This is an optimization exercise on Yosys and OpenROAD, whose aim is small area, not a production implementation. Only simulation tests tie the RTL to the original design; equivalence was not proved. The series may have gaps, and a smaller design here may also do less where the tests do not look.

`design/flow/run.sh`:
```
#!/bin/bash
# synth_recipe.tcl (not shown) runs the flow's synth.tcl, then flattens the netlist and writes it again
# the make line also repeats each setting of config.mk as NAME=value (left out here)
make -C /OpenROAD-flow-scripts/flow DESIGN_CONFIG=/design/flow/config.mk WORK_HOME=/design/flow/orfs CLKGATE_MAP_FILE= SYNTH_SCRIPT=/design/flow/synth_recipe.tcl finish
```
`design/flow/config.mk`:
```
export PLATFORM = sky130hd
export DESIGN_NAME = CHIP
export DESIGN_NICKNAME = CHIP
export VERILOG_FILES = /design/flow/design.v
export SDC_FILE = /design/flow/constraint.sdc
export NUM_CORES = 4
export LEC_CHECK = 0
export CAP_MARGIN = 20
export CORE_MARGIN = 2
export CORE_UTILIZATION = 30
export SLEW_MARGIN = 20
```
`design/flow/constraint.sdc`:
```
create_clock -name core_clock -period 20.0 [get_ports {i_clk}]
set_input_delay 4.0000 -clock core_clock [delete_from_list [all_inputs] [get_ports {i_clk}]]
set_output_delay 4.0000 -clock core_clock [all_outputs]
set_load 0.01 [all_outputs]
```
`design/flow/design.v`:
```
module CHIP #(                                                                                  
    parameter BIT_W = 32                                                                        
)(                                                                                              
        input               i_clk,                                                              
        input               i_rst_n,                                                            
        input  [BIT_W-1:0]  i_IMEM_data,                                                        
        output [BIT_W-1:0]  o_IMEM_addr,                                                        
        output              o_IMEM_cen,                                                         
        input               i_DMEM_stall,                                                       
        input  [BIT_W-1:0]  i_DMEM_rdata,                                                       
        output              o_DMEM_cen,                                                         
        output              o_DMEM_wen,                                                         
        output [BIT_W-1:0]  o_DMEM_addr,                                                        
        output [BIT_W-1:0]  o_DMEM_wdata,                                                       
        output              o_finish,                                                           
        input               i_cache_finish,                                                     
        output              o_proc_finish                                                       
);                                                                                              
    parameter aupicop = 7'b0010111;
    parameter jalop = 7'b1101111;
    parameter jalrop = 7'b1100111;
    parameter addop = 7'b0110011;
    parameter subop = 7'b0110011;
    parameter andop = 7'b0110011;
    parameter xorop = 7'b0110011;
    parameter addiop = 7'b0010011;
    parameter slliop = 7'b0010011;
    parameter slti = 7'b0010011;
    parameter srai = 7'b0010011;
    parameter lwop = 7'b0000011;
    parameter swop = 7'b0100011;
    parameter mulop = 7'b0110011;
    parameter divop = 7'b0110011;
    parameter beqop = 7'b1100011;
    parameter bgeop = 7'b1100011;
    parameter bltop = 7'b1100011;
    parameter bneop = 7'b1100011;
    parameter ecallop = 7'b1110011;
    parameter jalrf3 = 3'b000;
    parameter addf3 = 3'b000;
    parameter subf3 = 3'b000;
    parameter andf3 = 3'b111;
    parameter xorf3 = 3'b100;
    parameter addif3 = 3'b000;
    parameter sllif3 = 3'b001;
    parameter sltif3 = 3'b010;
    parameter sraif3 = 3'b101;
    parameter lwf3 = 3'b010;
    parameter swf3 = 3'b010;
    parameter mulf3 = 3'b000;
    parameter beqf3 = 3'b000;
    parameter bgef3 = 3'b101;
    parameter bltf3 = 3'b100;
    parameter bnef3 = 3'b001;
    parameter ecallf3 = 3'b000;
    parameter addf7 = 7'b0000000;
    parameter subf7 = 7'b0100000;
    parameter andf7 = 7'b0000000;
    parameter xorf7 = 7'b0000000;
    parameter sllif7 = 7'b0000000;
    parameter sraif7 = 7'b0100000;
    parameter mulf7 = 7'b0000001;
    parameter ecallimm = 12'b000000000000;
        reg [BIT_W-1: 0] PC, next_PC; 
        reg ecallreg;
        reg procreg;
        reg [4:0] register_source_1, register_source_2, register_destination;  
        reg [BIT_W-1: 0] write_data;  
        reg [BIT_W-1: 0] read_data_1, read_data_2;  
        reg [31:0] immediate;
        wire [4:0] rs1, rs2, rd;
        wire [BIT_W-1: 0] wdata;
        wire [BIT_W-1: 0] rdata1, rdata2;
        reg [6:0] opcode;  
        reg [2:0] func3;
        reg [6:0] func7;
        wire [6:0] opcode_w;
        wire [2:0] func3_w;
        wire [6:0] func7_w;
        wire MemRnW, MemtoReg, MemWrite, ALUSrc, RegWrite;  
        wire [1:0] Branch; 
        wire [3:0] ALUOp; 
        reg [BIT_W - 1:0] i_Breg;
        reg [BIT_W - 1:0] final_op;
        reg mul_en, mul_en_old;
        reg mul_valid, mul_counter_valid;
        reg mul_done_reg, mul_done_reg_old;
        wire [BIT_W - 1:0] i_A_wire, i_B_wire;
        wire [BIT_W - 1:0] o_ALU_wire, o_MULDIV_wire;
        wire mul_valid_wire, mul_counter_valid_wire, mul_done;
        reg state, state_nxt;
        assign o_IMEM_cen = state;
        assign o_IMEM_addr = PC;
        assign o_proc_finish = ecallreg;
        assign o_finish = i_cache_finish;
        assign rs1 = register_source_1; 
        assign rs2 = register_source_2;
        assign rd = register_destination;
        assign wdata = write_data;
        assign opcode_w = opcode;
        assign func3_w = func3;
        assign func7_w = func7;
        assign i_A_wire = read_data_1;
        assign i_B_wire = i_Breg;
        assign mul_valid_wire = mul_valid;
        assign mul_counter_valid_wire = mul_counter_valid;
        assign o_DMEM_cen = MemRnW;
        assign o_DMEM_wen = MemWrite;
        assign o_DMEM_wdata = read_data_2;
        assign o_DMEM_addr = final_op;
    Reg_file reg0(               
        .i_clk  (i_clk),
        .i_rst_n(i_rst_n),
        .wen    (RegWrite),
        .rs1    (rs1),
        .rs2    (rs2),
        .rd     (rd),
        .wdata  (wdata),
        .rdata1 (rdata1),
        .rdata2 (rdata2)
    );
    ALU alu0(
        .i_clk   (i_clk),
        .i_rst_n (i_rst_n),
        .i_A     (i_A_wire),
        .i_B     (i_B_wire),
        .ALUOp  (ALUOp),
        .o_data  (o_ALU_wire)
    );
    MULDIV_unit md0(
        .i_clk   (i_clk),
        .i_rst_n (i_rst_n),
        .i_valid (mul_valid_wire),
        .i_A     (i_A_wire),
        .i_B     (i_B_wire),
        .i_counter_valid(mul_counter_valid_wire),
        .o_data  (o_MULDIV_wire),
        .o_done  (mul_done)
    );
    ControlUnit cu0(
        .opcode  (opcode_w),
        .func3   (func3_w),
        .func7   (func7_w),
        .Branch  (Branch),
        .MemRnW  (MemRnW),
        .MemtoReg(MemtoReg),
        .ALUOp   (ALUOp),
        .MemWrite(MemWrite),
        .ALUSrc  (ALUSrc),
        .RegWrite(RegWrite)
    );
    always @(*) begin  
        opcode = i_IMEM_data[6:0];
    end
    always @(*) begin  
        if ( ( !i_DMEM_stall && !mul_en) || mul_done ) begin  
            state_nxt = 1'b1;
        end
        else begin
            state_nxt = 1'b0;
        end
    end
    always @(*) begin  
        case (i_IMEM_data)
            32'h73: begin
                ecallreg = 1;
            end
            default: begin
                ecallreg = 0;
            end
        endcase
        case (Branch)  
            2'b00: begin  
                case (o_IMEM_cen)
                    1'b0: begin
                        next_PC = PC;
                    end
                    1'b1: begin
                        next_PC = PC + 4;
                    end
                    default: begin
                        next_PC = PC;
                    end
                endcase
            end
            2'b01: begin  
                case (o_DMEM_addr)
                    1: begin
                        next_PC = PC + ({i_IMEM_data[31], i_IMEM_data[7], i_IMEM_data[30:25], i_IMEM_data[11:8]} << 1);
                    end
                    default: begin
                        next_PC = PC + 4;
                    end
                endcase
            end
            2'b10: begin  
                case (opcode)
                    aupicop: begin
                        next_PC = PC + 4;
                    end
                    jalop: begin
                        next_PC = $signed(PC) + $signed(immediate);
                    end
                    default: begin
                        next_PC = PC;
                    end
                endcase
            end
            2'b11: begin  
                next_PC = $signed(read_data_1) + $signed(immediate);
            end
            default: begin
                next_PC = PC + 4;
            end
        endcase
    end
    always @(*) begin  
        case (i_IMEM_data[6:0])
            7'b0110011: begin  
                register_source_1 = i_IMEM_data[19:15];
                register_source_2 = i_IMEM_data[24:20];
                register_destination = i_IMEM_data[11:7];
                immediate = 0;
                func3 = i_IMEM_data[14:12];
                func7 = i_IMEM_data[31:25];
            end
            7'b1100111: begin  
                register_source_1 = i_IMEM_data[19:15];
                register_source_2 = 0;
                register_destination = i_IMEM_data[11:7];
                immediate = $signed(i_IMEM_data[31:20]);
                func3 = i_IMEM_data[14:12];
                func7 = 7'b0;
            end
            7'b0010011: begin  
                register_source_1 = i_IMEM_data[19:15];
                register_source_2 = 0;
                register_destination = i_IMEM_data[11:7];
                func3 = i_IMEM_data[14:12];
                case (func3) 
                    3'b000: immediate = $signed(i_IMEM_data[31:20]);  
                    3'b010: immediate = $signed(i_IMEM_data[31:20]);  
                    3'b001: immediate = $signed(i_IMEM_data[24:20]);  
                    3'b101: immediate = $signed(i_IMEM_data[24:20]);  
                    default: immediate = 0;
                endcase
                func7 = 7'b0;
            end
            7'b0000011: begin  
                register_source_1 = i_IMEM_data[19:15];
                register_source_2 = 0;
                register_destination = i_IMEM_data[11:7];
                immediate = $signed(i_IMEM_data[31:20]);
                func3 = i_IMEM_data[14:12];
                func7 = 7'b0;
            end
            7'b1110011: begin  
                register_source_1 = i_IMEM_data[19:15];
                register_source_2 = 0;
                register_destination = i_IMEM_data[11:7];
                immediate = 0;
                func3 = i_IMEM_data[14:12];
                func7 = 7'b0;
            end
            7'b0100011: begin  
                register_source_1 = i_IMEM_data[19:15];
                register_source_2 = i_IMEM_data[24:20];
                register_destination = 0;
                immediate = $signed({i_IMEM_data[31:25], i_IMEM_data[11:7]});
                func3 = i_IMEM_data[14:12];
                func7 = 7'b0;
            end
            7'b1100011: begin  
                register_source_1 = i_IMEM_data[19:15];
                register_source_2 = i_IMEM_data[24:20];
                register_destination = 0;
                immediate = $signed({i_IMEM_data[31], i_IMEM_data[7], i_IMEM_data[30:25], i_IMEM_data[11:8]}  << 1);
                func3 = i_IMEM_data[14:12];
                func7 = 7'b0;
            end
            7'b0010111: begin  
                register_source_1 = 0;
                register_source_2 = 0;
                register_destination = i_IMEM_data[11:7];
                immediate = $signed(i_IMEM_data[31:12] << 12);
                func3 = 3'b0;
                func7 = 7'b0;
            end
            7'b1101111: begin  
                register_source_1 = 0;
                register_source_2 = 0;
                register_destination = i_IMEM_data[11:7];
                immediate = $signed({i_IMEM_data[31], i_IMEM_data[19:12], i_IMEM_data[20], i_IMEM_data[30:21]} << 1);
                func3 = 3'b0;
                func7 = 7'b0;
            end
            default: begin
                register_source_1 = 0;
                register_source_2 = 0;
                register_destination = 0;
                immediate = 0;
                func3 = 3'b0;
                func7 = 7'b0;
            end
        endcase
        case (MemtoReg)  
            0: begin
                case (opcode) 
                    aupicop: begin
                        write_data = $signed(PC) +$signed(immediate);
                    end
                    jalop: begin
                        write_data = PC + 4;
                    end
                    default: begin
                    write_data = o_DMEM_addr; 
                    end
                endcase                        
            end
            1: begin
                write_data = i_DMEM_rdata; 
            end
            default: begin
                write_data = 0;
            end
        endcase
    end
    always @(*) begin  
        read_data_1 = rdata1;
        read_data_2 = rdata2;
        mul_done_reg = mul_done;
    end
    always @(*) begin  
        case (ALUSrc)
            0: begin
                i_Breg = read_data_2; 
            end
            1: begin
                i_Breg = immediate; 
            end
        endcase
    end
    always @(*) begin  
        case (mul_en)
            1'b1: begin
                final_op = o_MULDIV_wire;
            end
            1'b0: begin
                final_op = o_ALU_wire;
            end
            default: begin
                final_op = o_ALU_wire;
            end
        endcase
    end
    always @(*) begin  
        case ({opcode, func7})
            {7'b0110011, 7'b0000001}: begin
                mul_en = 1'b1;
            end
            default begin
                mul_en = 1'b0;
            end
        endcase
    end
    always @(*) begin  
        if ( (!mul_en_old && mul_en) || (mul_done_reg_old && !mul_done_reg) ) begin
            mul_valid = 1;
        end
        else begin
            mul_valid = 0;
        end
    end
    always @(*) begin  
        if ( mul_en && !mul_done_reg ) begin
            mul_counter_valid = 1;
        end
        else begin
            mul_counter_valid = 0;
        end
    end
    always @(posedge i_clk or negedge i_rst_n) begin
        if (!i_rst_n) begin
            PC <= 32'h00010000;  
            state <= 1'b1;
            mul_en_old <= 1'b0;
            mul_done_reg_old <= 1'b0;
        end
        else begin
            PC <= next_PC;
            state <= state_nxt;
            mul_en_old <= mul_en;
            mul_done_reg_old <= mul_done_reg;
        end
    end
endmodule
module Reg_file(i_clk, i_rst_n, wen, rs1, rs2, rd, wdata, rdata1, rdata2);
    parameter BITS = 32;
    parameter word_depth = 32;
    parameter addr_width = 5;  
    input i_clk, i_rst_n, wen;  
    input [BITS-1:0] wdata;
    input [addr_width-1:0] rs1, rs2, rd;
    output [BITS-1:0] rdata1, rdata2;
    reg [BITS-1:0] mem [0:word_depth-1];
    reg [BITS-1:0] mem_nxt [0:word_depth-1];
    integer i;
    assign rdata1 = mem[rs1];
    assign rdata2 = mem[rs2];
    always @(*) begin
        for (i=0; i<word_depth; i=i+1)
            mem_nxt[i] = (wen && (rd == i)) ? wdata : mem[i];
    end
    always @(posedge i_clk or negedge i_rst_n) begin
        if (!i_rst_n) begin
            mem[0] <= 0;
            for (i=1; i<word_depth; i=i+1) begin
                case(i)
                    32'd2: mem[i] <= 32'hbffffff0;
                    32'd3: mem[i] <= 32'h10008000;
                    default: mem[i] <= 32'h0;
                endcase
            end
        end
        else begin
            mem[0] <= 0;
            for (i=1; i<word_depth; i=i+1)
                mem[i] <= mem_nxt[i];
        end       
    end
endmodule
module ALU #(
    parameter BIT_W = 32
)(
    input                       i_clk,    
    input                       i_rst_n,  
    input [BIT_W - 1 : 0]       i_A,      
    input [BIT_W - 1 : 0]       i_B,      
    input [        3 : 0]       ALUOp,   
    output [2*BIT_W - 1 : 0]    o_data   
);
    reg  [ BIT_W-1: 0 ] i_a;
    reg  [ BIT_W-1: 0 ] i_b;
    reg  [ 3: 0 ] aluop;
    reg  [ 2 * BIT_W-1: 0] op;
    assign o_data = op;
    always @(*) begin
        i_a = i_A;
        i_b = i_B;
        case (ALUOp)
            4'b0000: begin  
                op = $signed(i_a) + $signed(i_b);
            end
            4'b0001: begin  
                op = $signed(i_a) - $signed(i_b);
            end
            4'b0010: begin  
                op = i_a & i_b;
            end
            4'b0011: begin  
                op = i_a ^ i_b;
            end
            4'b0100: begin  
                op = i_a << i_b;
            end
            4'b0101: begin  
                op = ($signed(i_a) < $signed(i_b)) ? {63'b0, 1'b1} : {63'b0, 1'b0};
            end
            4'b0110: begin  
                op = i_a >>> i_b;
            end
            4'b1001: begin  
                op = (($signed(i_a) - $signed(i_b)) == 0) ? 1 : 0;
            end
            4'b1010: begin  
                op = (($signed(i_a) - $signed(i_b)) >= 0) ? 1 : 0;
            end      
            4'b1011: begin  
                op = (($signed(i_a) - $signed(i_b)) < 0) ? 1 : 0;
            end
            4'b1100: begin  
                op = (($signed(i_a) - $signed(i_b)) != 0) ? 1 : 0;
            end
            default: begin
                op = 0;
            end
        endcase
    end
endmodule
module MULDIV_unit #(
    parameter BIT_W = 32
)(
    input                       i_clk,    
    input                       i_rst_n,  
    input                       i_valid,  
    input [BIT_W - 1 : 0]       i_A,      
    input [BIT_W - 1 : 0]       i_B,      
    input                       i_counter_valid,
    output [2*BIT_W - 1 : 0]    o_data,   
    output                      o_done    
);
    reg  [  BIT_W-1: 0] operand_a, operand_a_nxt;
    reg  [  BIT_W-1: 0] operand_b, operand_b_nxt;
    reg  [  2*BIT_W: 0] result, result_nxt;    
    reg  [         4: 0] counter, counter_nxt;
    reg valid_signal, valid_signal_nxt;
    reg counter_accu;
    reg result_reset;
    assign o_data = result;
    assign o_done = valid_signal;
    always @(*) begin
        if(!i_valid && i_counter_valid && counter < 31) begin
            counter_nxt = counter + 1;
        end
        else begin
            counter_nxt = 0;
        end
    end
    always @(*) begin
        if (i_valid && counter === 0) begin
            operand_a_nxt = i_A;
            operand_b_nxt = i_B;
        end
        else begin
            operand_a_nxt = operand_a;
            operand_b_nxt = operand_b;
        end
        valid_signal_nxt = (counter == 31) ? 1 : 0;
    end
    always @(*) begin
        if (i_valid && counter === 0) begin
            result_nxt = 0;
        end
        else begin
            result_nxt = (operand_b[counter]) ? (result + ({33'b0, operand_a} << counter)) : result;    
            result_nxt = (counter == 31) ? result_nxt[31:0] : result_nxt;
        end
    end
    always @(posedge i_clk or negedge i_rst_n) begin
        if (!i_rst_n ) begin
            result      <= 0;
            valid_signal <= 0;
            operand_a   <= 0;
            operand_b   <= 0;
            counter <= 0;
        end
        else begin
            result      <= result_nxt;
            valid_signal <= valid_signal_nxt;
            operand_a   <= operand_a_nxt;
            operand_b   <= operand_b_nxt;
            counter <= counter_nxt;
        end
    end
endmodule
module ControlUnit(
    input[6:0]      opcode,
    input[2:0]      func3,
    input[6:0]      func7,
    output[1:0]     Branch,
    output          MemRnW,
    output          MemtoReg,
    output[3:0]     ALUOp,
    output          MemWrite,
    output          ALUSrc,
    output          RegWrite
);
    reg memrnw, memtoreg, memwrite, alusrc, regwrite;
    reg [1:0] branch;
    reg [3:0] aluop;
    assign Branch = branch;
    assign MemRnW = memrnw;
    assign MemtoReg = memtoreg;
    assign ALUOp = aluop;
    assign MemWrite = memwrite;
    assign ALUSrc = alusrc;
    assign RegWrite = regwrite;
    parameter aupicop = 7'b0010111;
    always @(*) begin
        case (opcode)
            7'b0110011: begin
                branch = 2'b00;
                memrnw = 0;
                memtoreg = 0;
                case (func3)
                    3'b000: begin
                        case (func7)
                            7'b0000000: aluop = 4'b0000;  
                            7'b0100000: aluop = 4'b0001;  
                            7'b0000001: aluop = 4'b0111;  
                            default: aluop = 4'b0000;
                        endcase
                    end
                    3'b111: aluop = 4'b0010;  
                    3'b100: begin
                        case(func7)
                            7'b0000000: aluop = 4'b0011;  
                            7'b0000001: aluop = 4'b1000;  
                            default: aluop = 4'b0000;
                        endcase
                    end
                    default: aluop = 4'b0000;
                endcase
                memwrite = 0;
                alusrc = 0;
                regwrite = 1;
            end
            7'b0000011: begin
                branch = 2'b00;
                memrnw = 1;
                memtoreg = 1;
                aluop = 4'b0000;
                memwrite = 0;
                alusrc = 1;
                regwrite = 1;
            end
            7'b0100011: begin
                branch = 2'b00;
                memrnw = 1;
                memtoreg = 0;
                aluop = 4'b0000;
                memwrite = 1;
                alusrc = 1;
                regwrite = 0;
            end
            7'b1100011: begin
                branch = 2'b01;
                memrnw = 0;
                memtoreg = 0;
                case (func3)
                    3'b000: aluop = 4'b1001;  
                    3'b101: aluop = 4'b1010;  
                    3'b100: aluop = 4'b1011;  
                    3'b001: aluop = 4'b1100;  
                    default: aluop = 4'b0000;
                endcase
                memwrite = 0;
                alusrc = 0;
                regwrite = 0;
            end
            7'b0010011: begin
                branch = 2'b00;
                memrnw = 0;
                memtoreg = 0;
                case (func3)
                    3'b000: aluop = 4'b0000;  
                    3'b001: aluop = 4'b0100;  
                    3'b010: aluop = 4'b0101;  
                    3'b101: aluop = 4'b0110;  
                    default: aluop = 4'b0000;
                endcase
                memwrite = 0;
                alusrc = 1;
                regwrite = 1;
            end
            7'b1101111: begin
                branch = 2'b10;
                memrnw = 0;
                memtoreg = 0;
                aluop = 4'b0000;
                memwrite = 0;
                alusrc = 0;
                regwrite = 1;
            end
            7'b1100111: begin
                branch = 2'b11;
                memrnw = 0;
                memtoreg = 0;
                aluop = 4'b0000;
                memwrite = 0;
                alusrc = 0;
                regwrite = 1;
            end
            7'b1110011: begin
                branch = 2'b00;
                memrnw = 0;
                memtoreg = 0;
                aluop = 4'b0000;
                memwrite = 0;
                alusrc = 0;
                regwrite = 0;
            end
            aupicop: begin
                branch = 2'b10;
                memrnw = 0;
                memtoreg = 0;
                aluop = 4'b0000;
                memwrite = 0;
                alusrc = 1;
                regwrite = 1;
            end
            default: begin
                branch = 2'b00;
                memrnw = 0;
                memtoreg = 0;
                aluop = 4'b0000;
                memwrite = 0;
                alusrc = 0;
                regwrite = 0;
            end
        endcase
    end
endmodule
```
Fig. 1: run 1, register map, names as in the netlist
Other sequential cells in the stronger gray, the rest of the logic in the fainter gray.
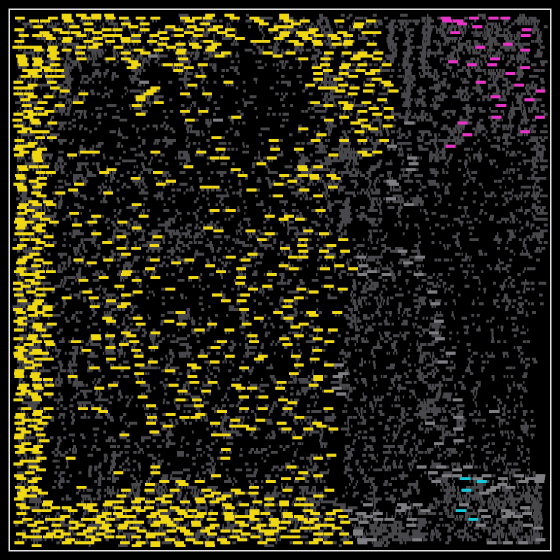
Magenta shows PC, flops 32, where north-east. Yellow shows reg0.mem, flops 992. Cyan shows md0.counter, flops 5, where south-east.
Another 100 sequential cells are not colored.

Fig. 2: run 1, met1 routing
The bar under the picture is 200 um long. Cells faint in the background.
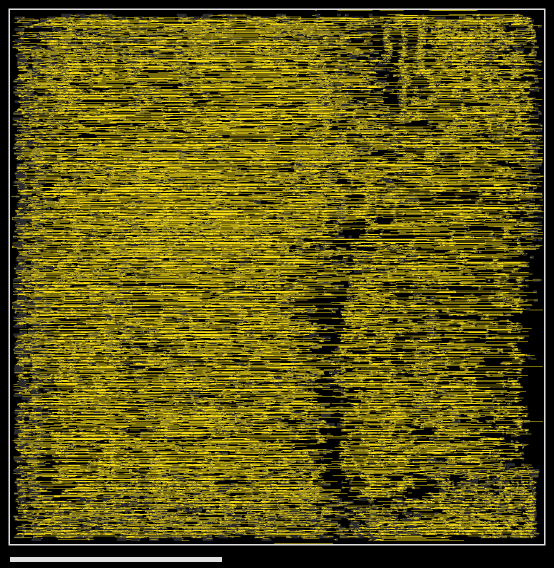
The wires run mostly horizontal. 9,076 nets have wire on it. The layer holds 37% of the routed length.
vias: 89,700
grt met1 use: 58.7%

Fig. 3: run 1, wiring by layer
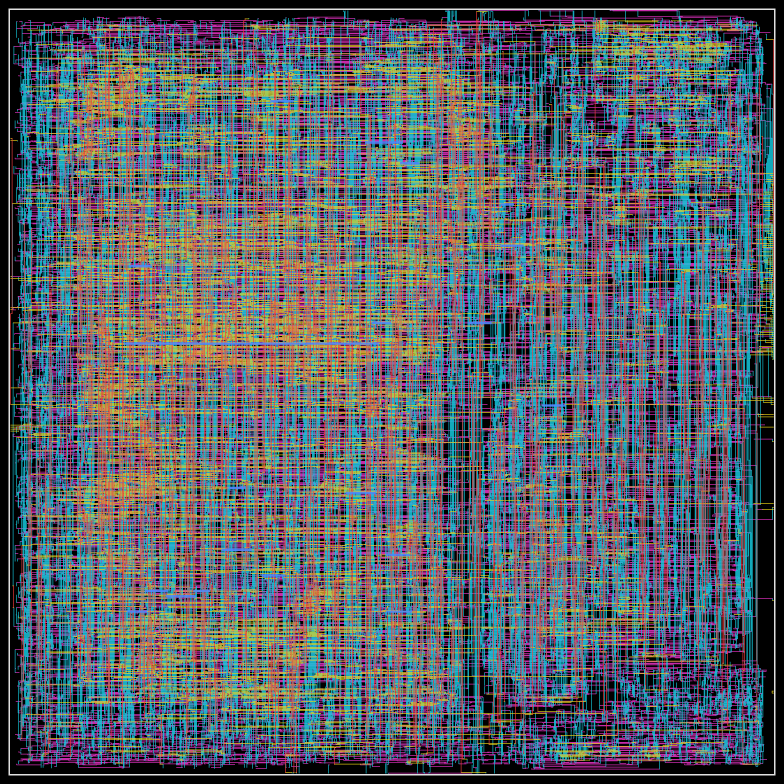
Magenta shows M1, wire length 241 mm. Blue shows M5, wire length 430 um. Red shows M4, wire length 71.8 mm. Yellow shows M3, wire length 72.7 mm. Cyan shows M2, wire length 273 mm.
drt wl/cell: 51.2 um
Post-Route WL: 659,000 um

Fig. 4: run 1, signal metal coverage by tile
The die is cut into 25 by 25 equal tiles; dark purple is low, yellow is high, scaled to the fullest tile. Values are wire area over tile area, all layers added.
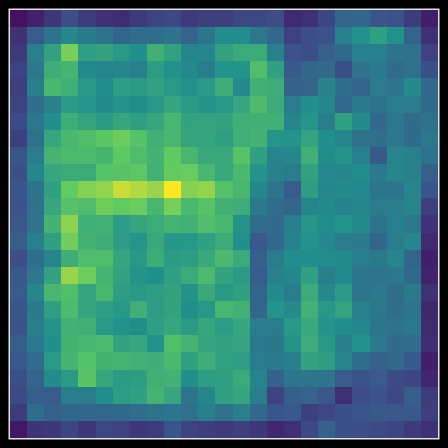
The fullest tile reaches 1.0. 42% of the tiles are over half the peak. The mean over all tiles is 0.47.

==> run 1: area by class of cell <==
cell class | instances | area (um^2) | share of cell area, %
sequential | 1129 | 28300 | 31.9
clock inverter | 73 | 1120 | 1.26
inverter | 147 | 552 | 0.622
clock buffer | 192 | 4000 | 4.51
multi-input combinational | 7140 | 44000 | 49.6
tap | 3330 | 4170 | 4.70
timing repair buffer | 771 | 6390 | 7.21
antenna | 68 | 170 | 0.192
==> run 1: layout by cell type, fill, tap and decap left out, types with 121 or more instances in the layout <==
cell,Yosys,layout
a21oi_1,316,314
a22o_1,121,121
a22oi_1,289,289
buf_4,15,592
clkbuf_16,0,147
clkdlybuf4s50_1,0,157
dfrtp_1,1098,1096
ha_1,167,167
inv_1,134,133
mux2i_1,203,202
nand2_1,1534,1500
nand3_1,547,544
nand4_1,224,224
nor2_1,453,432
nor3_1,194,169
o21ai_0,1338,1301
==> run 1: worst paths after layout <==
path | endpoint | from | slack (ns) | depth (start not counted)
min in group asynchronous | reg0.mem[10][16] | i_rst_n | 3.16 | 1
hold / removal | md0.operand_b[24] | md0.operand_b[24] | 0.49 | 2
hold reg to reg | md0.operand_b[24] | md0.operand_b[24] | 0.49 | 2
setup reg to reg | PC[29] | reg0.mem[6][10] | 10.01 | 29
max in group asynchronous | md0.counter[0] | i_rst_n | 12.95 | 5
setup / recovery | o_DMEM_addr[0] | i_IMEM_data[6] | 1.17 | 28
==> run 1: flip-flops by register name, summed over array words and instances (netlist names) <==
| signal | flops |
|---|---|
| mul_done_reg_old | 1 |
| mul_en_old | 1 |
| md0.counter | 5 |
| state | 1 |
| PC | 32 |
| md0.valid_signal | 1 |
| md0.result | 32 |
| md0.operand_a | 32 |
| reg0.mem | 992 |
| md0.operand_b | 32 |
==> run 1: worst max-delay path, stage by stage <==
cell,delay (ns)
clkdlybuf4s50_1,0.94
buf_4,0.36
nand3b_4,0.26
a2111oi_4,0.84
buf_4,0.27
and2_1,0.88
buf_4,0.45
a22oi_1,0.11
nand3_1,0.12
or3_1,0.61
inv_1,0.15
ha_1,0.26
inv_1,0.06
a21o_1,0.13
nand3_1,0.11
o211ai_1,0.78
nand3_2,0.46
xnor2_1,0.54
o2111ai_1,0.22
a2111oi_0,0.46
buf_4,0.20
nand4_1,0.19
or4b_1,0.60
or4_1,0.45
or3_1,0.33
a31o_2,0.27
inv_1,0.09
clkdlybuf4s50_1,0.56
==> run 1: through the flow <==
stage                     instances
after global routing          12800
after detailed placement      12500
after CTS                     12800
after floorplan                9225
final                         12900
after global placement        12500
==> run 1: kinds of logic after synthesis <==
group,count (synthesis),synth area share (%)
compound gates,3014,26.0
xor+xnor,154,1.82
fa+ha+maj,174,2.96
buf+inv,956,5.09
flops,1129,37.7
mux,286,4.46
simple gates,3512,21.9
==> run 1: layer usage <==
layer,wire [um],track usage [%]
met3,72700,16.8
met1,241000,58.7
met4,71800,45.1
met2,273000,72.0
met5,429,0.0375
==> impl_metrics.json, run 1 <==
{
  "ys_warn_count": 9,
  "hold_buffers": 0,
  "timing.fmax_mhz": 53.1,
  "cp.required_ns": 16.00,
  "cts_tree": "built",
  "status": "complete, no violations",
  "hp-class": "reg -> reg",
  "final_area_um2": 88700,
  "max_slew_margin_pct": 11.2,
  "placed_area_um2": 83300,
  "synth_edf_count": 0,
  "fillers": 26000,
  "netlist_top_cells_area": "dfrtp_1, o21ai_0, nand2_1, nand3_1, clkbuf_1",
  "grt_max_degree": 175,
  "setup_viol": 0,
  "die-area_um2": 254000,
  "area_growth_pct": 18.2,
  "postSynthAreaPerCell_um2": 8.13,
  "grt_overflow_total": 0,
  "fin_ws_ns": 1.17,
  "htreeDepth": 4,
  "postCtsSetupBuffers": 0,
  "worst_skew_pair.late_latency_ns": 0.85,
  "ant_nets": 0,
  "path_class": "in -> out",
  "dr.pass1.iters": 9,
  "hold_ws_ns": 0.485,
  "cts_buffer_depth": 3,
  "yosysUniqueCellTypes": 123,
  "antenna_found_initial": 97,
  "worstSetupStartpointType": "primary input",
  "grt_pass1_wl_um": 847000,
  "fin_skew_ns": 0.0762,
  "slew_violations": 0,
  "async_flop_share_pct": 100,
  "root_buffer": "clkbuf_16",
  "synth.largest_area_cell": "dfrtp_1",
  "numCtsBuffers": 145,
  "ys_ff_latch": 1129,
  "row_count": 183,
  "vias_per_cell": 6.98,
  "fin_util_pct": 35.7,
  "die_w_um": 504,
  "track_usage_pct": 50.0,
  "cts.sinks": 1129,
  "dpl_worst_slack_ns": 1.58,
  "worstMarginPinSlew_ns": 1.33,
  "syn_nets": 9466,
  "postSynthCellCount": 9225,
  "synth_top_area_share_pct": 36.6,
  "arrival_ns": 14.83,
  "io_buffers": 166,
  "clk_pin_slew_worst_paths_ns": 0.06,
  "setup_tns_ns": 0,
  "cts_resized": 0,
  "ys.flop_type": "dfrtp_1",
  "post-route-period-util_pct": 94.1,
  "ios": 169
}
--- run 2 (changed files replaced; the others as in run 1) ---
==> design/flow/design.v <==
module CHIP #(                                                                                  
    parameter BIT_W = 32                                                                        
)(                                                                                              
        input               i_clk,                                                              
        input               i_rst_n,                                                            
        input  [BIT_W-1:0]  i_IMEM_data,                                                        
        output [BIT_W-1:0]  o_IMEM_addr,                                                        
        output              o_IMEM_cen,                                                         
        input               i_DMEM_stall,                                                       
        input  [BIT_W-1:0]  i_DMEM_rdata,                                                       
        output              o_DMEM_cen,                                                         
        output              o_DMEM_wen,                                                         
        output [BIT_W-1:0]  o_DMEM_addr,                                                        
        output [BIT_W-1:0]  o_DMEM_wdata,                                                       
        output              o_finish,                                                           
        input               i_cache_finish,                                                     
        output              o_proc_finish                                                       
);                                                                                              
    localparam [3:0] S_INIT  = 4'd0,   
                     S_F0    = 4'd1,   
                     S_F1    = 4'd2,
                     S_F2    = 4'd3,
                     S_MREQ  = 4'd4,   
                     S_MWAIT = 4'd5,
                     S_MDONE = 4'd6,
                     S_WB    = 4'd7,   
                     S_IT    = 4'd8;   
    reg  [2:0]  ph;                    
    reg  [3:0]  fs;                    
    wire        ph0  = (ph == 3'd0);
    wire        ph7  = (ph == 3'd7);
    wire        init = (fs == S_INIT);
    wire [31:0] ins = i_IMEM_data;     
    wire d_ecall = ins[6] & ins[4];
    wire d_br    = ins[6] & ~ins[4] & ~ins[2];
    wire d_jal   = ins[3];
    wire d_jalr  = ins[6] & ~ins[3] & ins[2];
    wire d_auipc = ~ins[6] & ins[2];
    wire d_op    = ~ins[6] & ins[5] & ins[4];
    wire d_opimm = ~ins[6] & ~ins[5] & ins[4] & ~ins[2];
    wire d_load  = ~ins[6] & ~ins[5] & ~ins[4];
    wire d_store = ~ins[6] & ins[5] & ~ins[4];
    reg  [31:0] imm;
    always @(*) begin
        if (d_store)      imm = {{20{ins[31]}}, ins[31:25], ins[11:7]};
        else if (d_br)    imm = {19'b0, ins[31], ins[7], ins[30:25], ins[11:8], 1'b0};
        else if (d_auipc) imm = {{12{ins[19]}}, ins[19:12], 12'b0};
        else if (d_jal)   imm = {{12{ins[19]}}, ins[19:12], ins[20], ins[30:21], 1'b0};
        else              imm = {{20{ins[31]}}, ins[31:20]};
    end
    wire [3:0] immd = imm[ph*4 +: 4];
    reg  [31:0] pc;                    
    reg  [31:0] ar;                    
    reg  [31:0] dr;                    
    reg  [2:0]  off;                   
    reg         c, ic, c2, z, t, mbit, mnext;
    reg  [4:0]  cnt;
    reg  [1:0]  xsel;                  
    reg  [2:0]  ysel;                  
    reg         sub, lop, rdwe, wdinc, pcinc, pcR, cin_t, slti_t, br_t, mcap, cnt_ld, cnt_dec, cap;
    reg  [3:0]  fs_n;
    wire [4:0]  ridx = ((fs == S_F0) & (d_op | d_br | d_store)) ? ins[24:20] : ins[19:15];
    wire [127:0] bots;
    wire [3:0]  A = bots[ridx*4 +: 4];
    wire [3:0]  P = pc[3:0];
    wire [3:0]  dtap = dr[off*4 +: 4];
    wire [3:0]  accL = {ar[2:0], c2 & ~ph0};
    wire [3:0]  accR = {ar[4] & ~ph7, ar[3:1]};
    wire [3:0]  X = (xsel == 2'd1) ? A : (xsel == 2'd2) ? P : 4'd0;
    reg  [3:0]  Yr;
    always @(*) begin
        case (ysel)
            3'd1:    Yr = immd;
            3'd2:    Yr = dtap;
            3'd3:    Yr = accL;
            3'd4:    Yr = accR;
            default: Yr = 4'd0;
        endcase
    end
    wire        cin = ph0 ? (sub | (cin_t & t)) : c;
    wire [4:0]  sum = X + (Yr ^ {4{sub}}) + cin;
    wire [3:0]  R = lop ? (ins[12] ? (X & Yr) : (X ^ Yr)) : sum[3:0];
    wire        zc = (ph0 | z) & (sum[3:0] == 4'd0);
    wire [4:0]  incs = P + (ph0 ? 4'd4 : {3'd0, ic});
    wire [3:0]  wdv = wdinc ? incs[3:0] : R;
    wire [4:0]  cntm1 = cnt - 5'd1;
    always @(*) begin
        xsel = 2'd0; ysel = 3'd0; sub = 1'b0; lop = 1'b0; rdwe = 1'b0; wdinc = 1'b0;
        pcinc = 1'b0; pcR = 1'b0; cin_t = 1'b0; slti_t = 1'b0; br_t = 1'b0; mcap = 1'b0;
        cnt_ld = 1'b0; cnt_dec = 1'b0; cap = 1'b0;
        fs_n = fs;
        case (fs)
            S_INIT: if (ph7) fs_n = S_F0;
            S_F0: begin
                if (d_opimm) begin
                    if (ins[12]) begin                        
                        xsel = ins[24] ? 2'd0 : 2'd1;
                        if (ins[24] | ~|ins[23:20]) begin rdwe = 1'b1; pcinc = 1'b1; end
                        else begin cnt_ld = 1'b1; if (ph7) fs_n = S_IT; end
                    end else if (ins[13]) begin               
                        xsel = 2'd1; ysel = 3'd1; sub = 1'b1; slti_t = 1'b1;
                        if (ph7) fs_n = S_F1;
                    end else begin                            
                        xsel = 2'd1; ysel = 3'd1; rdwe = 1'b1; pcinc = 1'b1;
                    end
                end else if (d_load) begin
                    xsel = 2'd1; ysel = 3'd1; pcinc = 1'b1;
                    if (ph7) fs_n = S_MREQ;
                end else if (d_store | d_br) begin
                    if (ph7) fs_n = S_F1;
                end else if (d_op) begin
                    if (ins[25]) begin                        
                        mcap = ph7; cnt_ld = 1'b1;
                        if (ph7) fs_n = S_IT;
                    end else if (ph7) fs_n = S_F1;
                end else if (d_jal) begin
                    xsel = 2'd2; ysel = 3'd1; pcR = 1'b1; rdwe = 1'b1; wdinc = 1'b1;
                end else if (d_jalr) begin
                    xsel = 2'd1; rdwe = 1'b1;
                    if (ph7) fs_n = S_F1;
                end else if (d_auipc) begin
                    xsel = 2'd2; ysel = 3'd1; rdwe = 1'b1; pcinc = 1'b1;
                end
            end
            S_F1: begin
                if (d_opimm) begin                            
                    cin_t = 1'b1; rdwe = 1'b1; pcinc = 1'b1;
                    if (ph7) fs_n = S_F0;
                end else if (d_store) begin
                    xsel = 2'd1; ysel = 3'd1; pcinc = 1'b1;
                    if (ph7) fs_n = S_MREQ;
                end else if (d_op) begin
                    xsel = 2'd1; ysel = 3'd2; sub = ins[30]; lop = ins[14]; rdwe = 1'b1; pcinc = 1'b1;
                    if (ph7) fs_n = S_F0;
                end else if (d_br) begin
                    xsel = 2'd1; ysel = 3'd2; sub = 1'b1; br_t = 1'b1;
                    if (ph7) fs_n = S_F2;
                end else begin                                
                    xsel = 2'd1; ysel = 3'd1; pcR = 1'b1;
                    if (ph7) fs_n = S_F0;
                end
            end
            S_F2: begin                                       
                xsel = 2'd2; ysel = 3'd1;
                if (t) pcR = 1'b1; else pcinc = 1'b1;
                if (ph7) fs_n = S_F0;
            end
            S_MREQ, S_MWAIT: begin
                if (!i_DMEM_stall) begin
                    cap = 1'b1;
                    fs_n = ph7 ? (d_load ? S_WB : S_F0) : S_MDONE;
                end else fs_n = S_MWAIT;
            end
            S_MDONE: if (ph7) fs_n = d_load ? S_WB : S_F0;
            S_WB: begin
                ysel = 3'd2; rdwe = 1'b1;
                if (ph7) fs_n = S_F0;
            end
            S_IT: begin
                if (d_op) begin                               
                    xsel = mbit ? 2'd1 : 2'd0; ysel = 3'd3;
                    mcap = (ph == cntm1[4:2]);
                end else begin                                
                    ysel = ins[14] ? 3'd4 : 3'd3;
                end
                if (cnt == 5'd0) begin
                    rdwe = 1'b1; pcinc = 1'b1;
                    if (ph7) fs_n = S_F0;
                end else cnt_dec = ph7;
            end
            default: fs_n = S_INIT;
        endcase
    end
    wire [3:0] x2d = ph0 ? 4'h0 : ph7 ? 4'hb : 4'hf;
    wire [3:0] x3d = (ph == 3'd3) ? 4'h8 : ph7 ? 4'h1 : 4'h0;
    wire [3:0] pcd = {3'b0, ph == 3'd4};
    assign bots[3:0] = 4'd0;
    genvar g;
    generate
        for (g = 1; g < 32; g = g + 1) begin : RF
            reg  [31:0] q;
            wire we = init | (rdwe & (ins[11:7] == g));
            wire [3:0] d = init ? ((g == 2) ? x2d : (g == 3) ? x3d : 4'd0) : wdv;
            always @(posedge i_clk) q <= {we ? d : q[3:0], q[31:4]};
            assign bots[g*4 +: 4] = q[3:0];
        end
    endgenerate
    wire       mcsrc = (fs == S_F0) ? A[3] : dtap[cntm1[1:0]];
    wire       mnew  = mcap ? mcsrc : mnext;
    always @(posedge i_clk) begin
        pc    <= {init ? pcd : pcR ? R : pcinc ? incs[3:0] : P, pc[31:4]};
        ar    <= {R, ar[31:4]};
        dr    <= cap ? i_DMEM_rdata : {(fs == S_F0) ? A : dr[3:0], dr[31:4]};
        off   <= cap ? ph + 3'd1 : (fs == S_F0) ? 3'd0 : off;
        c     <= sum[4];
        ic    <= incs[4];
        c2    <= ar[3];
        z     <= zc;
        if (ph7 & slti_t) t <= (X[3] ^ Yr[3]) ? X[3] : sum[3];
        if (ph7 & br_t)   t <= (ins[14] ? sum[3] : zc) ^ ins[12];
        mnext <= mnew;
        if (ph7) mbit <= mnew;
        if (cnt_ld)       cnt <= d_op ? 5'd31 : {1'b0, ins[23:20]} - 5'd1;
        else if (cnt_dec) cnt <= cntm1;
    end
    always @(posedge i_clk or negedge i_rst_n) begin
        if (!i_rst_n) begin
            ph <= 3'd0;
            fs <= S_INIT;
        end else begin
            ph <= ph + 3'd1;
            fs <= fs_n;
        end
    end
    assign o_IMEM_addr   = pc;
    assign o_IMEM_cen    = (fs == S_F0) & ph0;
    assign o_DMEM_cen    = (fs == S_MREQ);
    assign o_DMEM_wen    = d_store;
    assign o_DMEM_addr   = ar;
    assign o_DMEM_wdata  = dr;
    assign o_proc_finish = (fs == S_F0) & d_ecall;
    assign o_finish      = i_cache_finish;
endmodule
==> design/flow/config.mk <==
export PLATFORM = sky130hd
export DESIGN_NAME = CHIP
export DESIGN_NICKNAME = CHIP
export VERILOG_FILES = /design/flow/design.v
export SDC_FILE = /design/flow/constraint.sdc
export NUM_CORES = 4
export LEC_CHECK = 0
export CAP_MARGIN = 20
export CORE_MARGIN = 2
export CORE_UTILIZATION = 30
export CTS_BUF_LIST = sky130_fd_sc_hd__clkbuf_4
export SLEW_MARGIN = 20
==> run 2 against run 1 <==
  * Worst hold slack lost 0.21 ns
  * Via count shrank 82%
  * Cell count decreased by 69%
  * Synthesized cell count down 77%
  * Critical path type unchanged
  * Critical endpoint is now o_DMEM_wen
  * Largest cell class is now registers
  * Highest routed layer unchanged
==> impl_metrics.json, run 2 <==
{
  "ys_ff_latch": 1110,
  "largest_reg_flops": 992,
  "io_buffers": 164,
  "crit_path_frequent_cell": "clkdlybuf4s50_1",
  "area_growth_pct": 22.2,
  "async_flop_share_pct": 0.631,
  "setup_tns_ns": 0,
  "postSynthAreaPerCell_um2": 13.7,
  "cts_tree": "built",
  "yosys.area_share.adder_pct": 0.920,
  "min_path_cells": 0,
  "layout_common_cells": "dfxtp_1, clkbuf_4, nand2_1, clkdlybuf4s50_1, mux2i_1",
  "vias_per_cell": 4.18,
  "synth-compound-area-share_pct": 4.81,
  "top_register": "RF.q",
  "postSynthCellCount": 2111,
  "fillers": 9175,
  "final_area_um2": 35200,
  "hp-class": "reg -> reg",
  "synth.largest_area_cell": "dfxtp_1",
  "critical_path_depth": 4,
  "worstMarginPinSlew_ns": 0.991,
  "wl_met2_um": 27200,
  "die_w_um": 314,
  "met3WireLength_um": 4270,
  "setup_viol": 0,
  "syn_nets": 2199,
  "grt_pass1_wl_um": 93500,
  "fin_util_pct": 37.0,
  "cts_resized": 0,
  "post-route-period-util_pct": 52.6,
  "ys_warn_count": 1,
  "placed_area_um2": 31900,
  "path_class": "in -> out",
  "htreeDepth": 5,
  "synth_xor_area_share_pct": 0.547,
  "max_slew_margin_pct": 33.0,
  "postCtsSetupBuffers": 0,
  "dr.pass1.iters": 6,
  "status": "complete, no violations",
  "ios": 169,
  "met1Wirelength_um": 28400,
  "numCtsBuffers": 287,
  "cts.sinks": 1110,
  "ant_nets": 0,
  "arrival_ns": 6.51,
  "slowest_delay_ns": 0.74,
  "root_buffer": "clkbuf_4",
  "yosysUniqueCellTypes": 78,
  "synth_top_family_by_area": "multiplexers",
  "fin_skew_ns": 0.0996,
  "final_common_cell": "dfxtp_1",
  "antenna_found_initial": 2,
  "cp.required_ns": 16.00,
  "worst_skew_pair.late_latency_ns": 1.07,
  "die-area_um2": 98600
}
[run 2: changes by cell type in the layout (fill, tap and decap cells not counted), sizes merged, moves of 504 or more]
cell	previous run	this run
nand2	1537	269
dfrtp	1098	7
o21ai	1347	53
buf	614	14
dfxtp	0	1093
nand3	548	44
[run 2: routing by layer]
layer	track usage [%]	vias to the layer above
li1	-	8022
met1	16.0	7813
met2	19.0	528
met3	4.22	95
met4	5.03	2
met5	0	-
[run 2: path summary, 6_finish.rpt]
check,startpoint,endpoint,slack [ns]
hold reg to reg,RF[5].q[16],RF[5].q[12],0.27
hold / removal,RF[5].q[16],RF[5].q[12],0.27
max in group asynchronous,i_rst_n,fs[0],16.48
min in group asynchronous,i_rst_n,fs[2],3.22
setup / recovery,i_IMEM_data[6],o_DMEM_wen,9.49
setup reg to reg,fs[0],RF[29].q[31],13.03
[run 2: cell type report]
type	count	area (um^2)	share of cell area (%)
Sequential cell	1110	22400	63.4
Multi-Input combinational cell	900	6110	17.3
Clock buffer	402	3020	8.56
Timing Repair Buffer	179	1750	4.97
Tap cell	1265	1580	4.49
Clock inverter	59	338	0.959
Inverter	20	75.1	0.213
Antenna cell	1	2.50	0.00710
[run 2: cell families (layout without fill, tap and decap cells)]
logic type | Yosys count | after routing
flops | 1110 | 1110
simple gates | 464 | 464
compound gates | 203 | 203
mux | 195 | 195
buf+inv | 101 | 660
fa+ha+maj | 20 | 20
xor+xnor | 18 | 18
other cells | 0 | 1
[run 2: stage by stage]
stage / setup WS, ns
3_3_place_gp: 8.84
5_1_grt: 9.43
3_5_place_dp: 8.90
6_report: 9.49
4_1_cts: 9.63
2_1_floorplan: 11.22
[run 2: worst register-to-register path, cell delays in order, from the launching register on]
cell	delay, ns
dfrtp_1	0.76
or4b_4	0.68
a211oi_1	0.40
a21o_2	0.14
buf_4	0.56
mux2i_1	0.32
mux2i_1	0.15
a22oi_1	0.42
nand4_1	0.44
a22o_1	0.39
fa_1	0.45
a21o_1	0.18
a21oi_1	0.17
xnor2_1	0.24
nor2_1	0.07
a21oi_1	0.33
mux2i_1	0.20
or2_2	0.65
mux2i_1	0.30
Fig. 5: run 2, signal metal coverage by tile
The die is cut into 31 by 31 equal tiles; dark purple is low, yellow is high, scaled to the fullest tile. Values are wire area over tile area, all layers added.
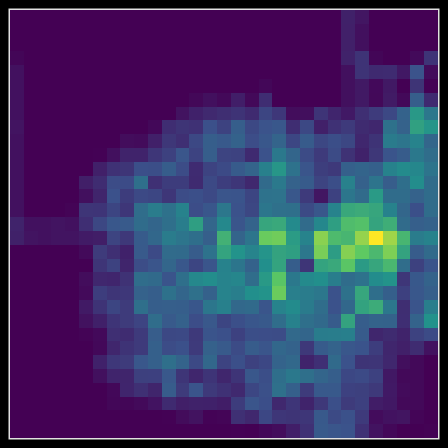
The mean over all tiles is 0.099. The densest ninth of the die: east. The fullest tile reaches 0.58. The emptiest ninth of the die: north-west. 5.8% of the tiles are over half the peak.
drt wl/cell: 15.5 um
vias: 16,500
Post-Route WL: 61,000 um
GRT Resource Usage Total: 12.4%

Fig. 6: run 2, wiring by layer
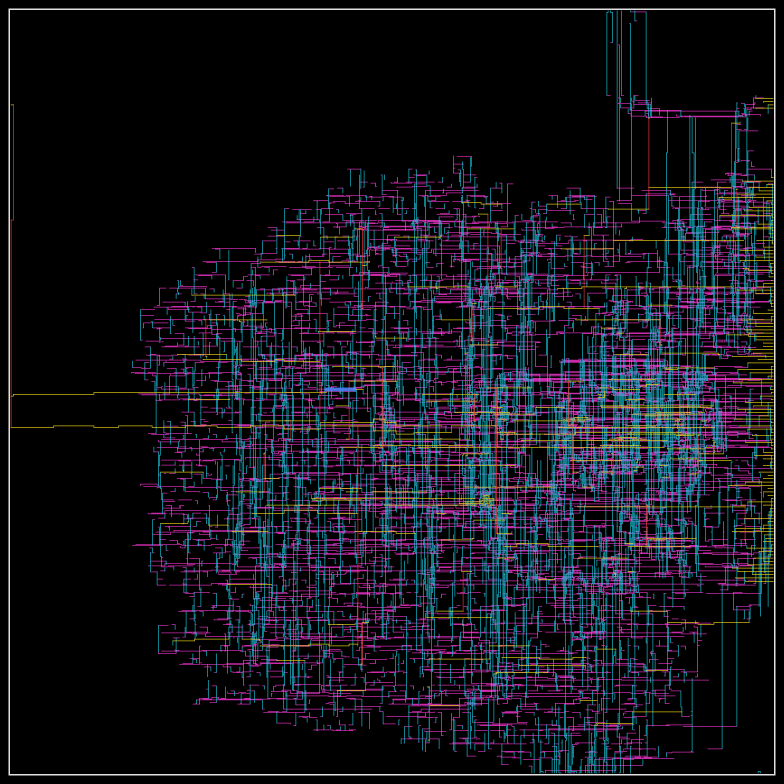
Magenta shows M1, wire length 28.4 mm. Blue shows M5, wire length 11.0 um. Red shows M4, wire length 1,070 um. Cyan shows M2, wire length 27.2 mm. Yellow shows M3, wire length 4,270 um.

Fig. 7: run 2, register map, names as in the netlist
Other sequential cells in the stronger gray, the rest of the logic in the fainter gray.
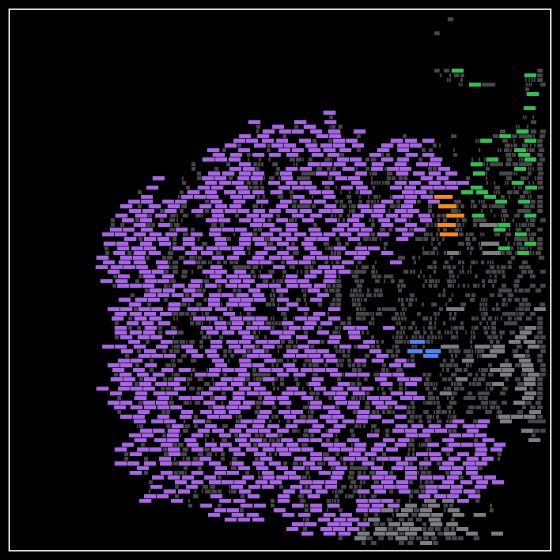
Blue shows fs, flops 4. Green shows dr, flops 32. Orange shows cnt, flops 5. Purple shows RF.q, flops 992.
Sequential Area: 22,400 um^2
Seq area share: 63.4%

--- run 3 (diff from run 2) ---
--- a/design/flow/config.mk
+++ b/design/flow/config.mk
@@ -10,3 +10,2 @@
 export CORE_UTILIZATION = 30
-export CTS_BUF_LIST = sky130_fd_sc_hd__clkbuf_4
 export SLEW_MARGIN = 20
Fig. 8: run 3, signal metal coverage by tile
The die is cut into 31 by 31 equal tiles; dark purple is low, yellow is high, scaled to the fullest tile. Values are wire area over tile area, all layers added.
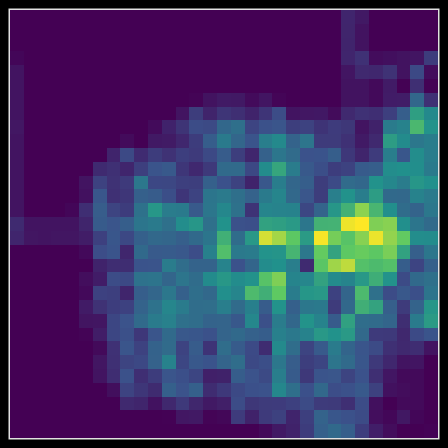
The mean over all tiles is 0.096. The densest ninth of the die: east. The emptiest ninth of the die: north-west. 36% of the tiles are nearly empty. 8.3% of the tiles are over half the peak.
drt wl/cell: 16.2 um
Post-Route WL: 59,400 um
GRT Resource Usage Total: 11.9%
vias: 15,400

Fig. 9: run 3, met1 routing
The bar under the picture is 100 um long. Cells faint in the background.
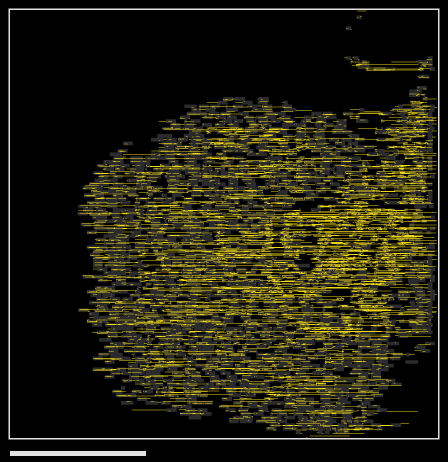
The longest straight run is 70.4 um. The wires run mostly horizontal.

==> run 3 against run 2 <==
  * Still clean
  * Register-to-register slack improved by 0.12 ns
  * Die area is the same
  * Non-clock buffer count stayed put
  * Core utilization grew 0.27 points
  * Clock skew is 0.066 ns lower
  * Sequential share of layout area is 0.47 points lower
  * Critical path depth grew 14
  * Worst hold slack better by 0.040 ns
  * Global-route usage is 0.47 points lower
  * Design area up 0.74%
  * Critical endpoint is now RF[29].q[31]
  * Largest cell class unchanged
==> impl_metrics.json, run 3 <==
{
  "postCtsSetupBuffers": 0,
  "worst_skew_pair.late_latency_ns": 0.65,
  "cts.sinks": 1110,
  "rsz0062_at_grt": "false",
  "worstMarginPinSlew_ns": 0.980,
  "fin_util_pct": 37.3,
  "placed_area_um2": 31900,
  "final_area_um2": 35500,
  "synth_seq_area_share_pct": 77.5,
  "dr.pass1.iters": 5,
  "die_w_um": 314,
  "grt_pass1_wl_um": 90500,
  "postSynthAreaPerCell_um2": 13.7,
  "ios": 169,
  "fp.dieH_um": 314,
  "final_cells": 3666,
  "cts_tree": "built",
  "n_antenna_cell": 0,
  "setup_tns_ns": 0,
  "hp-class": "reg -> reg",
  "cp.required_ns": 20.56,
  "die-area_um2": 98600,
  "path_class": "in -> reg",
  "io_buffers": 164,
  "fin_ws_ns": 9.44,
  "antenna_found_initial": 1,
  "setup_viol": 0,
  "vias_per_cell": 4.20,
  "arrival_ns": 11.11,
  "slowest_delay_ns": 0.87,
  "htreeDepth": 3,
  "synth.largest_area_cell": "dfxtp_1",
  "rrSetupSlack_ns": 13.15,
  "numCtsBuffers": 102,
  "crit_path_frequent_cell": "mux2i_1",
  "layout_common_cells": "dfxtp_1, nand2_1, clkdlybuf4s50_1, mux2i_1, clkbuf_16",
  "max_slew_margin_pct": 34.5,
  "yosysUniqueCellTypes": 78,
  "final_common_cell": "dfxtp_1",
  "dpl_worst_slack_ns": 8.90,
  "layout.nets": 2401,
  "crit_path_top_delay_cell": "clkdlybuf4s50_1",
  "postSynthCellCount": 2111,
  "post-route-period-util_pct": 52.8,
  "top_register": "RF.q",
  "gp_congestion": 0.908,
  "ant_nets": 0,
  "root_buffer": "clkbuf_16",
  "netlist_top_cells_area": "dfxtp_1, mux2i_1, nand2_1, mux4_2, edfxtp_1",
  "path_max_fanout": 30,
  "largest_reg_flops": 992,
  "ys_ff_latch": 1110,
  "ys_warn_count": 1,
  "fin_skew_ns": 0.0334,
  "async_flop_share_pct": 0.631,
  "cts_resized": 0,
  "status": "complete, no violations",
  "area_growth_pct": 23.1
}
Fig. 10: run 3, routing view
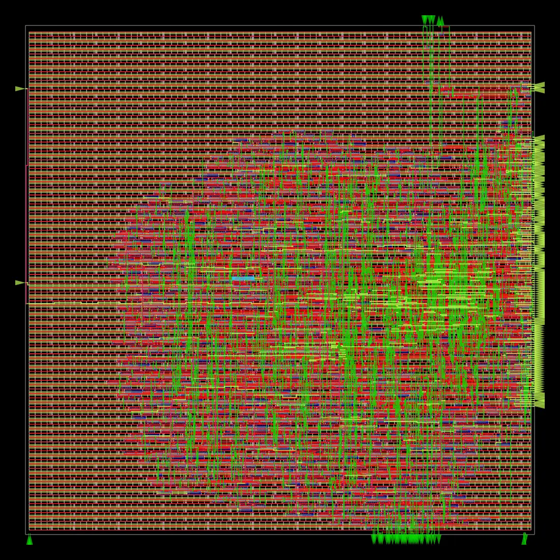
DR WL met2: 26,000 um
WL met1: 28,300 um
top routing layer in use: met5

==> run 3: final timing paths <==
kind | start | endpoint | depth (start not counted)
min in group asynchronous | i_rst_n | fs[2] | 1
hold / removal | RF[14].q[27] | RF[14].q[23] | 0
max in group asynchronous | i_rst_n | ph[0] | 1
setup / recovery | i_IMEM_data[6] | RF[29].q[31] | 18
setup reg to reg | fs[0] | RF[29].q[31] | 18
hold reg to reg | RF[14].q[27] | RF[14].q[23] | 0
==> run 3: cell type report <==
| type | count | area (um^2) |
|---|---|---|
| Multi-Input combinational cell | 900 | 6110 |
| Clock inverter | 56 | 708 |
| Tap cell | 1265 | 1580 |
| Timing Repair Buffer | 179 | 1750 |
| Clock buffer | 136 | 2910 |
| Sequential cell | 1110 | 22400 |
| Fill cell | 8998 | 59700 |
| Inverter | 20 | 75.1 |
==> run 3: cells by family after synthesis <==
kind of cell	Yosys count	share of synthesized area, %
adders and majority gates	20	0.920
AOI/OAI and AO/OA	203	4.81
DFF	1110	77.5
muxes	195	7.50
and+or+nand+nor	464	7.30
buffers and inverters	101	1.41
xor gates and xnor gates	18	0.547
==> run 3: worst max-delay path, delay by kind of cell <==
kind            cells  cell delay (ns)
compound gates      6             2.27
buf+inv             2             1.14
xor+xnor            1             0.24
simple gates        4             1.47
fa+ha+maj           1             0.45
mux                 4             1.49
==> run 3: metrics by stage <==
step / hold slack [ns]
6_report: 0.314
5_1_grt: 0.315
4_1_cts: 0.313
3_5_place_dp: 0.312
3_3_place_gp: 0.309
2_1_floorplan: 0.310
==> run 3: metal layers <==
layer,track usage (%),wire [um]
met1,16.5,28300
met2,18.7,26000
met3,2.64,3780
met4,3.58,1330
met5,0,11
--- run 4 (diff from run 3) ---
==> design/flow/flow/run.sh (new file) <==
#!/bin/bash
# Standard ORFS layout with: CTS without dummy loads, small clock buffers with
# bounded sink clusters, and buf_1 cells as the port buffers.
set -euo pipefail
export CTS_ARGS="-sink_clustering_enable -repair_clock_nets -dont_use_dummy_load -buf_list sky130_fd_sc_hd__clkbuf_4 -sink_clustering_size 10 -sink_clustering_max_diameter 50"
export BUFFER_PORTS_ARGS="-buffer_cell sky130_fd_sc_hd__buf_1"
bash standard.sh > flow_make.log 2>&1
==> design/flow/standard.sh (new file) <==
#!/bin/bash
# synth_recipe.tcl (not shown) runs the flow's synth.tcl, then flattens the netlist and writes it again
# the make line also repeats each setting of config.mk as NAME=value (left out here)
make -C /OpenROAD-flow-scripts/flow DESIGN_CONFIG=/design/flow/config.mk WORK_HOME=/design/flow/orfs CLKGATE_MAP_FILE= SYNTH_SCRIPT=/design/flow/synth_recipe.tcl "${@:-finish}"
removed: design/flow/run.sh
Fig. 11: run 4, met1 routing
The bar under the picture is 100 um long. Cells faint in the background.
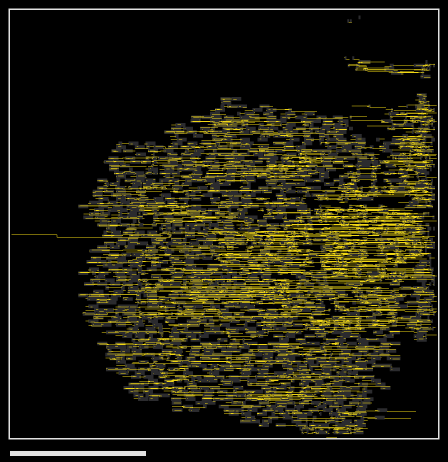
2,285 nets have wire on it. The longest straight run is 89.7 um. The layer holds 48% of the routed length. The layer carries 27.9 mm of wire.
vias: 15,400
Post-Route WL: 58,700 um
grt met1 use: 16.4%

Fig. 12: run 4, register map, names as in the netlist
Other sequential cells in the stronger gray, the rest of the logic in the fainter gray.
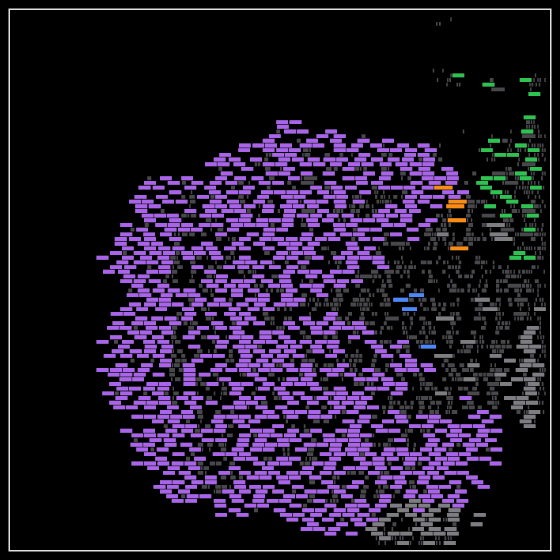
Purple shows RF.q, flops 992. Green shows dr, flops 32. Blue shows fs, flops 4, where east. Orange shows cnt, flops 5.

Fig. 13: run 4, wiring by layer
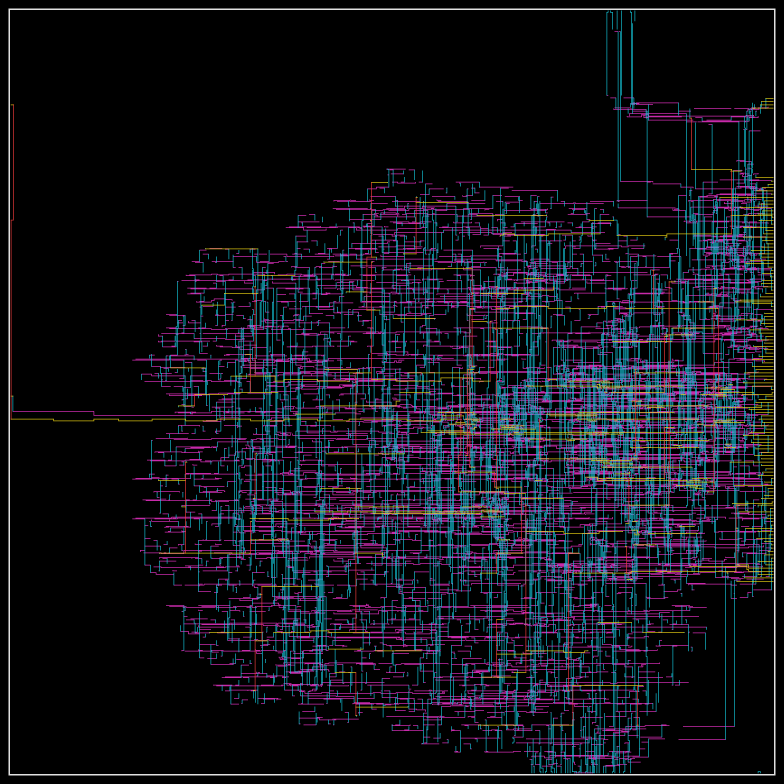
Magenta shows M1, wire length 27.9 mm. Red shows M4, wire length 1,510 um. Cyan shows M2, wire length 25.5 mm. Yellow shows M3, wire length 3,770 um.

==> run 4 against run 3 <==
  * Still clean on timing, DRC and antenna
  * Design area shrank 10%
  * Largest cell class unchanged
  * Wire length shrank 1.2%
  * Clock skew grew 0.076 ns
  * Via count grew 0.13%
  * Fmax grew 11%
==> impl_metrics.json, run 4 <==
{
  "path_class": "in -> reg",
  "fp.dieH_um": 314,
  "ios": 169,
  "grt_pass1_wl_um": 89300,
  "postSynthCellCount": 2111,
  "top_register": "RF.q",
  "largest_reg_flops": 992,
  "fin_skew_ns": 0.109,
  "min_to": "RF[26].q[10]",
  "hold_ws_ns": 0.264,
  "layout_common_cells": "dfxtp_1, nand2_1, buf_1, mux2i_1, clkbuf_4",
  "cts.sinks": 1110,
  "track_usage_pct": 11.9,
  "netlist_top_cells_area": "dfxtp_1, mux2i_1, nand2_1, mux4_2, edfxtp_1",
  "io_buffers": 164,
  "rr_startpoint": "fs[0]",
  "ys_warn_count": 1,
  "postSynthAreaPerCell_um2": 13.7,
  "worst-r2r-cell-count": 18,
  "cts_resized": 0,
  "worstMarginPinSlew_ns": 1.05,
  "rsz0062_at_grt": "false",
  "min_path_cells": 0,
  "setup_viol": 0,
  "status": "complete, no violations",
  "reg2reg_to": "RF[11].q[31]",
  "fillers": 9424,
  "antenna_found_initial": 3,
  "synth.largest_area_cell": "dfxtp_1",
  "setup_tns_ns": 0
}
==> run 4: cell counts after synthesis <==
Identical to the previous run, type by type.
==> run 4: logic make-up after synthesis <==
kind of cell	count (synthesis)	synth area share, %
flops	1110	77.5
simple gates	464	7.30
compound gates	203	4.81
mux	195	7.50
buf+inv	101	1.41
fa+ha+maj	20	0.920
xor+xnor	18	0.547
==> run 4: worst max-delay path by stage <==
stage,from,to,slack (ns),cells after the start
after floorplan,i_IMEM_data[6],o_DMEM_wen,11.22,4
final,i_IMEM_data[6],RF[11].q[31],10.50,19
after detailed placement,i_IMEM_data[6],RF[11].q[31],9.67,20
after CTS,i_IMEM_data[6],o_DMEM_wen,10.66,5
after global routing,i_IMEM_data[6],RF[3].q[31],10.36,20
after global placement,i_IMEM_data[6],RF[16].q[29],9.67,18
==> run 4: worst max-delay path, cell delays in order <==
cell and delay, ns:
buf_1 0.07, buf_4 0.19, nor3b_2 0.23, o21ai_2 0.75, mux2i_4 0.59, buf_4 0.46
mux2i_1 0.22, a22oi_1 0.46, nand4_1 0.44, a22o_1 0.37, fa_1 0.45, a21o_1 0.18
a21oi_1 0.17, xnor2_1 0.23, nor2_1 0.07, a21oi_1 0.30, mux2i_1 0.19, or2_2 0.63
o21ai_0 0.28
==> run 4: routing by layer <==
layer / wire length (um) / track usage (%) / vias up / part of all wire, %
li1: - / - / 7521 / -
met1: 27900 / 16.4 / 7326 / 48
met2: 25500 / 17.8 / 473 / 43
met3: 3770 / 3.38 / 106 / 6.4
met4: 1510 / 4.62 / 0 / 2.6
met5: 0 / 0 / - / 0
==> run 4: metrics by stage <==
stage | area, um^2 | utilization [%] | setup slack (ns) | std cells
3_5_place_dp | 30900 | 32.4 | 9.67 | 3476
6_report | 31900 | 33.5 | 10.50 | 3617
4_1_cts | 31900 | 33.5 | 10.66 | 3612
2_1_floorplan | 28800 | - | 11.22 | 2111
5_1_grt | 31900 | 33.5 | 10.36 | 3615
3_3_place_gp | 30900 | 32.4 | 9.67 | 3476
==> run 4: area by class of cell <==
cell class	instances	area (um^2)	area share [%]
inverter	20	75.1	0.235
clock buffer	136	1020	3.20
timing repair buffer	181	743	2.33
sequential	1110	22400	70.1
antenna	5	12.5	0.0392
tap	1265	1580	4.96
multi-input combinational	900	6110	19.2
--- run 5 (diff from run 4) ---
==> design/flow/flow/run.sh (replaced) <==
#!/bin/bash
# Standard ORFS layout with: CTS without dummy loads, small clock buffers with
# bounded sink clusters, and buf_1 cells as the port buffers.
set -euo pipefail
export CTS_ARGS="-sink_clustering_enable -repair_clock_nets -dont_use_dummy_load -buf_list sky130_fd_sc_hd__clkbuf_4 -sink_clustering_size 12 -sink_clustering_max_diameter 40"
export BUFFER_PORTS_ARGS="-buffer_cell sky130_fd_sc_hd__buf_1"
bash standard.sh > flow_make.log 2>&1
--- a/design/flow/config.mk
+++ b/design/flow/config.mk
@@ -9,3 +9,4 @@
 export CORE_MARGIN = 2
-export CORE_UTILIZATION = 30
+export CORE_UTILIZATION = 60
+export PLACE_DENSITY = 0.7
 export SLEW_MARGIN = 20
Fig. 14: run 5, register map, names as in the netlist
Other sequential cells in the stronger gray, the rest of the logic in the fainter gray.
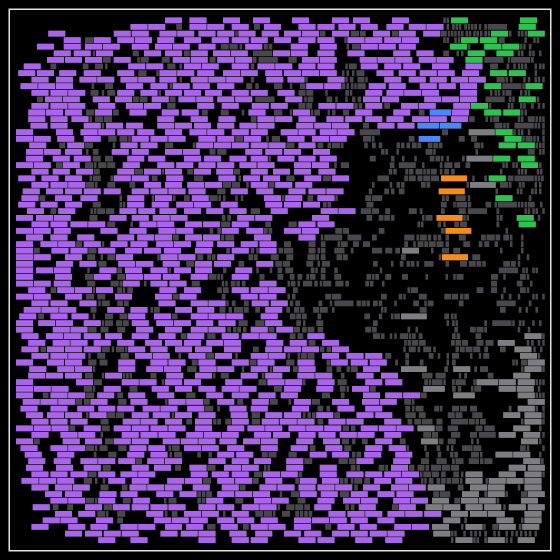
Green shows dr, flops 32, where north-east. Purple shows RF.q, flops 992. Orange shows cnt, flops 5, where east. Blue shows fs, flops 4, where north-east.

Fig. 15: run 5, routing view
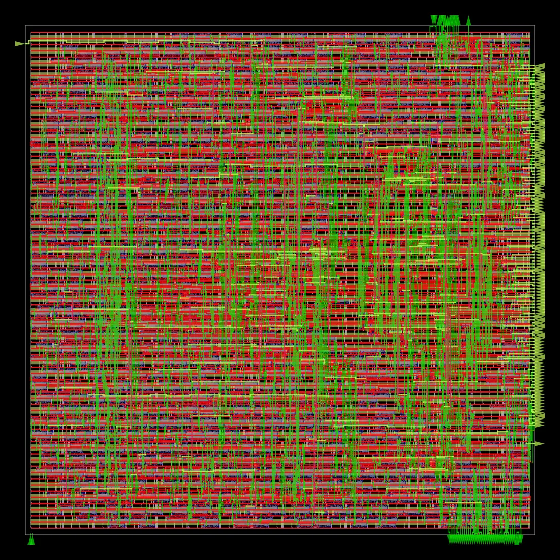
DR WL met2: 26,200 um
drt wl/cell: 19.4 um

Fig. 16: run 5, met1 routing
The bar under the picture is 50 um long. Cells faint in the background.
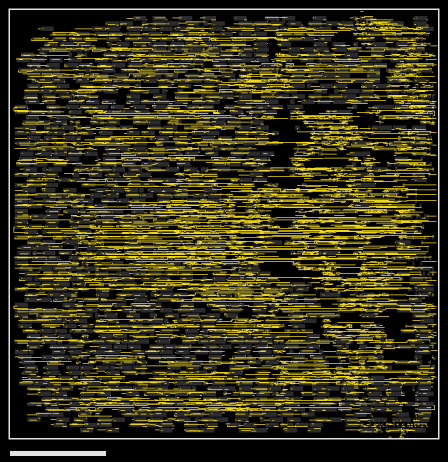
The wires run mostly horizontal. 2,285 nets have wire on it.

==> run 5 against run 4 <==
  * Critical path depth is 1 lower
  * Worst hold slack worse by 0.0014 ns
  * Critical path type unchanged
  * Highest routed layer unchanged
  * Clock skew is 0.042 ns higher
  * First-iteration DRC count is 25% lower
  * Still clean on timing, DRC and antenna
  * Non-clock buffer count stayed put
==> impl_metrics.json, run 5 <==
{
  "cp_top_family": "compound AO/OA/AOI/OAI gates",
  "startpoint": "i_IMEM_data[6]",
  "synth_top_family_by_area": "multiplexers",
  "rr_startpoint": "fs[0]",
  "synth-compound-area-share_pct": 4.81,
  "yosys.area_share.adder_pct": 0.920,
  "postSynthAreaPerCell_um2": 13.7,
  "io_buffers": 164,
  "status": "complete, no violations",
  "synth.largest_area_cell": "dfxtp_1",
  "grt_pass1_wl_um": 87800,
  "routed_wl_um": 57100,
  "post-route-period-util_pct": 48.4,
  "fp.dieH_um": 223,
  "clk_pin_slew_worst_paths_ns": 0.12,
  "antenna_found_initial": 2,
  "crit_chain": "buf_1 > buf_4 > nor3b_2 > o21ai_2 > mux2i_4 > buf_4 > mux2_2 > o22ai_1 > or3_1 > nand4_1 > a22o_1 > fa_1 > fa_1 > nor2_1 > a21oi_1 > mux2i_1 > or2_2 > o21ai_0",
  "cts_resized": 0,
  "netlist_top_cells_area": "dfxtp_1, mux2i_1, nand2_1, mux4_2, edfxtp_1",
  "postSynthCellCount": 2111,
  "layout_common_cells": "dfxtp_1, nand2_1, buf_1, mux2i_1, clkbuf_4",
  "rsz0062_at_grt": "false",
  "min_to": "RF[11].q[15]",
  "dp_cells": 2826,
  "path_class": "in -> reg",
  "final_cells": 2942,
  "ios": 169,
  "synthMuxAreaShare_pct": 7.50,
  "setup_viol": 0,
  "ant_nets": 0,
  "reg2reg_to": "RF[28].q[29]",
  "ys_warn_count": 1,
  "slowest_delay_ns": 0.78,
  "cts.sinks": 1110,
  "synthSimpleGateAreaFrac_pct": 7.30,
  "worst-r2r-cell-count": 16,
  "largest_reg_flops": 992,
  "setup_tns_ns": 0,
  "fin_util_pct": 64.9,
  "top_register": "RF.q",
  "min_path_cells": 0,
  "synth_xor_area_share_pct": 0.547
}
[run 5: routing by layer]
metal / routed length, um / part of all wire (%) / track usage [%]
met2: 26200 / 46 / 37.6
met5: 0 / 0 / 0
met4: 2020 / 3.5 / 9.61
met1: 25900 / 45 / 31.0
met3: 2960 / 5.2 / 4.69
[run 5: area by class of cell]
type                            instances  area, um^2
Antenna cell                            4        10.0
Clock buffer                          112         841
Fill cell                            3623       16700
Inverter                               20        75.1
Multi-Input combinational cell        900        6120
Sequential cell                      1110       22400
Tap cell                              615         769
Timing Repair Buffer                  181         743
[run 5: how the worst max path moves through the flow]
| stage | to | cells after the start | slack [ns] |
|---|---|---|---|
| 4_1_cts | RF[28].q[29] | 18 | 10.45 |
| 3_5_place_dp | RF[15].q[29] | 18 | 9.48 |
| 2_1_floorplan | o_DMEM_wen | 4 | 11.22 |
| 5_1_grt | RF[7].q[29] | 18 | 10.20 |
| 6_report | RF[28].q[29] | 18 | 10.32 |
| 3_3_place_gp | RF[15].q[29] | 17 | 9.53 |
[run 5: per-stage QoR]
step,hold slack [ns],cell area (um^2),worst slack [ns]
CTS,0.262,30900,10.45
floorplan,0.310,28800,11.22
global placement,0.310,30100,9.53
finish,0.263,30900,10.32
global route,0.257,30900,10.20
detailed placement,0.312,30100,9.48
[run 5: worst register-to-register path, delay by kind of cell (launching register included)]
kind	cells	cell delay, ns
AOI/OAI and AO/OA	6	1.60
DFF	1	0.79
and+or+nand+nor	4	1.96
adders and majority gates	2	0.95
buffers and inverters	1	0.59
muxes	3	0.81
[run 5: logic make-up after synthesis]
kind of cell / count (synthesis)
buf+inv: 101
fa+ha+maj: 20
compound gates: 203
mux: 195
flops: 1110
xor+xnor: 18
simple gates: 464
Fig. 17: run 5, wiring by layer
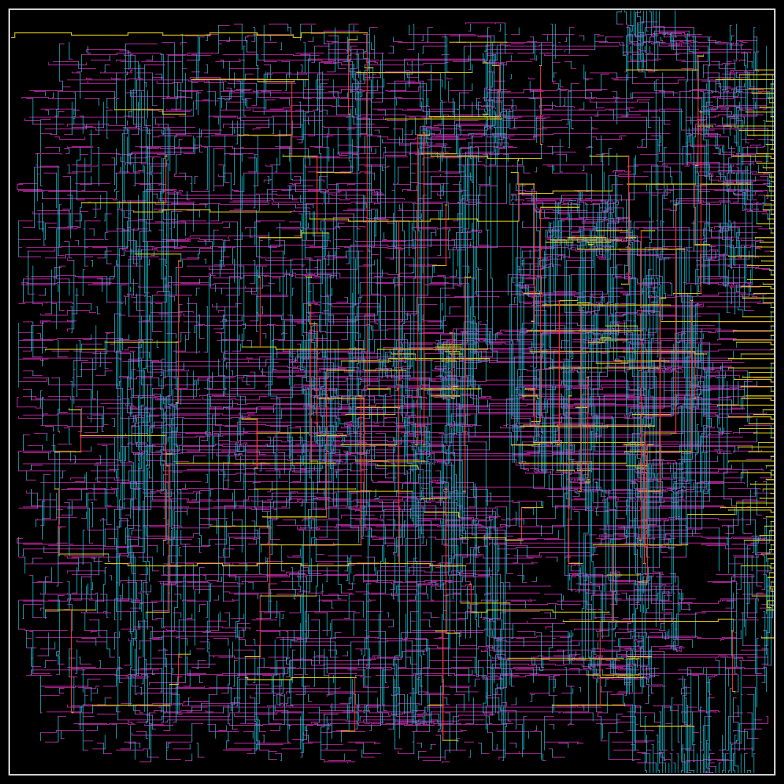

--- run 6 (diff from run 5) ---
--- a/design/flow/design.v
+++ b/design/flow/design.v
@@ -42,10 +42,15 @@
     wire d_store = ~ins[6] & ins[5] & ~ins[4];
-    reg  [31:0] imm;
-    always @(*) begin
-        if (d_store)      imm = {{20{ins[31]}}, ins[31:25], ins[11:7]};
-        else if (d_br)    imm = {19'b0, ins[31], ins[7], ins[30:25], ins[11:8], 1'b0};
-        else if (d_auipc) imm = {{12{ins[19]}}, ins[19:12], 12'b0};
-        else if (d_jal)   imm = {{12{ins[19]}}, ins[19:12], ins[20], ins[30:21], 1'b0};
-        else              imm = {{20{ins[31]}}, ins[31:20]};
-    end
+    wire i_sb = ins[5] & ~ins[2];              
+    wire i_u  = ins[4] & ins[2];               
+    wire i_uj = ins[2] & (ins[4] | ins[3]);    
+    wire i_b  = i_sb & ins[6];
+    wire [31:0] imm;
+    assign imm[0]     = ~i_u & (i_sb ? ins[7] & ~ins[6] : ins[20] & ~ins[3]);
+    assign imm[3:1]   = i_u ? 3'd0 : i_sb ? ins[10:8] : ins[23:21];
+    assign imm[4]     = ~i_u & (i_sb ? ins[11] : ins[24]);
+    assign imm[10:5]  = i_u ? 6'd0 : ins[30:25];
+    assign imm[11]    = ~i_u & (i_b ? ins[7] : ins[3] ? ins[20] : ins[31]);
+    assign imm[12]    = i_uj ? ins[12] : ins[31];
+    assign imm[19:13] = i_uj ? ins[19:13] : {7{ins[31] & ~i_b}};
+    assign imm[31:20] = {12{i_uj ? ins[19] : ins[31] & ~i_b}};
     wire [3:0] immd = imm[ph*4 +: 4];
@@ -63,3 +68,8 @@
     wire [127:0] bots;
-    wire [3:0]  A = bots[ridx*4 +: 4];
+    reg  [3:0]  A;
+    integer k;
+    always @(*) begin
+        A = 4'd0;
+        for (k = 1; k < 32; k = k + 1) A = A | (bots[k*4 +: 4] & {4{ridx == k}});
+    end
     wire [3:0]  P = pc[3:0];
==> design/flow/flow/run.sh (replaced) <==
#!/bin/bash
# Standard ORFS layout with: CTS without dummy loads, small clock buffers with
# bounded sink clusters, and buf_1 cells as the port buffers.
set -euo pipefail
export CTS_ARGS="-sink_clustering_enable -repair_clock_nets -dont_use_dummy_load -buf_list sky130_fd_sc_hd__clkbuf_4 -sink_clustering_size 10 -sink_clustering_max_diameter 40"
export BUFFER_PORTS_ARGS="-buffer_cell sky130_fd_sc_hd__buf_1"
bash standard.sh > flow_make.log 2>&1
--- a/design/flow/config.mk
+++ b/design/flow/config.mk
@@ -7,6 +7,6 @@
 export LEC_CHECK = 0
+export ABC_AREA = 1
 export CAP_MARGIN = 20
 export CORE_MARGIN = 2
-export CORE_UTILIZATION = 60
-export PLACE_DENSITY = 0.7
+export CORE_UTILIZATION = 45
 export SLEW_MARGIN = 20
Fig. 18: run 6, wiring by layer
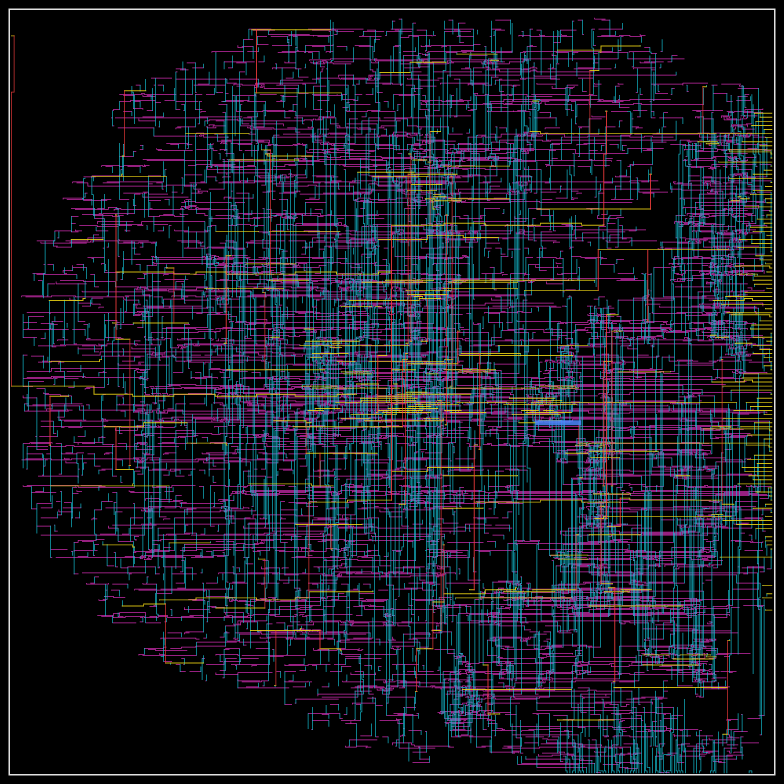
Blue shows M5, wire length 13.8 um. Yellow shows M3, wire length 4,060 um. Magenta shows M1, wire length 29.4 mm. Red shows M4, wire length 1,700 um. Cyan shows M2, wire length 28.1 mm.

Fig. 19: run 6, signal metal coverage by tile
The die is cut into 26 by 26 equal tiles; dark purple is low, yellow is high, scaled to the fullest tile. Values are wire area over tile area, all layers added.
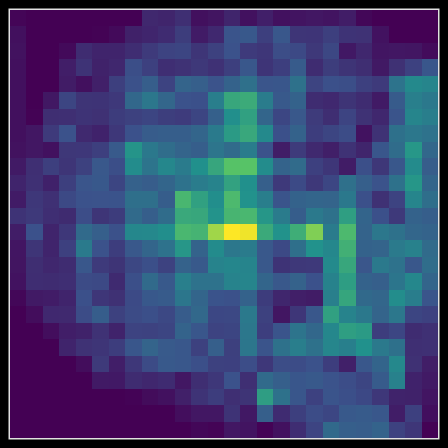
The densest ninth of the die: center. The fullest tile reaches 0.68. The mean over all tiles is 0.16. 6.4% of the tiles are over half the peak. 12% of the tiles are nearly empty.
drt wl/cell: 18.0 um
Post-Route WL: 63,200 um
vias: 16,800
GRT Resource Usage Total: 19.6%

==> run 6 against run 5 <==
  * Sequential share of layout area shrank 0.082 points
  * Worst setup slack gained 0.49 ns
  * Critical path type unchanged
  * Wire length grew 11%
  * Cell count grew 19%
  * Core utilization shrank 16 points
  * Largest cell class unchanged
==> impl_metrics.json, run 6 <==
{
  "timing.fmax_mhz": 109,
  "rsz0062_at_grt": "false",
  "fin_util_pct": 49.3,
  "post-route-period-util_pct": 45.9,
  "postSynthCellCount": 2389,
  "netlist_top_cells_area": "dfxtp_1, nand2_1, o21ai_0, inv_1, nand3_1",
  "antenna_found_initial": 3,
  "largest_reg_flops": 992,
  "dr.pass1.iters": 7,
  "ant_nets": 0,
  "fin_skew_ns": 0.130,
  "setup_viol": 0,
  "cts_resized": 0,
  "postSynthAreaPerCell_um2": 11.9,
  "final_cells": 3507,
  "clk_pin_slew_worst_paths_ns": 0.10,
  "min_path_cells": 0,
  "dp_cells": 3368,
  "status": "complete, no violations",
  "io_buffers": 164,
  "synth.largest_area_cell": "dfxtp_1",
  "dp_hpwl_um": 45100,
  "setup_tns_ns": 0,
  "fp.dieH_um": 255,
  "ios": 169,
  "worst-r2r-cell-count": 25,
  "cts.sinks": 1110
}
Fig. 20: run 6, register map, names as in the netlist
Other sequential cells in the stronger gray, the rest of the logic in the fainter gray.
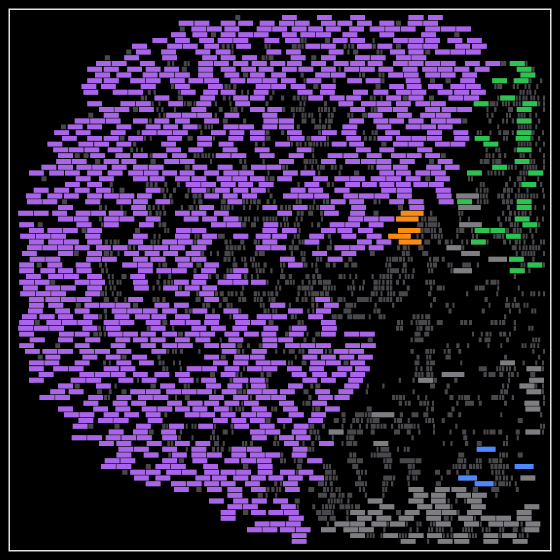
Purple shows RF.q, flops 992. Green shows dr, flops 32. Orange shows cnt, flops 5, where east. Blue shows fs, flops 4, where south-east.
Another 77 sequential cells are not colored.

run 6: cell count changes after synthesis, sizes merged, moves of 11 or more:
cell    previous run  this run
a21oi             37        48
a22oi             14         2
clkbuf            60        24
inv               20       144
mux2              16         0
mux2i            164         1
mux4              15         0
nand2            269       484
nand2b            15         0
nand3             44       100
nor2              44       140
nor2b             15         0
o21ai             53       192
xnor2             13         1
run 6: per-stage QoR:
stage	hold WS, ns	worst slack, ns	area (um^2)
after floorplan	0.310	11.63	28400
after detailed placement	0.312	9.93	29900
after global routing	0.211	10.66	31000
final	0.208	10.82	31000
after CTS	0.210	10.97	30900
after global placement	0.310	9.92	29900
run 6: final cells by class:
type / count / area, um^2 / area share [%]
inverters: 145 / 544 / 1.76
repair buffers: 171 / 668 / 2.16
clock buffers: 137 / 1030 / 3.32
diodes: 2 / 5.00 / 0.0162
flip-flops and latches: 1110 / 22400 / 72.2
well taps: 846 / 1060 / 3.42
multi-input cells: 1096 / 5290 / 17.1
run 6: path summary, 6_finish.rpt:
path / from / to / slack, ns
worst max-delay path: i_IMEM_data[6] / RF[5].q[30] / 10.82
worst min-delay path: RF[31].q[25] / RF[31].q[21] / 0.21
worst max register to register: fs[3] / RF[5].q[30] / 13.64
worst min register to register: RF[31].q[25] / RF[31].q[21] / 0.21
max in group asynchronous: i_rst_n / fs[0] / 16.58
min in group asynchronous: i_rst_n / ph[1] / 2.99
run 6: worst max-delay path: stages:
cell and delay, ns:
buf_1 0.30, nand3_2 0.25, nand2_1 0.38, nand2_2 0.28
nand2_2 0.15, o21ai_4 0.06, buf_4 0.26, nand2_1 0.24
nor2_1 0.18, nand2_1 0.22, nand2_1 0.08, nor2_1 0.08
nand4_1 0.14, nor2_1 0.12, nand2_1 0.20, nand2_1 0.16
nand2_1 0.11, fa_1 0.44, fa_1 0.42, xor2_1 0.18
or2_2 0.30, o21ai_0 0.16, a21oi_2 0.17, inv_2 0.63
o21ai_0 0.35
run 6: per-layer routing:
layer / GRT usage [%] / vias to the layer above / wire length (um)
li1: - / 8165 / -
met1: 26.3 / 7928 / 29400
met2: 30.5 / 546 / 28100
met3: 4.55 / 118 / 4060
met4: 8.02 / 2 / 1700
met5: 0 / - / 13
run 6: cell families (layout without fill, tap and decap cells):
logic type,count (synthesis),in the layout,synth area share (%)
simple gates,767,767,11.4
flops,1110,1110,78.8
mux,1,1,0.0353
compound gates,295,295,5.84
buf+inv,183,453,2.61
fa+ha+maj,20,20,0.935
other cells,0,2,0
xor+xnor,13,13,0.401
--- run 7 (diff from run 6) ---
==> design/flow/flow/run.sh (replaced) <==
#!/bin/bash
# Standard ORFS layout with: CTS without dummy loads, chosen clock buffers with
# bounded sink clusters, and buf_1 cells as the port buffers.
set -euo pipefail
export CTS_ARGS="-sink_clustering_enable -repair_clock_nets -dont_use_dummy_load -buf_list sky130_fd_sc_hd__clkbuf_4 -sink_clustering_size 12 -sink_clustering_max_diameter 35"
export BUFFER_PORTS_ARGS="-buffer_cell sky130_fd_sc_hd__buf_1"
bash standard.sh > flow_make.log 2>&1
--- a/design/flow/config.mk
+++ b/design/flow/config.mk
@@ -10,3 +10,3 @@
 export CORE_MARGIN = 2
-export CORE_UTILIZATION = 45
+export CORE_UTILIZATION = 30
 export SLEW_MARGIN = 20
==> run 7 against run 6 <==
  * Sequential share of layout area is 1.1 points lower
  * Still clean on timing, DRC and antenna
  * Synthesized cell count stayed put
  * Core utilization is 16 points lower
  * Global-route usage is 7.3 points lower
==> impl_metrics.json, run 7 <==
{
  "worst_skew_pair.late_latency_ns": 0.98,
  "arrival_ns": 9.93,
  "min_path_cells": 0,
  "setup_viol": 0,
  "status": "complete, no violations",
  "postSynthCellCount": 2389,
  "post-route-period-util_pct": 46.2,
  "dp_cells": 3776,
  "dr.pass1.iters": 5,
  "antenna_found_initial": 2,
  "ant_nets": 0,
  "cts.sinks": 1110,
  "largest_reg_flops": 992,
  "synth.largest_area_cell": "dfxtp_1",
  "dp_hpwl_um": 42900,
  "clk_pin_slew_worst_paths_ns": 0.12,
  "worst-r2r-cell-count": 23,
  "io_buffers": 164,
  "ios": 169,
  "fin_util_pct": 33.6,
  "cts_resized": 0,
  "fin_skew_ns": 0.107,
  "fp.dieH_um": 312,
  "timing.fmax_mhz": 108
}
run 7: cell counts after synthesis:
No cell type changed its count.
run 7: critical path, cell delays in order:
cell and delay [ns]:
buf_1 0.28, inv_2 0.10, nand2_2 0.16, nand2_1 0.32, nand2_2 0.36, nand2_2 0.11
o21ai_4 0.08, buf_4 0.44, nand2_1 0.25, nor2_1 0.38, nand2_1 0.21, nand2_1 0.11
nor2_1 0.04, nand4_1 0.12, nor2_1 0.05, nand2_1 0.26, nand2_1 0.09, nand2_1 0.13
fa_1 0.44, or2_2 0.31, o21ai_1 0.24, a21oi_1 0.20, inv_1 0.60, buf_4 0.41
o21ai_0 0.20
run 7: stage by stage:
step	cell area, um^2	setup slack (ns)
detailed placement	30400	9.92
CTS	31400	10.93
global placement	30400	9.94
floorplan	28400	11.63
finish	31400	10.76
global route	31400	10.47
run 7: layout make-up:
cell class                      instances  area, um^2  area share [%]
Tap cell                             1254        1570            4.99
Timing Repair Buffer                  171         668            2.13
Inverter                              145         544            1.73
Antenna cell                            3        7.51          0.0239
Clock buffer                          131         983            3.13
Multi-Input combinational cell       1096        5290            16.8
Sequential cell                      1110       22400            71.2
run 7: cell families after synthesis:
logic type / after synthesis / synth area share [%]
AND/OR/NAND/NOR: 767 / 11.4
XOR/XNOR: 13 / 0.401
flip-flops: 1110 / 78.8
adder cells (fa/ha/maj): 20 / 0.935
multiplexers: 1 / 0.0353
buffers and inverters: 183 / 2.61
AO/OA/AOI/OAI: 295 / 5.84
run 7: path summary, 6_finish.rpt:
check / start / end / slack (ns)
max in group asynchronous: i_rst_n / fs[0] / 16.52
min reg2reg: RF[27].q[26] / RF[27].q[22] / 0.25
max: i_IMEM_data[6] / RF[5].q[28] / 10.76
max reg2reg: fs[3] / RF[5].q[28] / 13.63
min in group asynchronous: i_rst_n / ph[2] / 3.02
min: RF[27].q[26] / RF[27].q[22] / 0.25
run 7: per-layer routing:
metal	vias up	track usage, %	wire [um]
met3	149	3.47	4100
met5	-	0	0
met4	0	6.17	2400
li1	8171	-	-
met2	556	18.2	25600
met1	7614	16.4	28000
Fig. 21: run 7, wiring by layer
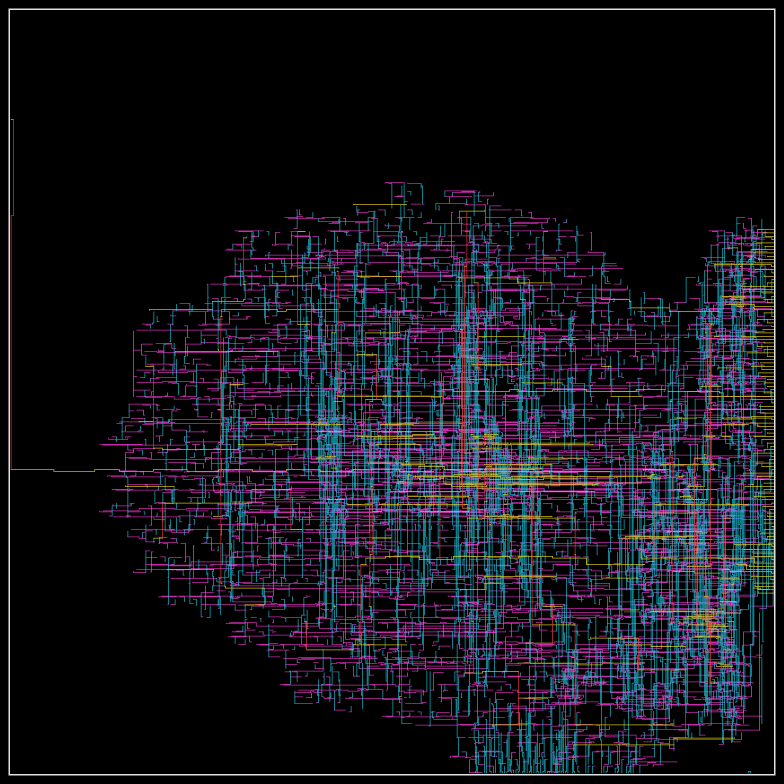
Red shows M4, wire length 2,400 um. Yellow shows M3, wire length 4,100 um. Magenta shows M1, wire length 28.0 mm. Cyan shows M2, wire length 25.6 mm.
GRT Resource Usage Total: 12.3%
vias: 16,500

Fig. 22: run 7, signal metal coverage by tile
The die is cut into 31 by 31 equal tiles; dark purple is low, yellow is high, scaled to the fullest tile. Values are wire area over tile area, all layers added.
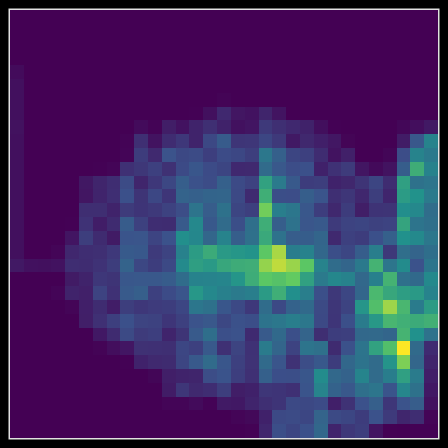
The fullest tile reaches 0.67. 44% of the tiles are nearly empty. The densest ninth of the die: center. 6.2% of the tiles are over half the peak. The emptiest ninth of the die: north-west. The mean over all tiles is 0.10.
Post-Route WL: 60,000 um
drt wl/cell: 15.4 um

Fig. 23: run 7, met1 routing
The bar under the picture is 100 um long. Cells faint in the background.
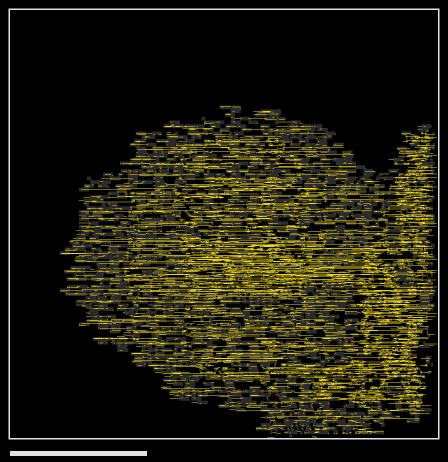
2,600 nets have wire on it. The layer carries 28.0 mm of wire. The wires run mostly horizontal. The longest straight run is 66.7 um.

--- run 8 (diff from run 7) ---
==> design/flow/flow/run.sh (replaced) <==
#!/bin/bash
# Standard ORFS layout with: CTS without dummy loads, chosen clock buffers with
# bounded sink clusters, and buf_1 cells as the port buffers.
set -euo pipefail
export CTS_ARGS="-sink_clustering_enable -repair_clock_nets -dont_use_dummy_load -buf_list sky130_fd_sc_hd__clkbuf_8 -sink_clustering_size 22 -sink_clustering_max_diameter 40"
export BUFFER_PORTS_ARGS="-buffer_cell sky130_fd_sc_hd__buf_1"
bash standard.sh > flow_make.log 2>&1
Fig. 24: run 8, wiring by layer
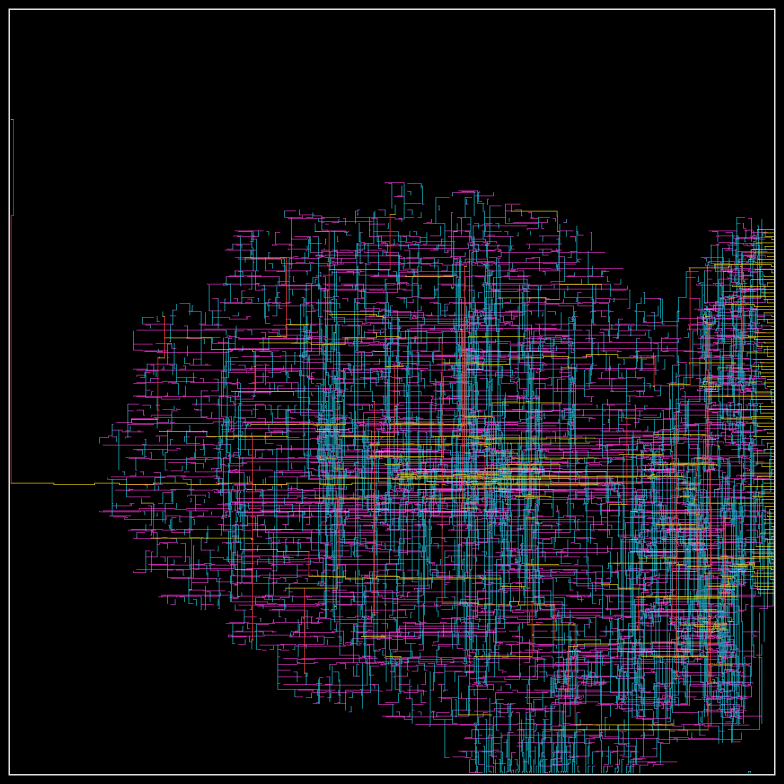
Magenta shows M1, wire length 28.1 mm. Yellow shows M3, wire length 4,140 um. Red shows M4, wire length 2,330 um. Cyan shows M2, wire length 25.4 mm.
GRT Resource Usage Total: 12.2%
drt wl/cell: 15.5 um

Fig. 25: run 8, routing view
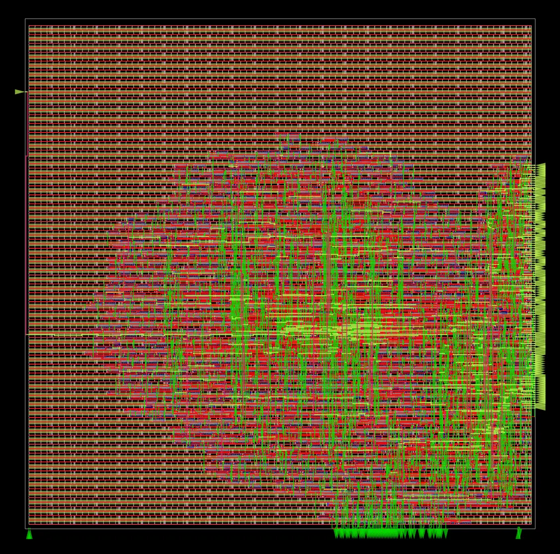
Post-Route WL: 60,000 um
vias: 16,300
top routing layer in use: met4
DR WL met2: 25,400 um

==> run 8 against run 7 <==
  * Largest cell class unchanged
  * Die area unchanged
  * Still clean on timing, DRC and antenna
  * Highest routed layer unchanged
  * Design area increased by 1.3%
  * Non-clock buffer count unchanged
==> impl_metrics.json, run 8 <==
{
  "dp_hpwl_um": 42900,
  "post-route-period-util_pct": 47.3,
  "dr.pass1.iters": 7,
  "ys.flop_type": "dfxtp_1",
  "postSynthAreaPerCell_um2": 11.9,
  "fp.dieH_um": 312,
  "cts.sinks": 1110,
  "status": "complete, no violations",
  "ios": 169,
  "endpoint_kind": "flip-flop",
  "largest_reg_flops": 992,
  "syn_nets": 2477,
  "clk_pin_slew_worst_paths_ns": 0.09,
  "antenna_found_initial": 1,
  "setup_viol": 0,
  "min_period_ns": 9.46,
  "worstSetupStartpointType": "primary input",
  "postSynthCellCount": 2389,
  "fin_skew_ns": 0.0768,
  "placed_area_um2": 30400,
  "cp.required_ns": 20.50,
  "final_area_um2": 31800,
  "path_class": "in -> reg",
  "ant_nets": 0,
  "arrival_ns": 9.97,
  "grt_pass1_vias": 15300,
  "timing.fmax_mhz": 106,
  "synth.largest_area_cell": "dfxtp_1",
  "io_buffers": 164,
  "rrSetupSlack_ns": 13.69,
  "cts_resized": 0,
  "min_path_cells": 0,
  "cts_tree": "built",
  "yosysUniqueCellTypes": 52,
  "worst-r2r-cell-count": 23,
  "initial_core_util_pct": 30.4,
  "postCtsSetupBuffers": 0,
  "worst_skew_pair.late_latency_ns": 0.72,
  "worstMarginPinSlew_ns": 0.849,
  "grt_overflow_total": 0,
  "gp_congestion": 0.934
}
Fig. 26: run 8, register map, names as in the netlist
Other sequential cells in the stronger gray, the rest of the logic in the fainter gray.
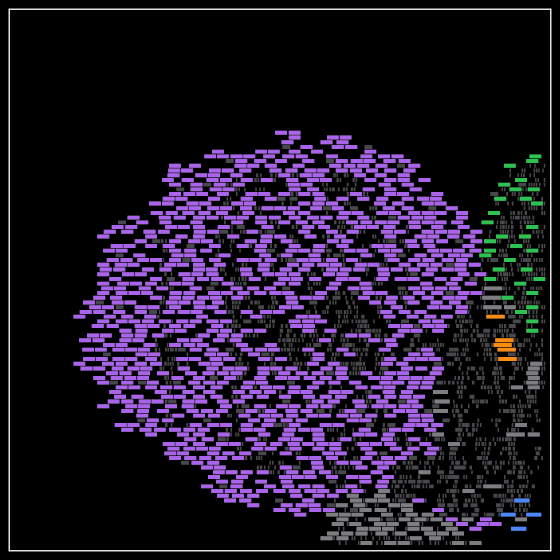
Green shows dr, flops 32, where east. Orange shows cnt, flops 5. Purple shows RF.q, flops 992. Blue shows fs, flops 4, where south-east.
Core Util, Final: 34.1%

==> run 8: through the flow <==
step / cells / setup slack (ns) / hold WS [ns]
after global routing: 3878 / 10.24 / 0.266
after CTS: 3877 / 10.66 / 0.266
after floorplan: 2389 / 11.63 / 0.310
final: 3880 / 10.54 / 0.265
after global placement: 3776 / 9.94 / 0.310
after detailed placement: 3776 / 9.92 / 0.312
==> run 8: worst paths after layout <==
check                                     from          end
worst max-delay path            i_IMEM_data[6]  RF[5].q[28]
worst min-delay path               RF[6].q[27]  RF[6].q[23]
worst max register to register           fs[3]  RF[5].q[28]
worst min register to register     RF[6].q[27]  RF[6].q[23]
max in group asynchronous              i_rst_n        fs[0]
min in group asynchronous              i_rst_n        fs[1]
==> run 8: routing by layer <==
| layer | track usage [%] | vias up | part of all wire [%] |
|---|---|---|---|
| met5 | 0 | - | 0 |
| met4 | 5.54 | 0 | 3.9 |
| met1 | 16.5 | 7545 | 47 |
| li1 | - | 8058 | - |
| met2 | 18.2 | 531 | 42 |
| met3 | 3.23 | 142 | 6.9 |
==> run 8: area by class of cell <==
type	instances	area (um^2)
antenna	3	7.51
clock buffer	101	1390
fill	9407	61600
inverter	145	544
multi-input combinational	1096	5290
sequential	1110	22400
tap	1254	1570
timing repair buffer	171	668
==> run 8: cells by family after synthesis <==
family	share of synthesized area, %
DFF	78.8
and+or+nand+nor	11.4
AOI/OAI and AO/OA	5.84
buffers and inverters	2.61
adders and majority gates	0.935
xor gates and xnor gates	0.401
muxes	0.0353
==> run 8: critical path, cell delays in order <==
cell     delay, ns
buf_1         0.28
inv_2         0.11
nand2_2       0.16
nand2_1       0.32
nand2_2       0.36
nand2_2       0.11
o21ai_4       0.08
buf_4         0.44
nand2_1       0.25
nor2_1        0.40
nand2_1       0.21
nand2_1       0.12
nor2_1        0.04
nand4_1       0.11
nor2_1        0.05
nand2_1       0.24
nand2_1       0.09
nand2_1       0.13
fa_1          0.44
or2_2         0.31
o21ai_1       0.27
a21oi_1       0.21
inv_1         0.60
buf_4         0.40
o21ai_0       0.20
--- run 9 (diff from run 8) ---
==> design/flow/flow/run.sh (replaced) <==
#!/bin/bash
# Standard ORFS layout with: CTS without dummy loads, small clock buffers with
# bounded sink clusters, and buf_1 cells as the port buffers.
set -euo pipefail
export CTS_ARGS="-sink_clustering_enable -repair_clock_nets -dont_use_dummy_load -buf_list sky130_fd_sc_hd__clkbuf_4 -sink_clustering_size 10 -sink_clustering_max_diameter 50"
export BUFFER_PORTS_ARGS="-buffer_cell sky130_fd_sc_hd__buf_1"
bash standard.sh > flow_make.log 2>&1
Fig. 27: run 9, wiring by layer
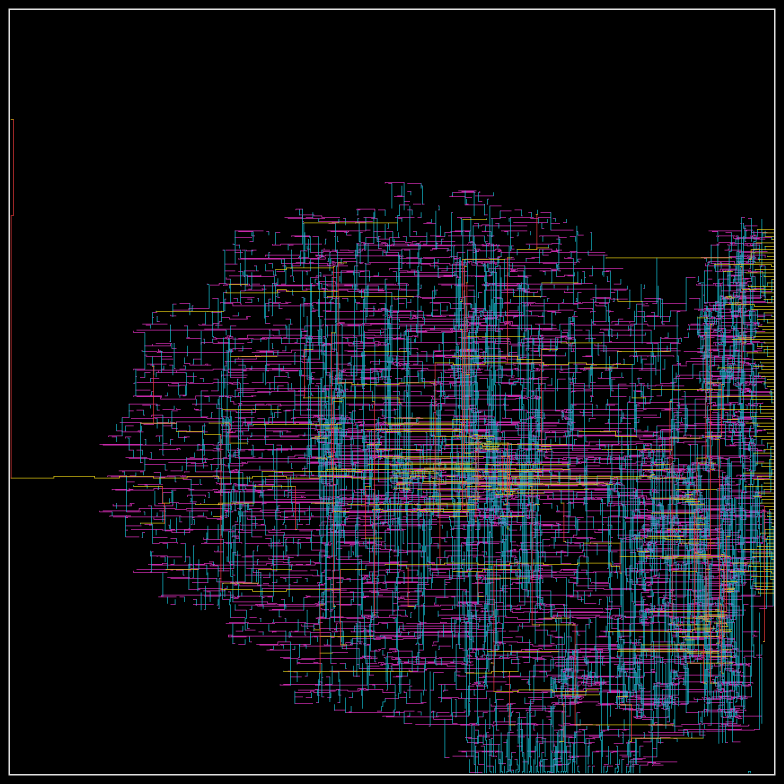
Cyan shows M2, wire length 25.8 mm. Red shows M4, wire length 2,200 um. Magenta shows M1, wire length 27.8 mm. Yellow shows M3, wire length 4,360 um.
Post-Route WL: 60,200 um
vias: 16,500
GRT Resource Usage Total: 12.4%
drt wl/cell: 15.4 um

Fig. 28: run 9, signal metal coverage by tile
The die is cut into 31 by 31 equal tiles; dark purple is low, yellow is high, scaled to the fullest tile. Values are wire area over tile area, all layers added.
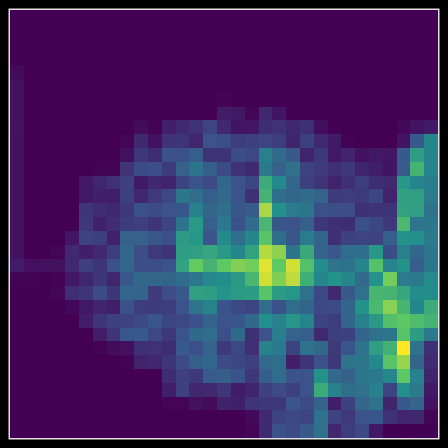
43% of the tiles are nearly empty. The mean over all tiles is 0.10. 8.2% of the tiles are over half the peak. The fullest tile reaches 0.61. The densest ninth of the die: center.

Fig. 29: run 9, met1 routing
The bar under the picture is 100 um long. Cells faint in the background.
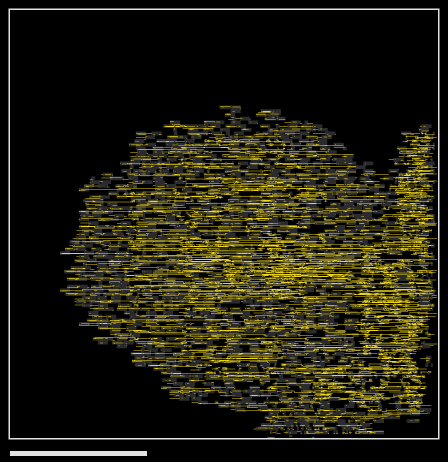
The layer holds 46% of the routed length. The layer carries 27.8 mm of wire. The longest straight run is 81.9 um. 2,603 nets have wire on it.

==> run 9 against run 8 <==
  * Register-to-register slack got worse by 0.04 ns
  * Critical path depth unchanged
  * Wire length increased by 0.33%
  * Critical endpoint unchanged
  * Sequential share of layout area increased by 0.88 points
  * Critical path type unchanged
  * Synthesized area unchanged
  * Core utilization decreased by 0.42 points
  * Synthesized cell count unchanged
  * Count of clock-buffer cells in the layout increased by 32
==> impl_metrics.json, run 9 <==
{
  "timing.fmax_mhz": 109,
  "io_buffers": 164,
  "dp_hpwl_um": 42900,
  "ios": 169,
  "status": "complete, no violations",
  "initial_core_util_pct": 30.4,
  "arrival_ns": 9.95,
  "syn_nets": 2477,
  "fp.dieH_um": 312,
  "yosysUniqueCellTypes": 52,
  "cts_resized": 0,
  "min_period_ns": 9.21,
  "worst_skew_pair.late_latency_ns": 0.96,
  "endpoint_kind": "flip-flop",
  "synth_edf_count": 10,
  "dr.pass1.iters": 8,
  "final_area_um2": 31400,
  "gp_congestion": 0.934,
  "cts_tree": "built",
  "vias_per_cell": 4.22,
  "slowest_delay_ns": 0.60,
  "ys.flop_type": "dfxtp_1",
  "grt_pass1_vias": 15600,
  "fillers": 9460,
  "postSynthCellCount": 2389,
  "clk_pin_slew_worst_paths_ns": 0.10,
  "setup_viol": 0,
  "postSynthAreaPerCell_um2": 11.9,
  "async_flop_share_pct": 0.631,
  "hold_viol_final": 0,
  "hold_ws_ns": 0.265,
  "cp_top_family": "simple AND/OR/NAND/NOR gates",
  "cts.sinks": 1110,
  "fin_skew_ns": 0.118,
  "synth.largest_area_cell": "dfxtp_1",
  "postCtsSetupBuffers": 0,
  "area_growth_pct": 10.8,
  "crit_path_top_delay_cell": "inv_1",
  "final_cells": 3912,
  "dp_cells": 3776,
  "antenna_found_initial": 2,
  "cp.required_ns": 20.73,
  "grt_overflow_total": 0,
  "fin_ws_ns": 10.79,
  "path_class": "in -> reg",
  "worstSetupStartpointType": "primary input",
  "dpl_worst_slack_ns": 9.92,
  "post-route-period-util_pct": 46.1,
  "slew_violations": 0,
  "cp_num_buf_inv": 5,
  "netlist_top_cells_area": "dfxtp_1, nand2_1, o21ai_0, inv_1, nand3_1",
  "largest_reg_flops": 992,
  "rrSetupSlack_ns": 13.65
}
==> run 9: cell counts after synthesis <==
Identical to the previous run, type by type.
==> run 9: worst reg2reg max path: cells and delay by family, from the launching register on <==
family / cells / cell delay (ns)
AND/OR/NAND/NOR: 14 / 2.80
adder cells (fa/ha/maj): 1 / 0.44
flip-flops: 1 / 0.47
AO/OA/AOI/OAI: 4 / 0.88
buffers and inverters: 4 / 1.54
==> run 9: per-stage QoR <==
step / utilization, %
global placement: 32.6
CTS: 33.6
detailed placement: 32.6
finish: 33.6
global route: 33.6
floorplan: -
==> run 9: worst paths after layout <==
kind,start,end,cells after the start
setup / recovery,i_IMEM_data[6],RF[5].q[28],25
hold / removal,RF[4].q[5],RF[4].q[1],0
setup reg to reg,fs[3],RF[5].q[28],23
hold reg to reg,RF[4].q[5],RF[4].q[1],0
max in group asynchronous,i_rst_n,ph[1],1
min in group asynchronous,i_rst_n,fs[2],1
==> run 9: cells by family after synthesis <==
group | count (synthesis) | synth area share, %
XOR/XNOR | 13 | 0.401
AND/OR/NAND/NOR | 767 | 11.4
flip-flops | 1110 | 78.8
adder cells (fa/ha/maj) | 20 | 0.935
AO/OA/AOI/OAI | 295 | 5.84
buffers and inverters | 183 | 2.61
multiplexers | 1 | 0.0353
==> run 9: layer usage <==
metal	wire, um	vias to the layer above	part of all wire (%)	global-route usage [%]
li1	-	8186	-	-
met4	2200	0	3.7	6.10
met2	25800	591	43	18.4
met5	0	-	0	0
met1	27800	7578	46	16.5
met3	4360	139	7.2	3.51
==> run 9: final cells by class <==
class | count | area [um^2] | share of cell area (%)
Sequential cell | 1110 | 22400 | 71.1
Timing Repair Buffer | 171 | 668 | 2.13
Antenna cell | 3 | 7.51 | 0.0239
Inverter | 145 | 544 | 1.73
Clock buffer | 133 | 998 | 3.18
Tap cell | 1254 | 1570 | 4.99
Multi-Input combinational cell | 1096 | 5290 | 16.8
--- run 10 (diff from run 9) ---
==> design/flow/flow/run.sh (replaced) <==
#!/bin/bash
# The standard ORFS layout (standard.sh), with three changes:
#  - ABC maps for area only (a copy of ORFS's scripts with its own abc_area.script);
#  - CTS without dummy loads, clkbuf_4 buffers and bounded sink clusters;
#  - buf_1 cells as the port buffers.
# make's full output goes to flow_make.log; each tool's log is under orfs/logs/.
set -euo pipefail
rm -rf scripts_local
cp -r "$FLOW_HOME/scripts" scripts_local
printf '%s\n' strash dch 'map -a' topo 'stime -c' 'buffer -c' 'upsize -c' 'dnsize -c' > scripts_local/abc_area.script
export SCRIPTS_DIR="$PWD/scripts_local"
export CTS_ARGS="-sink_clustering_enable -repair_clock_nets -dont_use_dummy_load -buf_list sky130_fd_sc_hd__clkbuf_4 -sink_clustering_size 10 -sink_clustering_max_diameter 50"
export BUFFER_PORTS_ARGS="-buffer_cell sky130_fd_sc_hd__buf_1"
bash standard.sh > flow_make.log 2>&1
==> run 10 against run 9 <==
  * Die area decreased by 2.7%
  * Wire length decreased by 5.5%
  * Worst setup slack got worse by 1.5 ns
  * Fmax decreased by 14%
  * Register-to-register slack got worse by 1.7 ns
  * Critical path type unchanged
==> impl_metrics.json, run 10 <==
{
  "startpoint": "i_IMEM_data[4]",
  "routed_wl_um": 56900,
  "cp.required_ns": 20.83,
  "post-route-period-util_pct": 53.4,
  "gp_congestion": 0.927,
  "yosysUniqueCellTypes": 52,
  "io_buffers": 164,
  "dp_hpwl_um": 39600,
  "worstHoldStart": "RF[9].q[8]",
  "rr_startpoint": "fs[3]",
  "worstSetupStartpointType": "primary input",
  "postSynthCellCount": 2168,
  "grt_overflow_total": 0,
  "timing.fmax_mhz": 93.7,
  "ios": 169,
  "dr.pass1.iters": 9,
  "cp_top_family": "compound AO/OA/AOI/OAI gates",
  "track_usage_pct": 12.1,
  "via_count": 15500,
  "seqCellArea_um2": 22400,
  "setup_viol": 0,
  "antenna_found_initial": 4,
  "postCtsSetupBuffers": 0,
  "fillers": 9122,
  "worst_skew_pair.late_latency_ns": 0.98,
  "status": "complete, no violations"
}
## run 10: cell count changes after synthesis, sizes merged, moves of 12 or more
cell / change
nand2: -154
nand3: -86
inv: -58
a22oi: +33
a31oi: +27
a221oi: +13
buf: -12
## run 10: final timing paths
| path | to | cells after the start | slack [ns] |
|---|---|---|---|
| worst min register to register | RF[9].q[4] | 0 | 0.25 |
| min in group asynchronous | ph[2] | 1 | 3.02 |
| worst max-delay path | RF[23].q[30] | 31 | 9.32 |
| worst max register to register | RF[23].q[30] | 32 | 11.91 |
| max in group asynchronous | fs[0] | 1 | 16.58 |
| worst min-delay path | RF[9].q[4] | 0 | 0.25 |
## run 10: metrics by stage
| step | worst slack (ns) | hold WS [ns] | util [%] | instance area (um^2) | instances |
|---|---|---|---|---|---|
| 4_1_cts | 9.40 | 0.232 | 33.5 | 30600 | 3624 |
| 3_5_place_dp | 8.32 | 0.312 | 32.4 | 29600 | 3488 |
| 3_3_place_gp | 8.38 | 0.309 | 32.4 | 29600 | 3488 |
| 2_1_floorplan | 10.92 | 0.310 | - | 27600 | 2168 |
| 6_report | 9.32 | 0.248 | 33.6 | 30700 | 3633 |
| 5_1_grt | 8.85 | 0.251 | 33.6 | 30700 | 3632 |
## run 10: metal layers
layer,vias to the layer above,GRT usage [%],wire length (um)
li1,7651,-,-
met1,7196,16.4,27800
met4,6,5.29,1650
met5,-,0,195
met2,495,17.9,23600
met3,121,3.56,3610
## run 10: cell families (layout without fill, tap and decap cells)
logic type      count (synthesis)  after routing  share of synthesized area, %
other cells                     0              9                             0
compound gates                370            370                          8.14
flops                        1110           1110                          81.0
buf+inv                       123            393                          1.71
fa+ha+maj                      20             20                         0.961
xor+xnor                       14             14                         0.444
simple gates                  531            531                          7.77
## run 10: area by class of cell
type | instances | share of cell area, %
repair buffers | 170 | 2.15
clock buffers | 136 | 3.33
diodes | 9 | 0.0734
flip-flops and latches | 1110 | 72.9
well taps | 1186 | 4.84
multi-input cells | 935 | 15.6
inverters | 87 | 1.07
Fig. 30: run 10, register map, names as in the netlist
Other sequential cells in the stronger gray, the rest of the logic in the fainter gray.
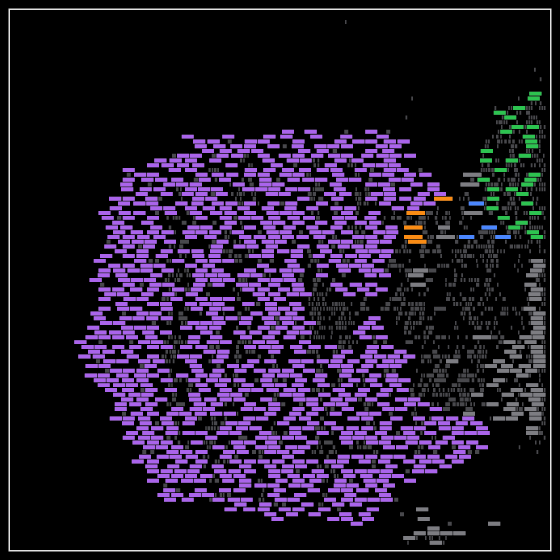
Green shows dr, flops 32. Purple shows RF.q, flops 992. Blue shows fs, flops 4, where east. Orange shows cnt, flops 5, where east.

Fig. 31: run 10, wiring by layer
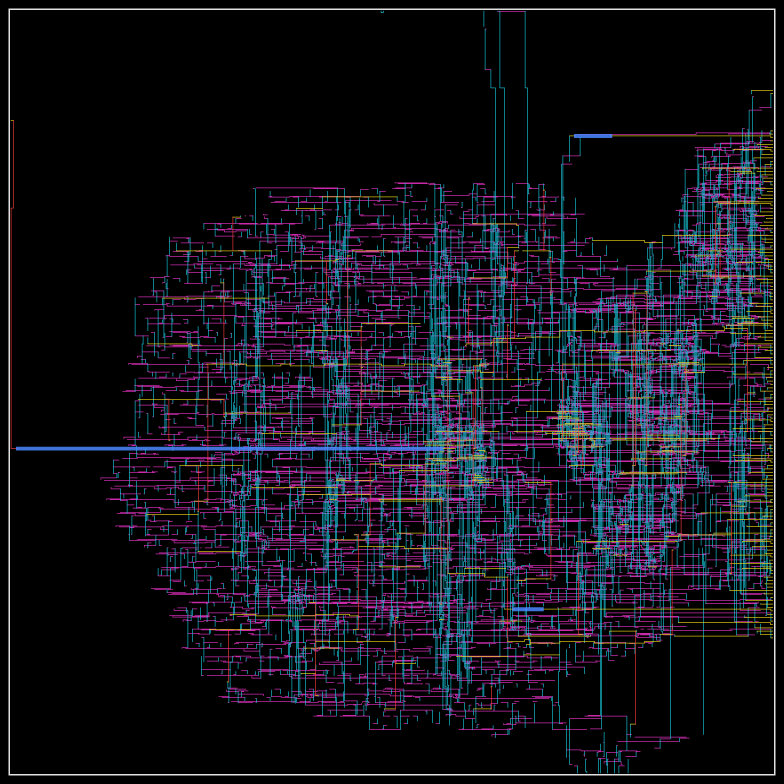
Cyan shows M2, wire length 23.6 mm. Yellow shows M3, wire length 3,610 um. Magenta shows M1, wire length 27.8 mm. Red shows M4, wire length 1,650 um. Blue shows M5, wire length 195 um.

Fig. 32: run 10, signal metal coverage by tile
The die is cut into 31 by 31 equal tiles; dark purple is low, yellow is high, scaled to the fullest tile. Values are wire area over tile area, all layers added.
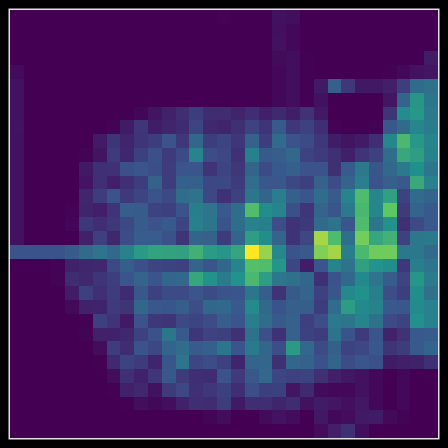
38% of the tiles are nearly empty. The densest ninth of the die: east. 5.1% of the tiles are over half the peak. The fullest tile reaches 0.63. The mean over all tiles is 0.10.

Fig. 33: run 10, met1 routing
The bar under the picture is 100 um long. Cells faint in the background.
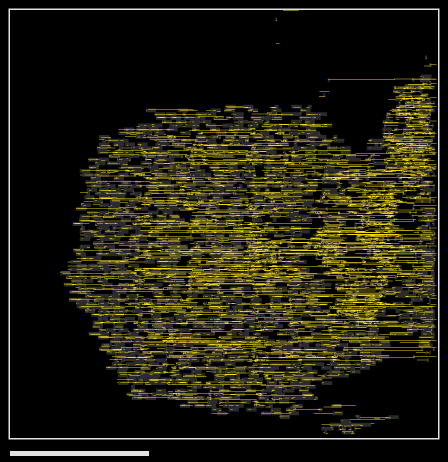

--- run 11 (diff from run 10) ---
--- a/design/flow/flow/run.sh
+++ b/design/flow/flow/run.sh
@@ -9,3 +9,3 @@
 cp -r "$FLOW_HOME/scripts" scripts_local
-printf '%s\n' strash dch 'map -a' topo 'stime -c' 'buffer -c' 'upsize -c' 'dnsize -c' > scripts_local/abc_area.script
+printf '%s\n' '&get -n' '&st' '&dch' '&nf -R 1000' '&put' > scripts_local/abc_area.script
 export SCRIPTS_DIR="$PWD/scripts_local"
Fig. 34: run 11, met1 routing
The bar under the picture is 100 um long. Cells faint in the background.
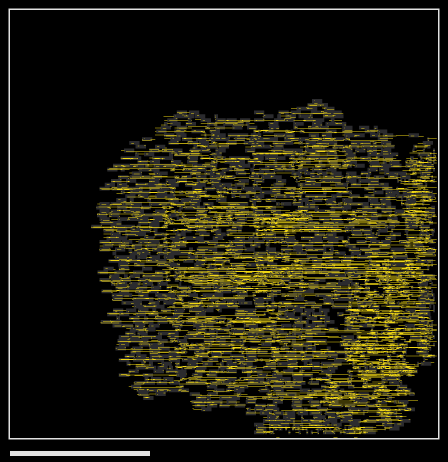
The layer holds 47% of the routed length. The wires run mostly horizontal.
Post-Route WL: 54,100 um
vias: 15,000
grt met1 use: 15.4%

Fig. 35: run 11, routing view
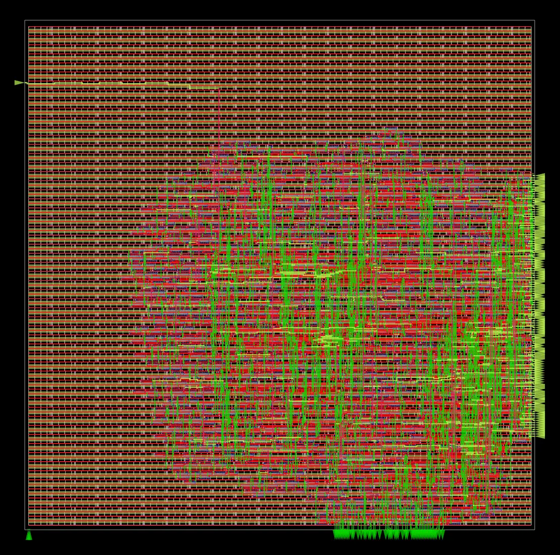
met3 WL: 3020 um
DR WL met2: 23,400 um
drt wl/cell: 15.4 um
WL met1: 25,600 um

==> run 11 against run 10 <==
  * Still clean
  * First-iteration DRC count increased by 1.3%
  * Synthesized area down 1.1%
  * Non-clock buffer count up 11
  * Critical path depth rose by 1
  * Via count fell by 2.9%
  * Design area shrank 0.42%
  * Largest cell class unchanged
==> impl_metrics.json, run 11 <==
{
  "postSynthAreaPerCell_um2": 13.6,
  "status": "complete, no violations",
  "cp.required_ns": 20.84,
  "setup_viol": 0,
  "postCtsSetupBuffers": 0,
  "slew_violations": 0,
  "grt_overflow_total": 0,
  "hold_ws_ns": 0.274,
  "worstSetupStartpointType": "primary input",
  "rr_startpoint": "fs[3]",
  "cts_resized": 0,
  "reg2reg_to": "RF[5].q[31]",
  "min_period_ns": 12.60,
  "max_slew_margin_pct": 34.2,
  "worstHoldStart": "RF[5].q[29]",
  "fillers": 8913,
  "hold_buffers": 0,
  "min_to": "RF[5].q[25]",
  "htreeDepth": 4,
  "largest_reg_flops": 992,
  "fin_skew_ns": 0.101,
  "min_path_cells": 0,
  "dr.pass1.iters": 8,
  "top_register": "RF.q",
  "io_buffers": 164,
  "numCtsBuffers": 132,
  "antenna_found_initial": 2,
  "hold_viol_final": 0,
  "postSynthCellCount": 2007,
  "dp_hpwl_um": 37000,
  "post-route-period-util_pct": 63.0,
  "worst_skew_pair.late_latency_ns": 0.98,
  "yosysUniqueCellTypes": 50,
  "worst-r2r-cell-count": 34,
  "fin_util_pct": 33.9,
  "cts_tree": "built",
  "gp_congestion": 0.921,
  "final_cells": 3503,
  "hp-class": "reg -> reg",
  "rrSetupSlack_ns": 10.46,
  "grt_pass1_vias": 14200,
  "initial_core_util_pct": 30.3,
  "ios": 169,
  "timing.fmax_mhz": 79.3,
  "dp_cells": 3363
}
Fig. 36: run 11, signal metal coverage by tile
The die is cut into 31 by 31 equal tiles; dark purple is low, yellow is high, scaled to the fullest tile. Values are wire area over tile area, all layers added.
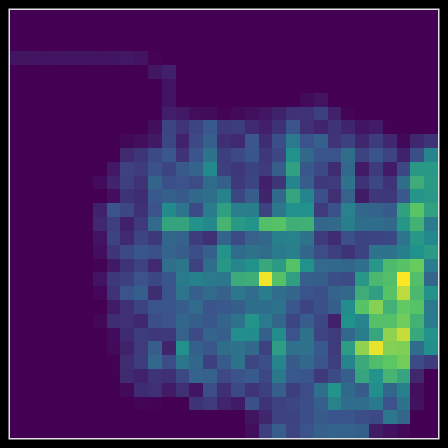
The fullest tile reaches 0.55. The mean over all tiles is 0.093. 8.7% of the tiles are over half the peak.
GRT Resource Usage Total: 11.6%

## run 11: cell types whose count changed in the layout (fill, tap and decap cells not counted), sizes merged, moves of 31 or more
cell | before | now
nor2 | 148 | 92
nand2 | 330 | 264
nor3 | 16 | 54
o21ai | 195 | 156
inv | 86 | 0
a31oi | 40 | 9
## run 11: layout make-up
| cell class | count | area (um^2) | area share [%] |
|---|---|---|---|
| inverters | 18 | 67.6 | 0.221 |
| clock buffers | 132 | 991 | 3.25 |
| repair buffers | 181 | 743 | 2.43 |
| diodes | 8 | 20.0 | 0.0656 |
| well taps | 1176 | 1470 | 4.82 |
| flip-flops and latches | 1110 | 22400 | 73.2 |
| multi-input cells | 878 | 4890 | 16.0 |
## run 11: logic make-up (layout without fill, tap and decap cells)
group                      count (synthesis)  after routing  share of synthesized area, %
DFF                                     1110           1110                          81.9
and+or+nand+nor                          488            488                          7.61
AOI/OAI and AO/OA                        325            325                          7.29
muxes                                     28             28                          1.45
adders and majority gates                 20             20                         0.971
buffers and inverters                     19            331                         0.275
xor gates and xnor gates                  17             17                         0.545
other                                      0              8                             0
## run 11: how the worst max path moves through the flow
stage | from | end | slack [ns] | cells past startpoint
6_report | i_IMEM_data[4] | RF[5].q[31] | 7.40 | 32
4_1_cts | i_IMEM_data[4] | RF[5].q[31] | 7.54 | 32
3_3_place_gp | i_IMEM_data[4] | RF[15].q[31] | 6.50 | 32
2_1_floorplan | i_IMEM_data[4] | RF[10].q[31] | 8.81 | 29
3_5_place_dp | i_IMEM_data[4] | RF[13].q[31] | 6.51 | 32
5_1_grt | i_IMEM_data[4] | RF[28].q[31] | 6.86 | 32
## run 11: metrics by stage
stage | cell area, um^2 | setup slack [ns]
final | 30500 | 7.40
after global routing | 30500 | 6.86
after CTS | 30500 | 7.54
after detailed placement | 29500 | 6.51
after global placement | 29500 | 6.50
after floorplan | 27300 | 8.81
## run 11: worst max-delay path, delay by kind of cell
family | cells | cell delay, ns
xor+xnor | 1 | 0.36
simple gates | 6 | 1.69
fa+ha+maj | 1 | 0.39
compound gates | 20 | 6.07
buf+inv | 4 | 0.90
## run 11: metal layers
layer,track usage [%],vias up,wire (um)
li1,-,7413,-
met1,15.4,7003,25600
met2,17.3,470,23400
met3,3.23,135,3020
met4,6.01,0,2130
met5,0,-,0

==> separate check: timing with driven ports <==
No port has a modelled driver above. Below, the same layouts with a new extraction and two added sets of constraints. Step 1, drivers: a clkbuf_16 drives i_clk and a buf_2 each remaining input, both assumed. Step 2 times the ports against the registers' clock, not the clock port: input delays grow and output delays shrink by t, the midpoint of the rising clock arrivals with the driver on. Three values: ideal ports, drivers, drivers and shift; two values: the first two.
| run | shift t [ns] | setup WS [ns] | slew at the worst register clock pin (ns) | worst data-port slew with drivers (ns) |
|---|---|---|---|---|
| run 1 | 0.915 | 1.173 / 1.145 / 1.145 | 0.07 / 0.07 | 0.17 |
| run 2 | 1.081 | 9.488 / 9.452 / 8.685 | 0.07 / 0.07 | 0.11 |
| run 3 | 0.700 | 9.444 / 9.464 / 8.764 | 0.07 / 0.07 | 0.12 |
| run 4 | 0.984 | 10.501 / 10.532 / 9.558 | 0.11 / 0.11 | 0.13 |
| run 5 | 0.874 | 10.323 / 10.350 / 9.476 | 0.12 / 0.12 | 0.06 |
| run 6 | 0.972 | 10.817 / 10.845 / 9.874 | 0.10 / 0.10 | 0.10 |
| run 7 | 0.984 | 10.761 / 10.799 / 9.815 | 0.12 / 0.12 | 0.09 |
| run 8 | 0.732 | 10.536 / 10.571 / 9.839 | 0.11 / 0.11 | 0.10 |
| run 9 | 0.968 | 10.787 / 10.823 / 9.855 | 0.12 / 0.12 | 0.09 |
| run 10 | 0.982 | 9.324 / 9.354 / 8.372 | 0.12 / 0.12 | 0.13 |
| run 11 | 0.996 | 7.397 / 7.441 / 6.445 | 0.12 / 0.12 | 0.09 |
After both steps every run listed still meets setup and hold.
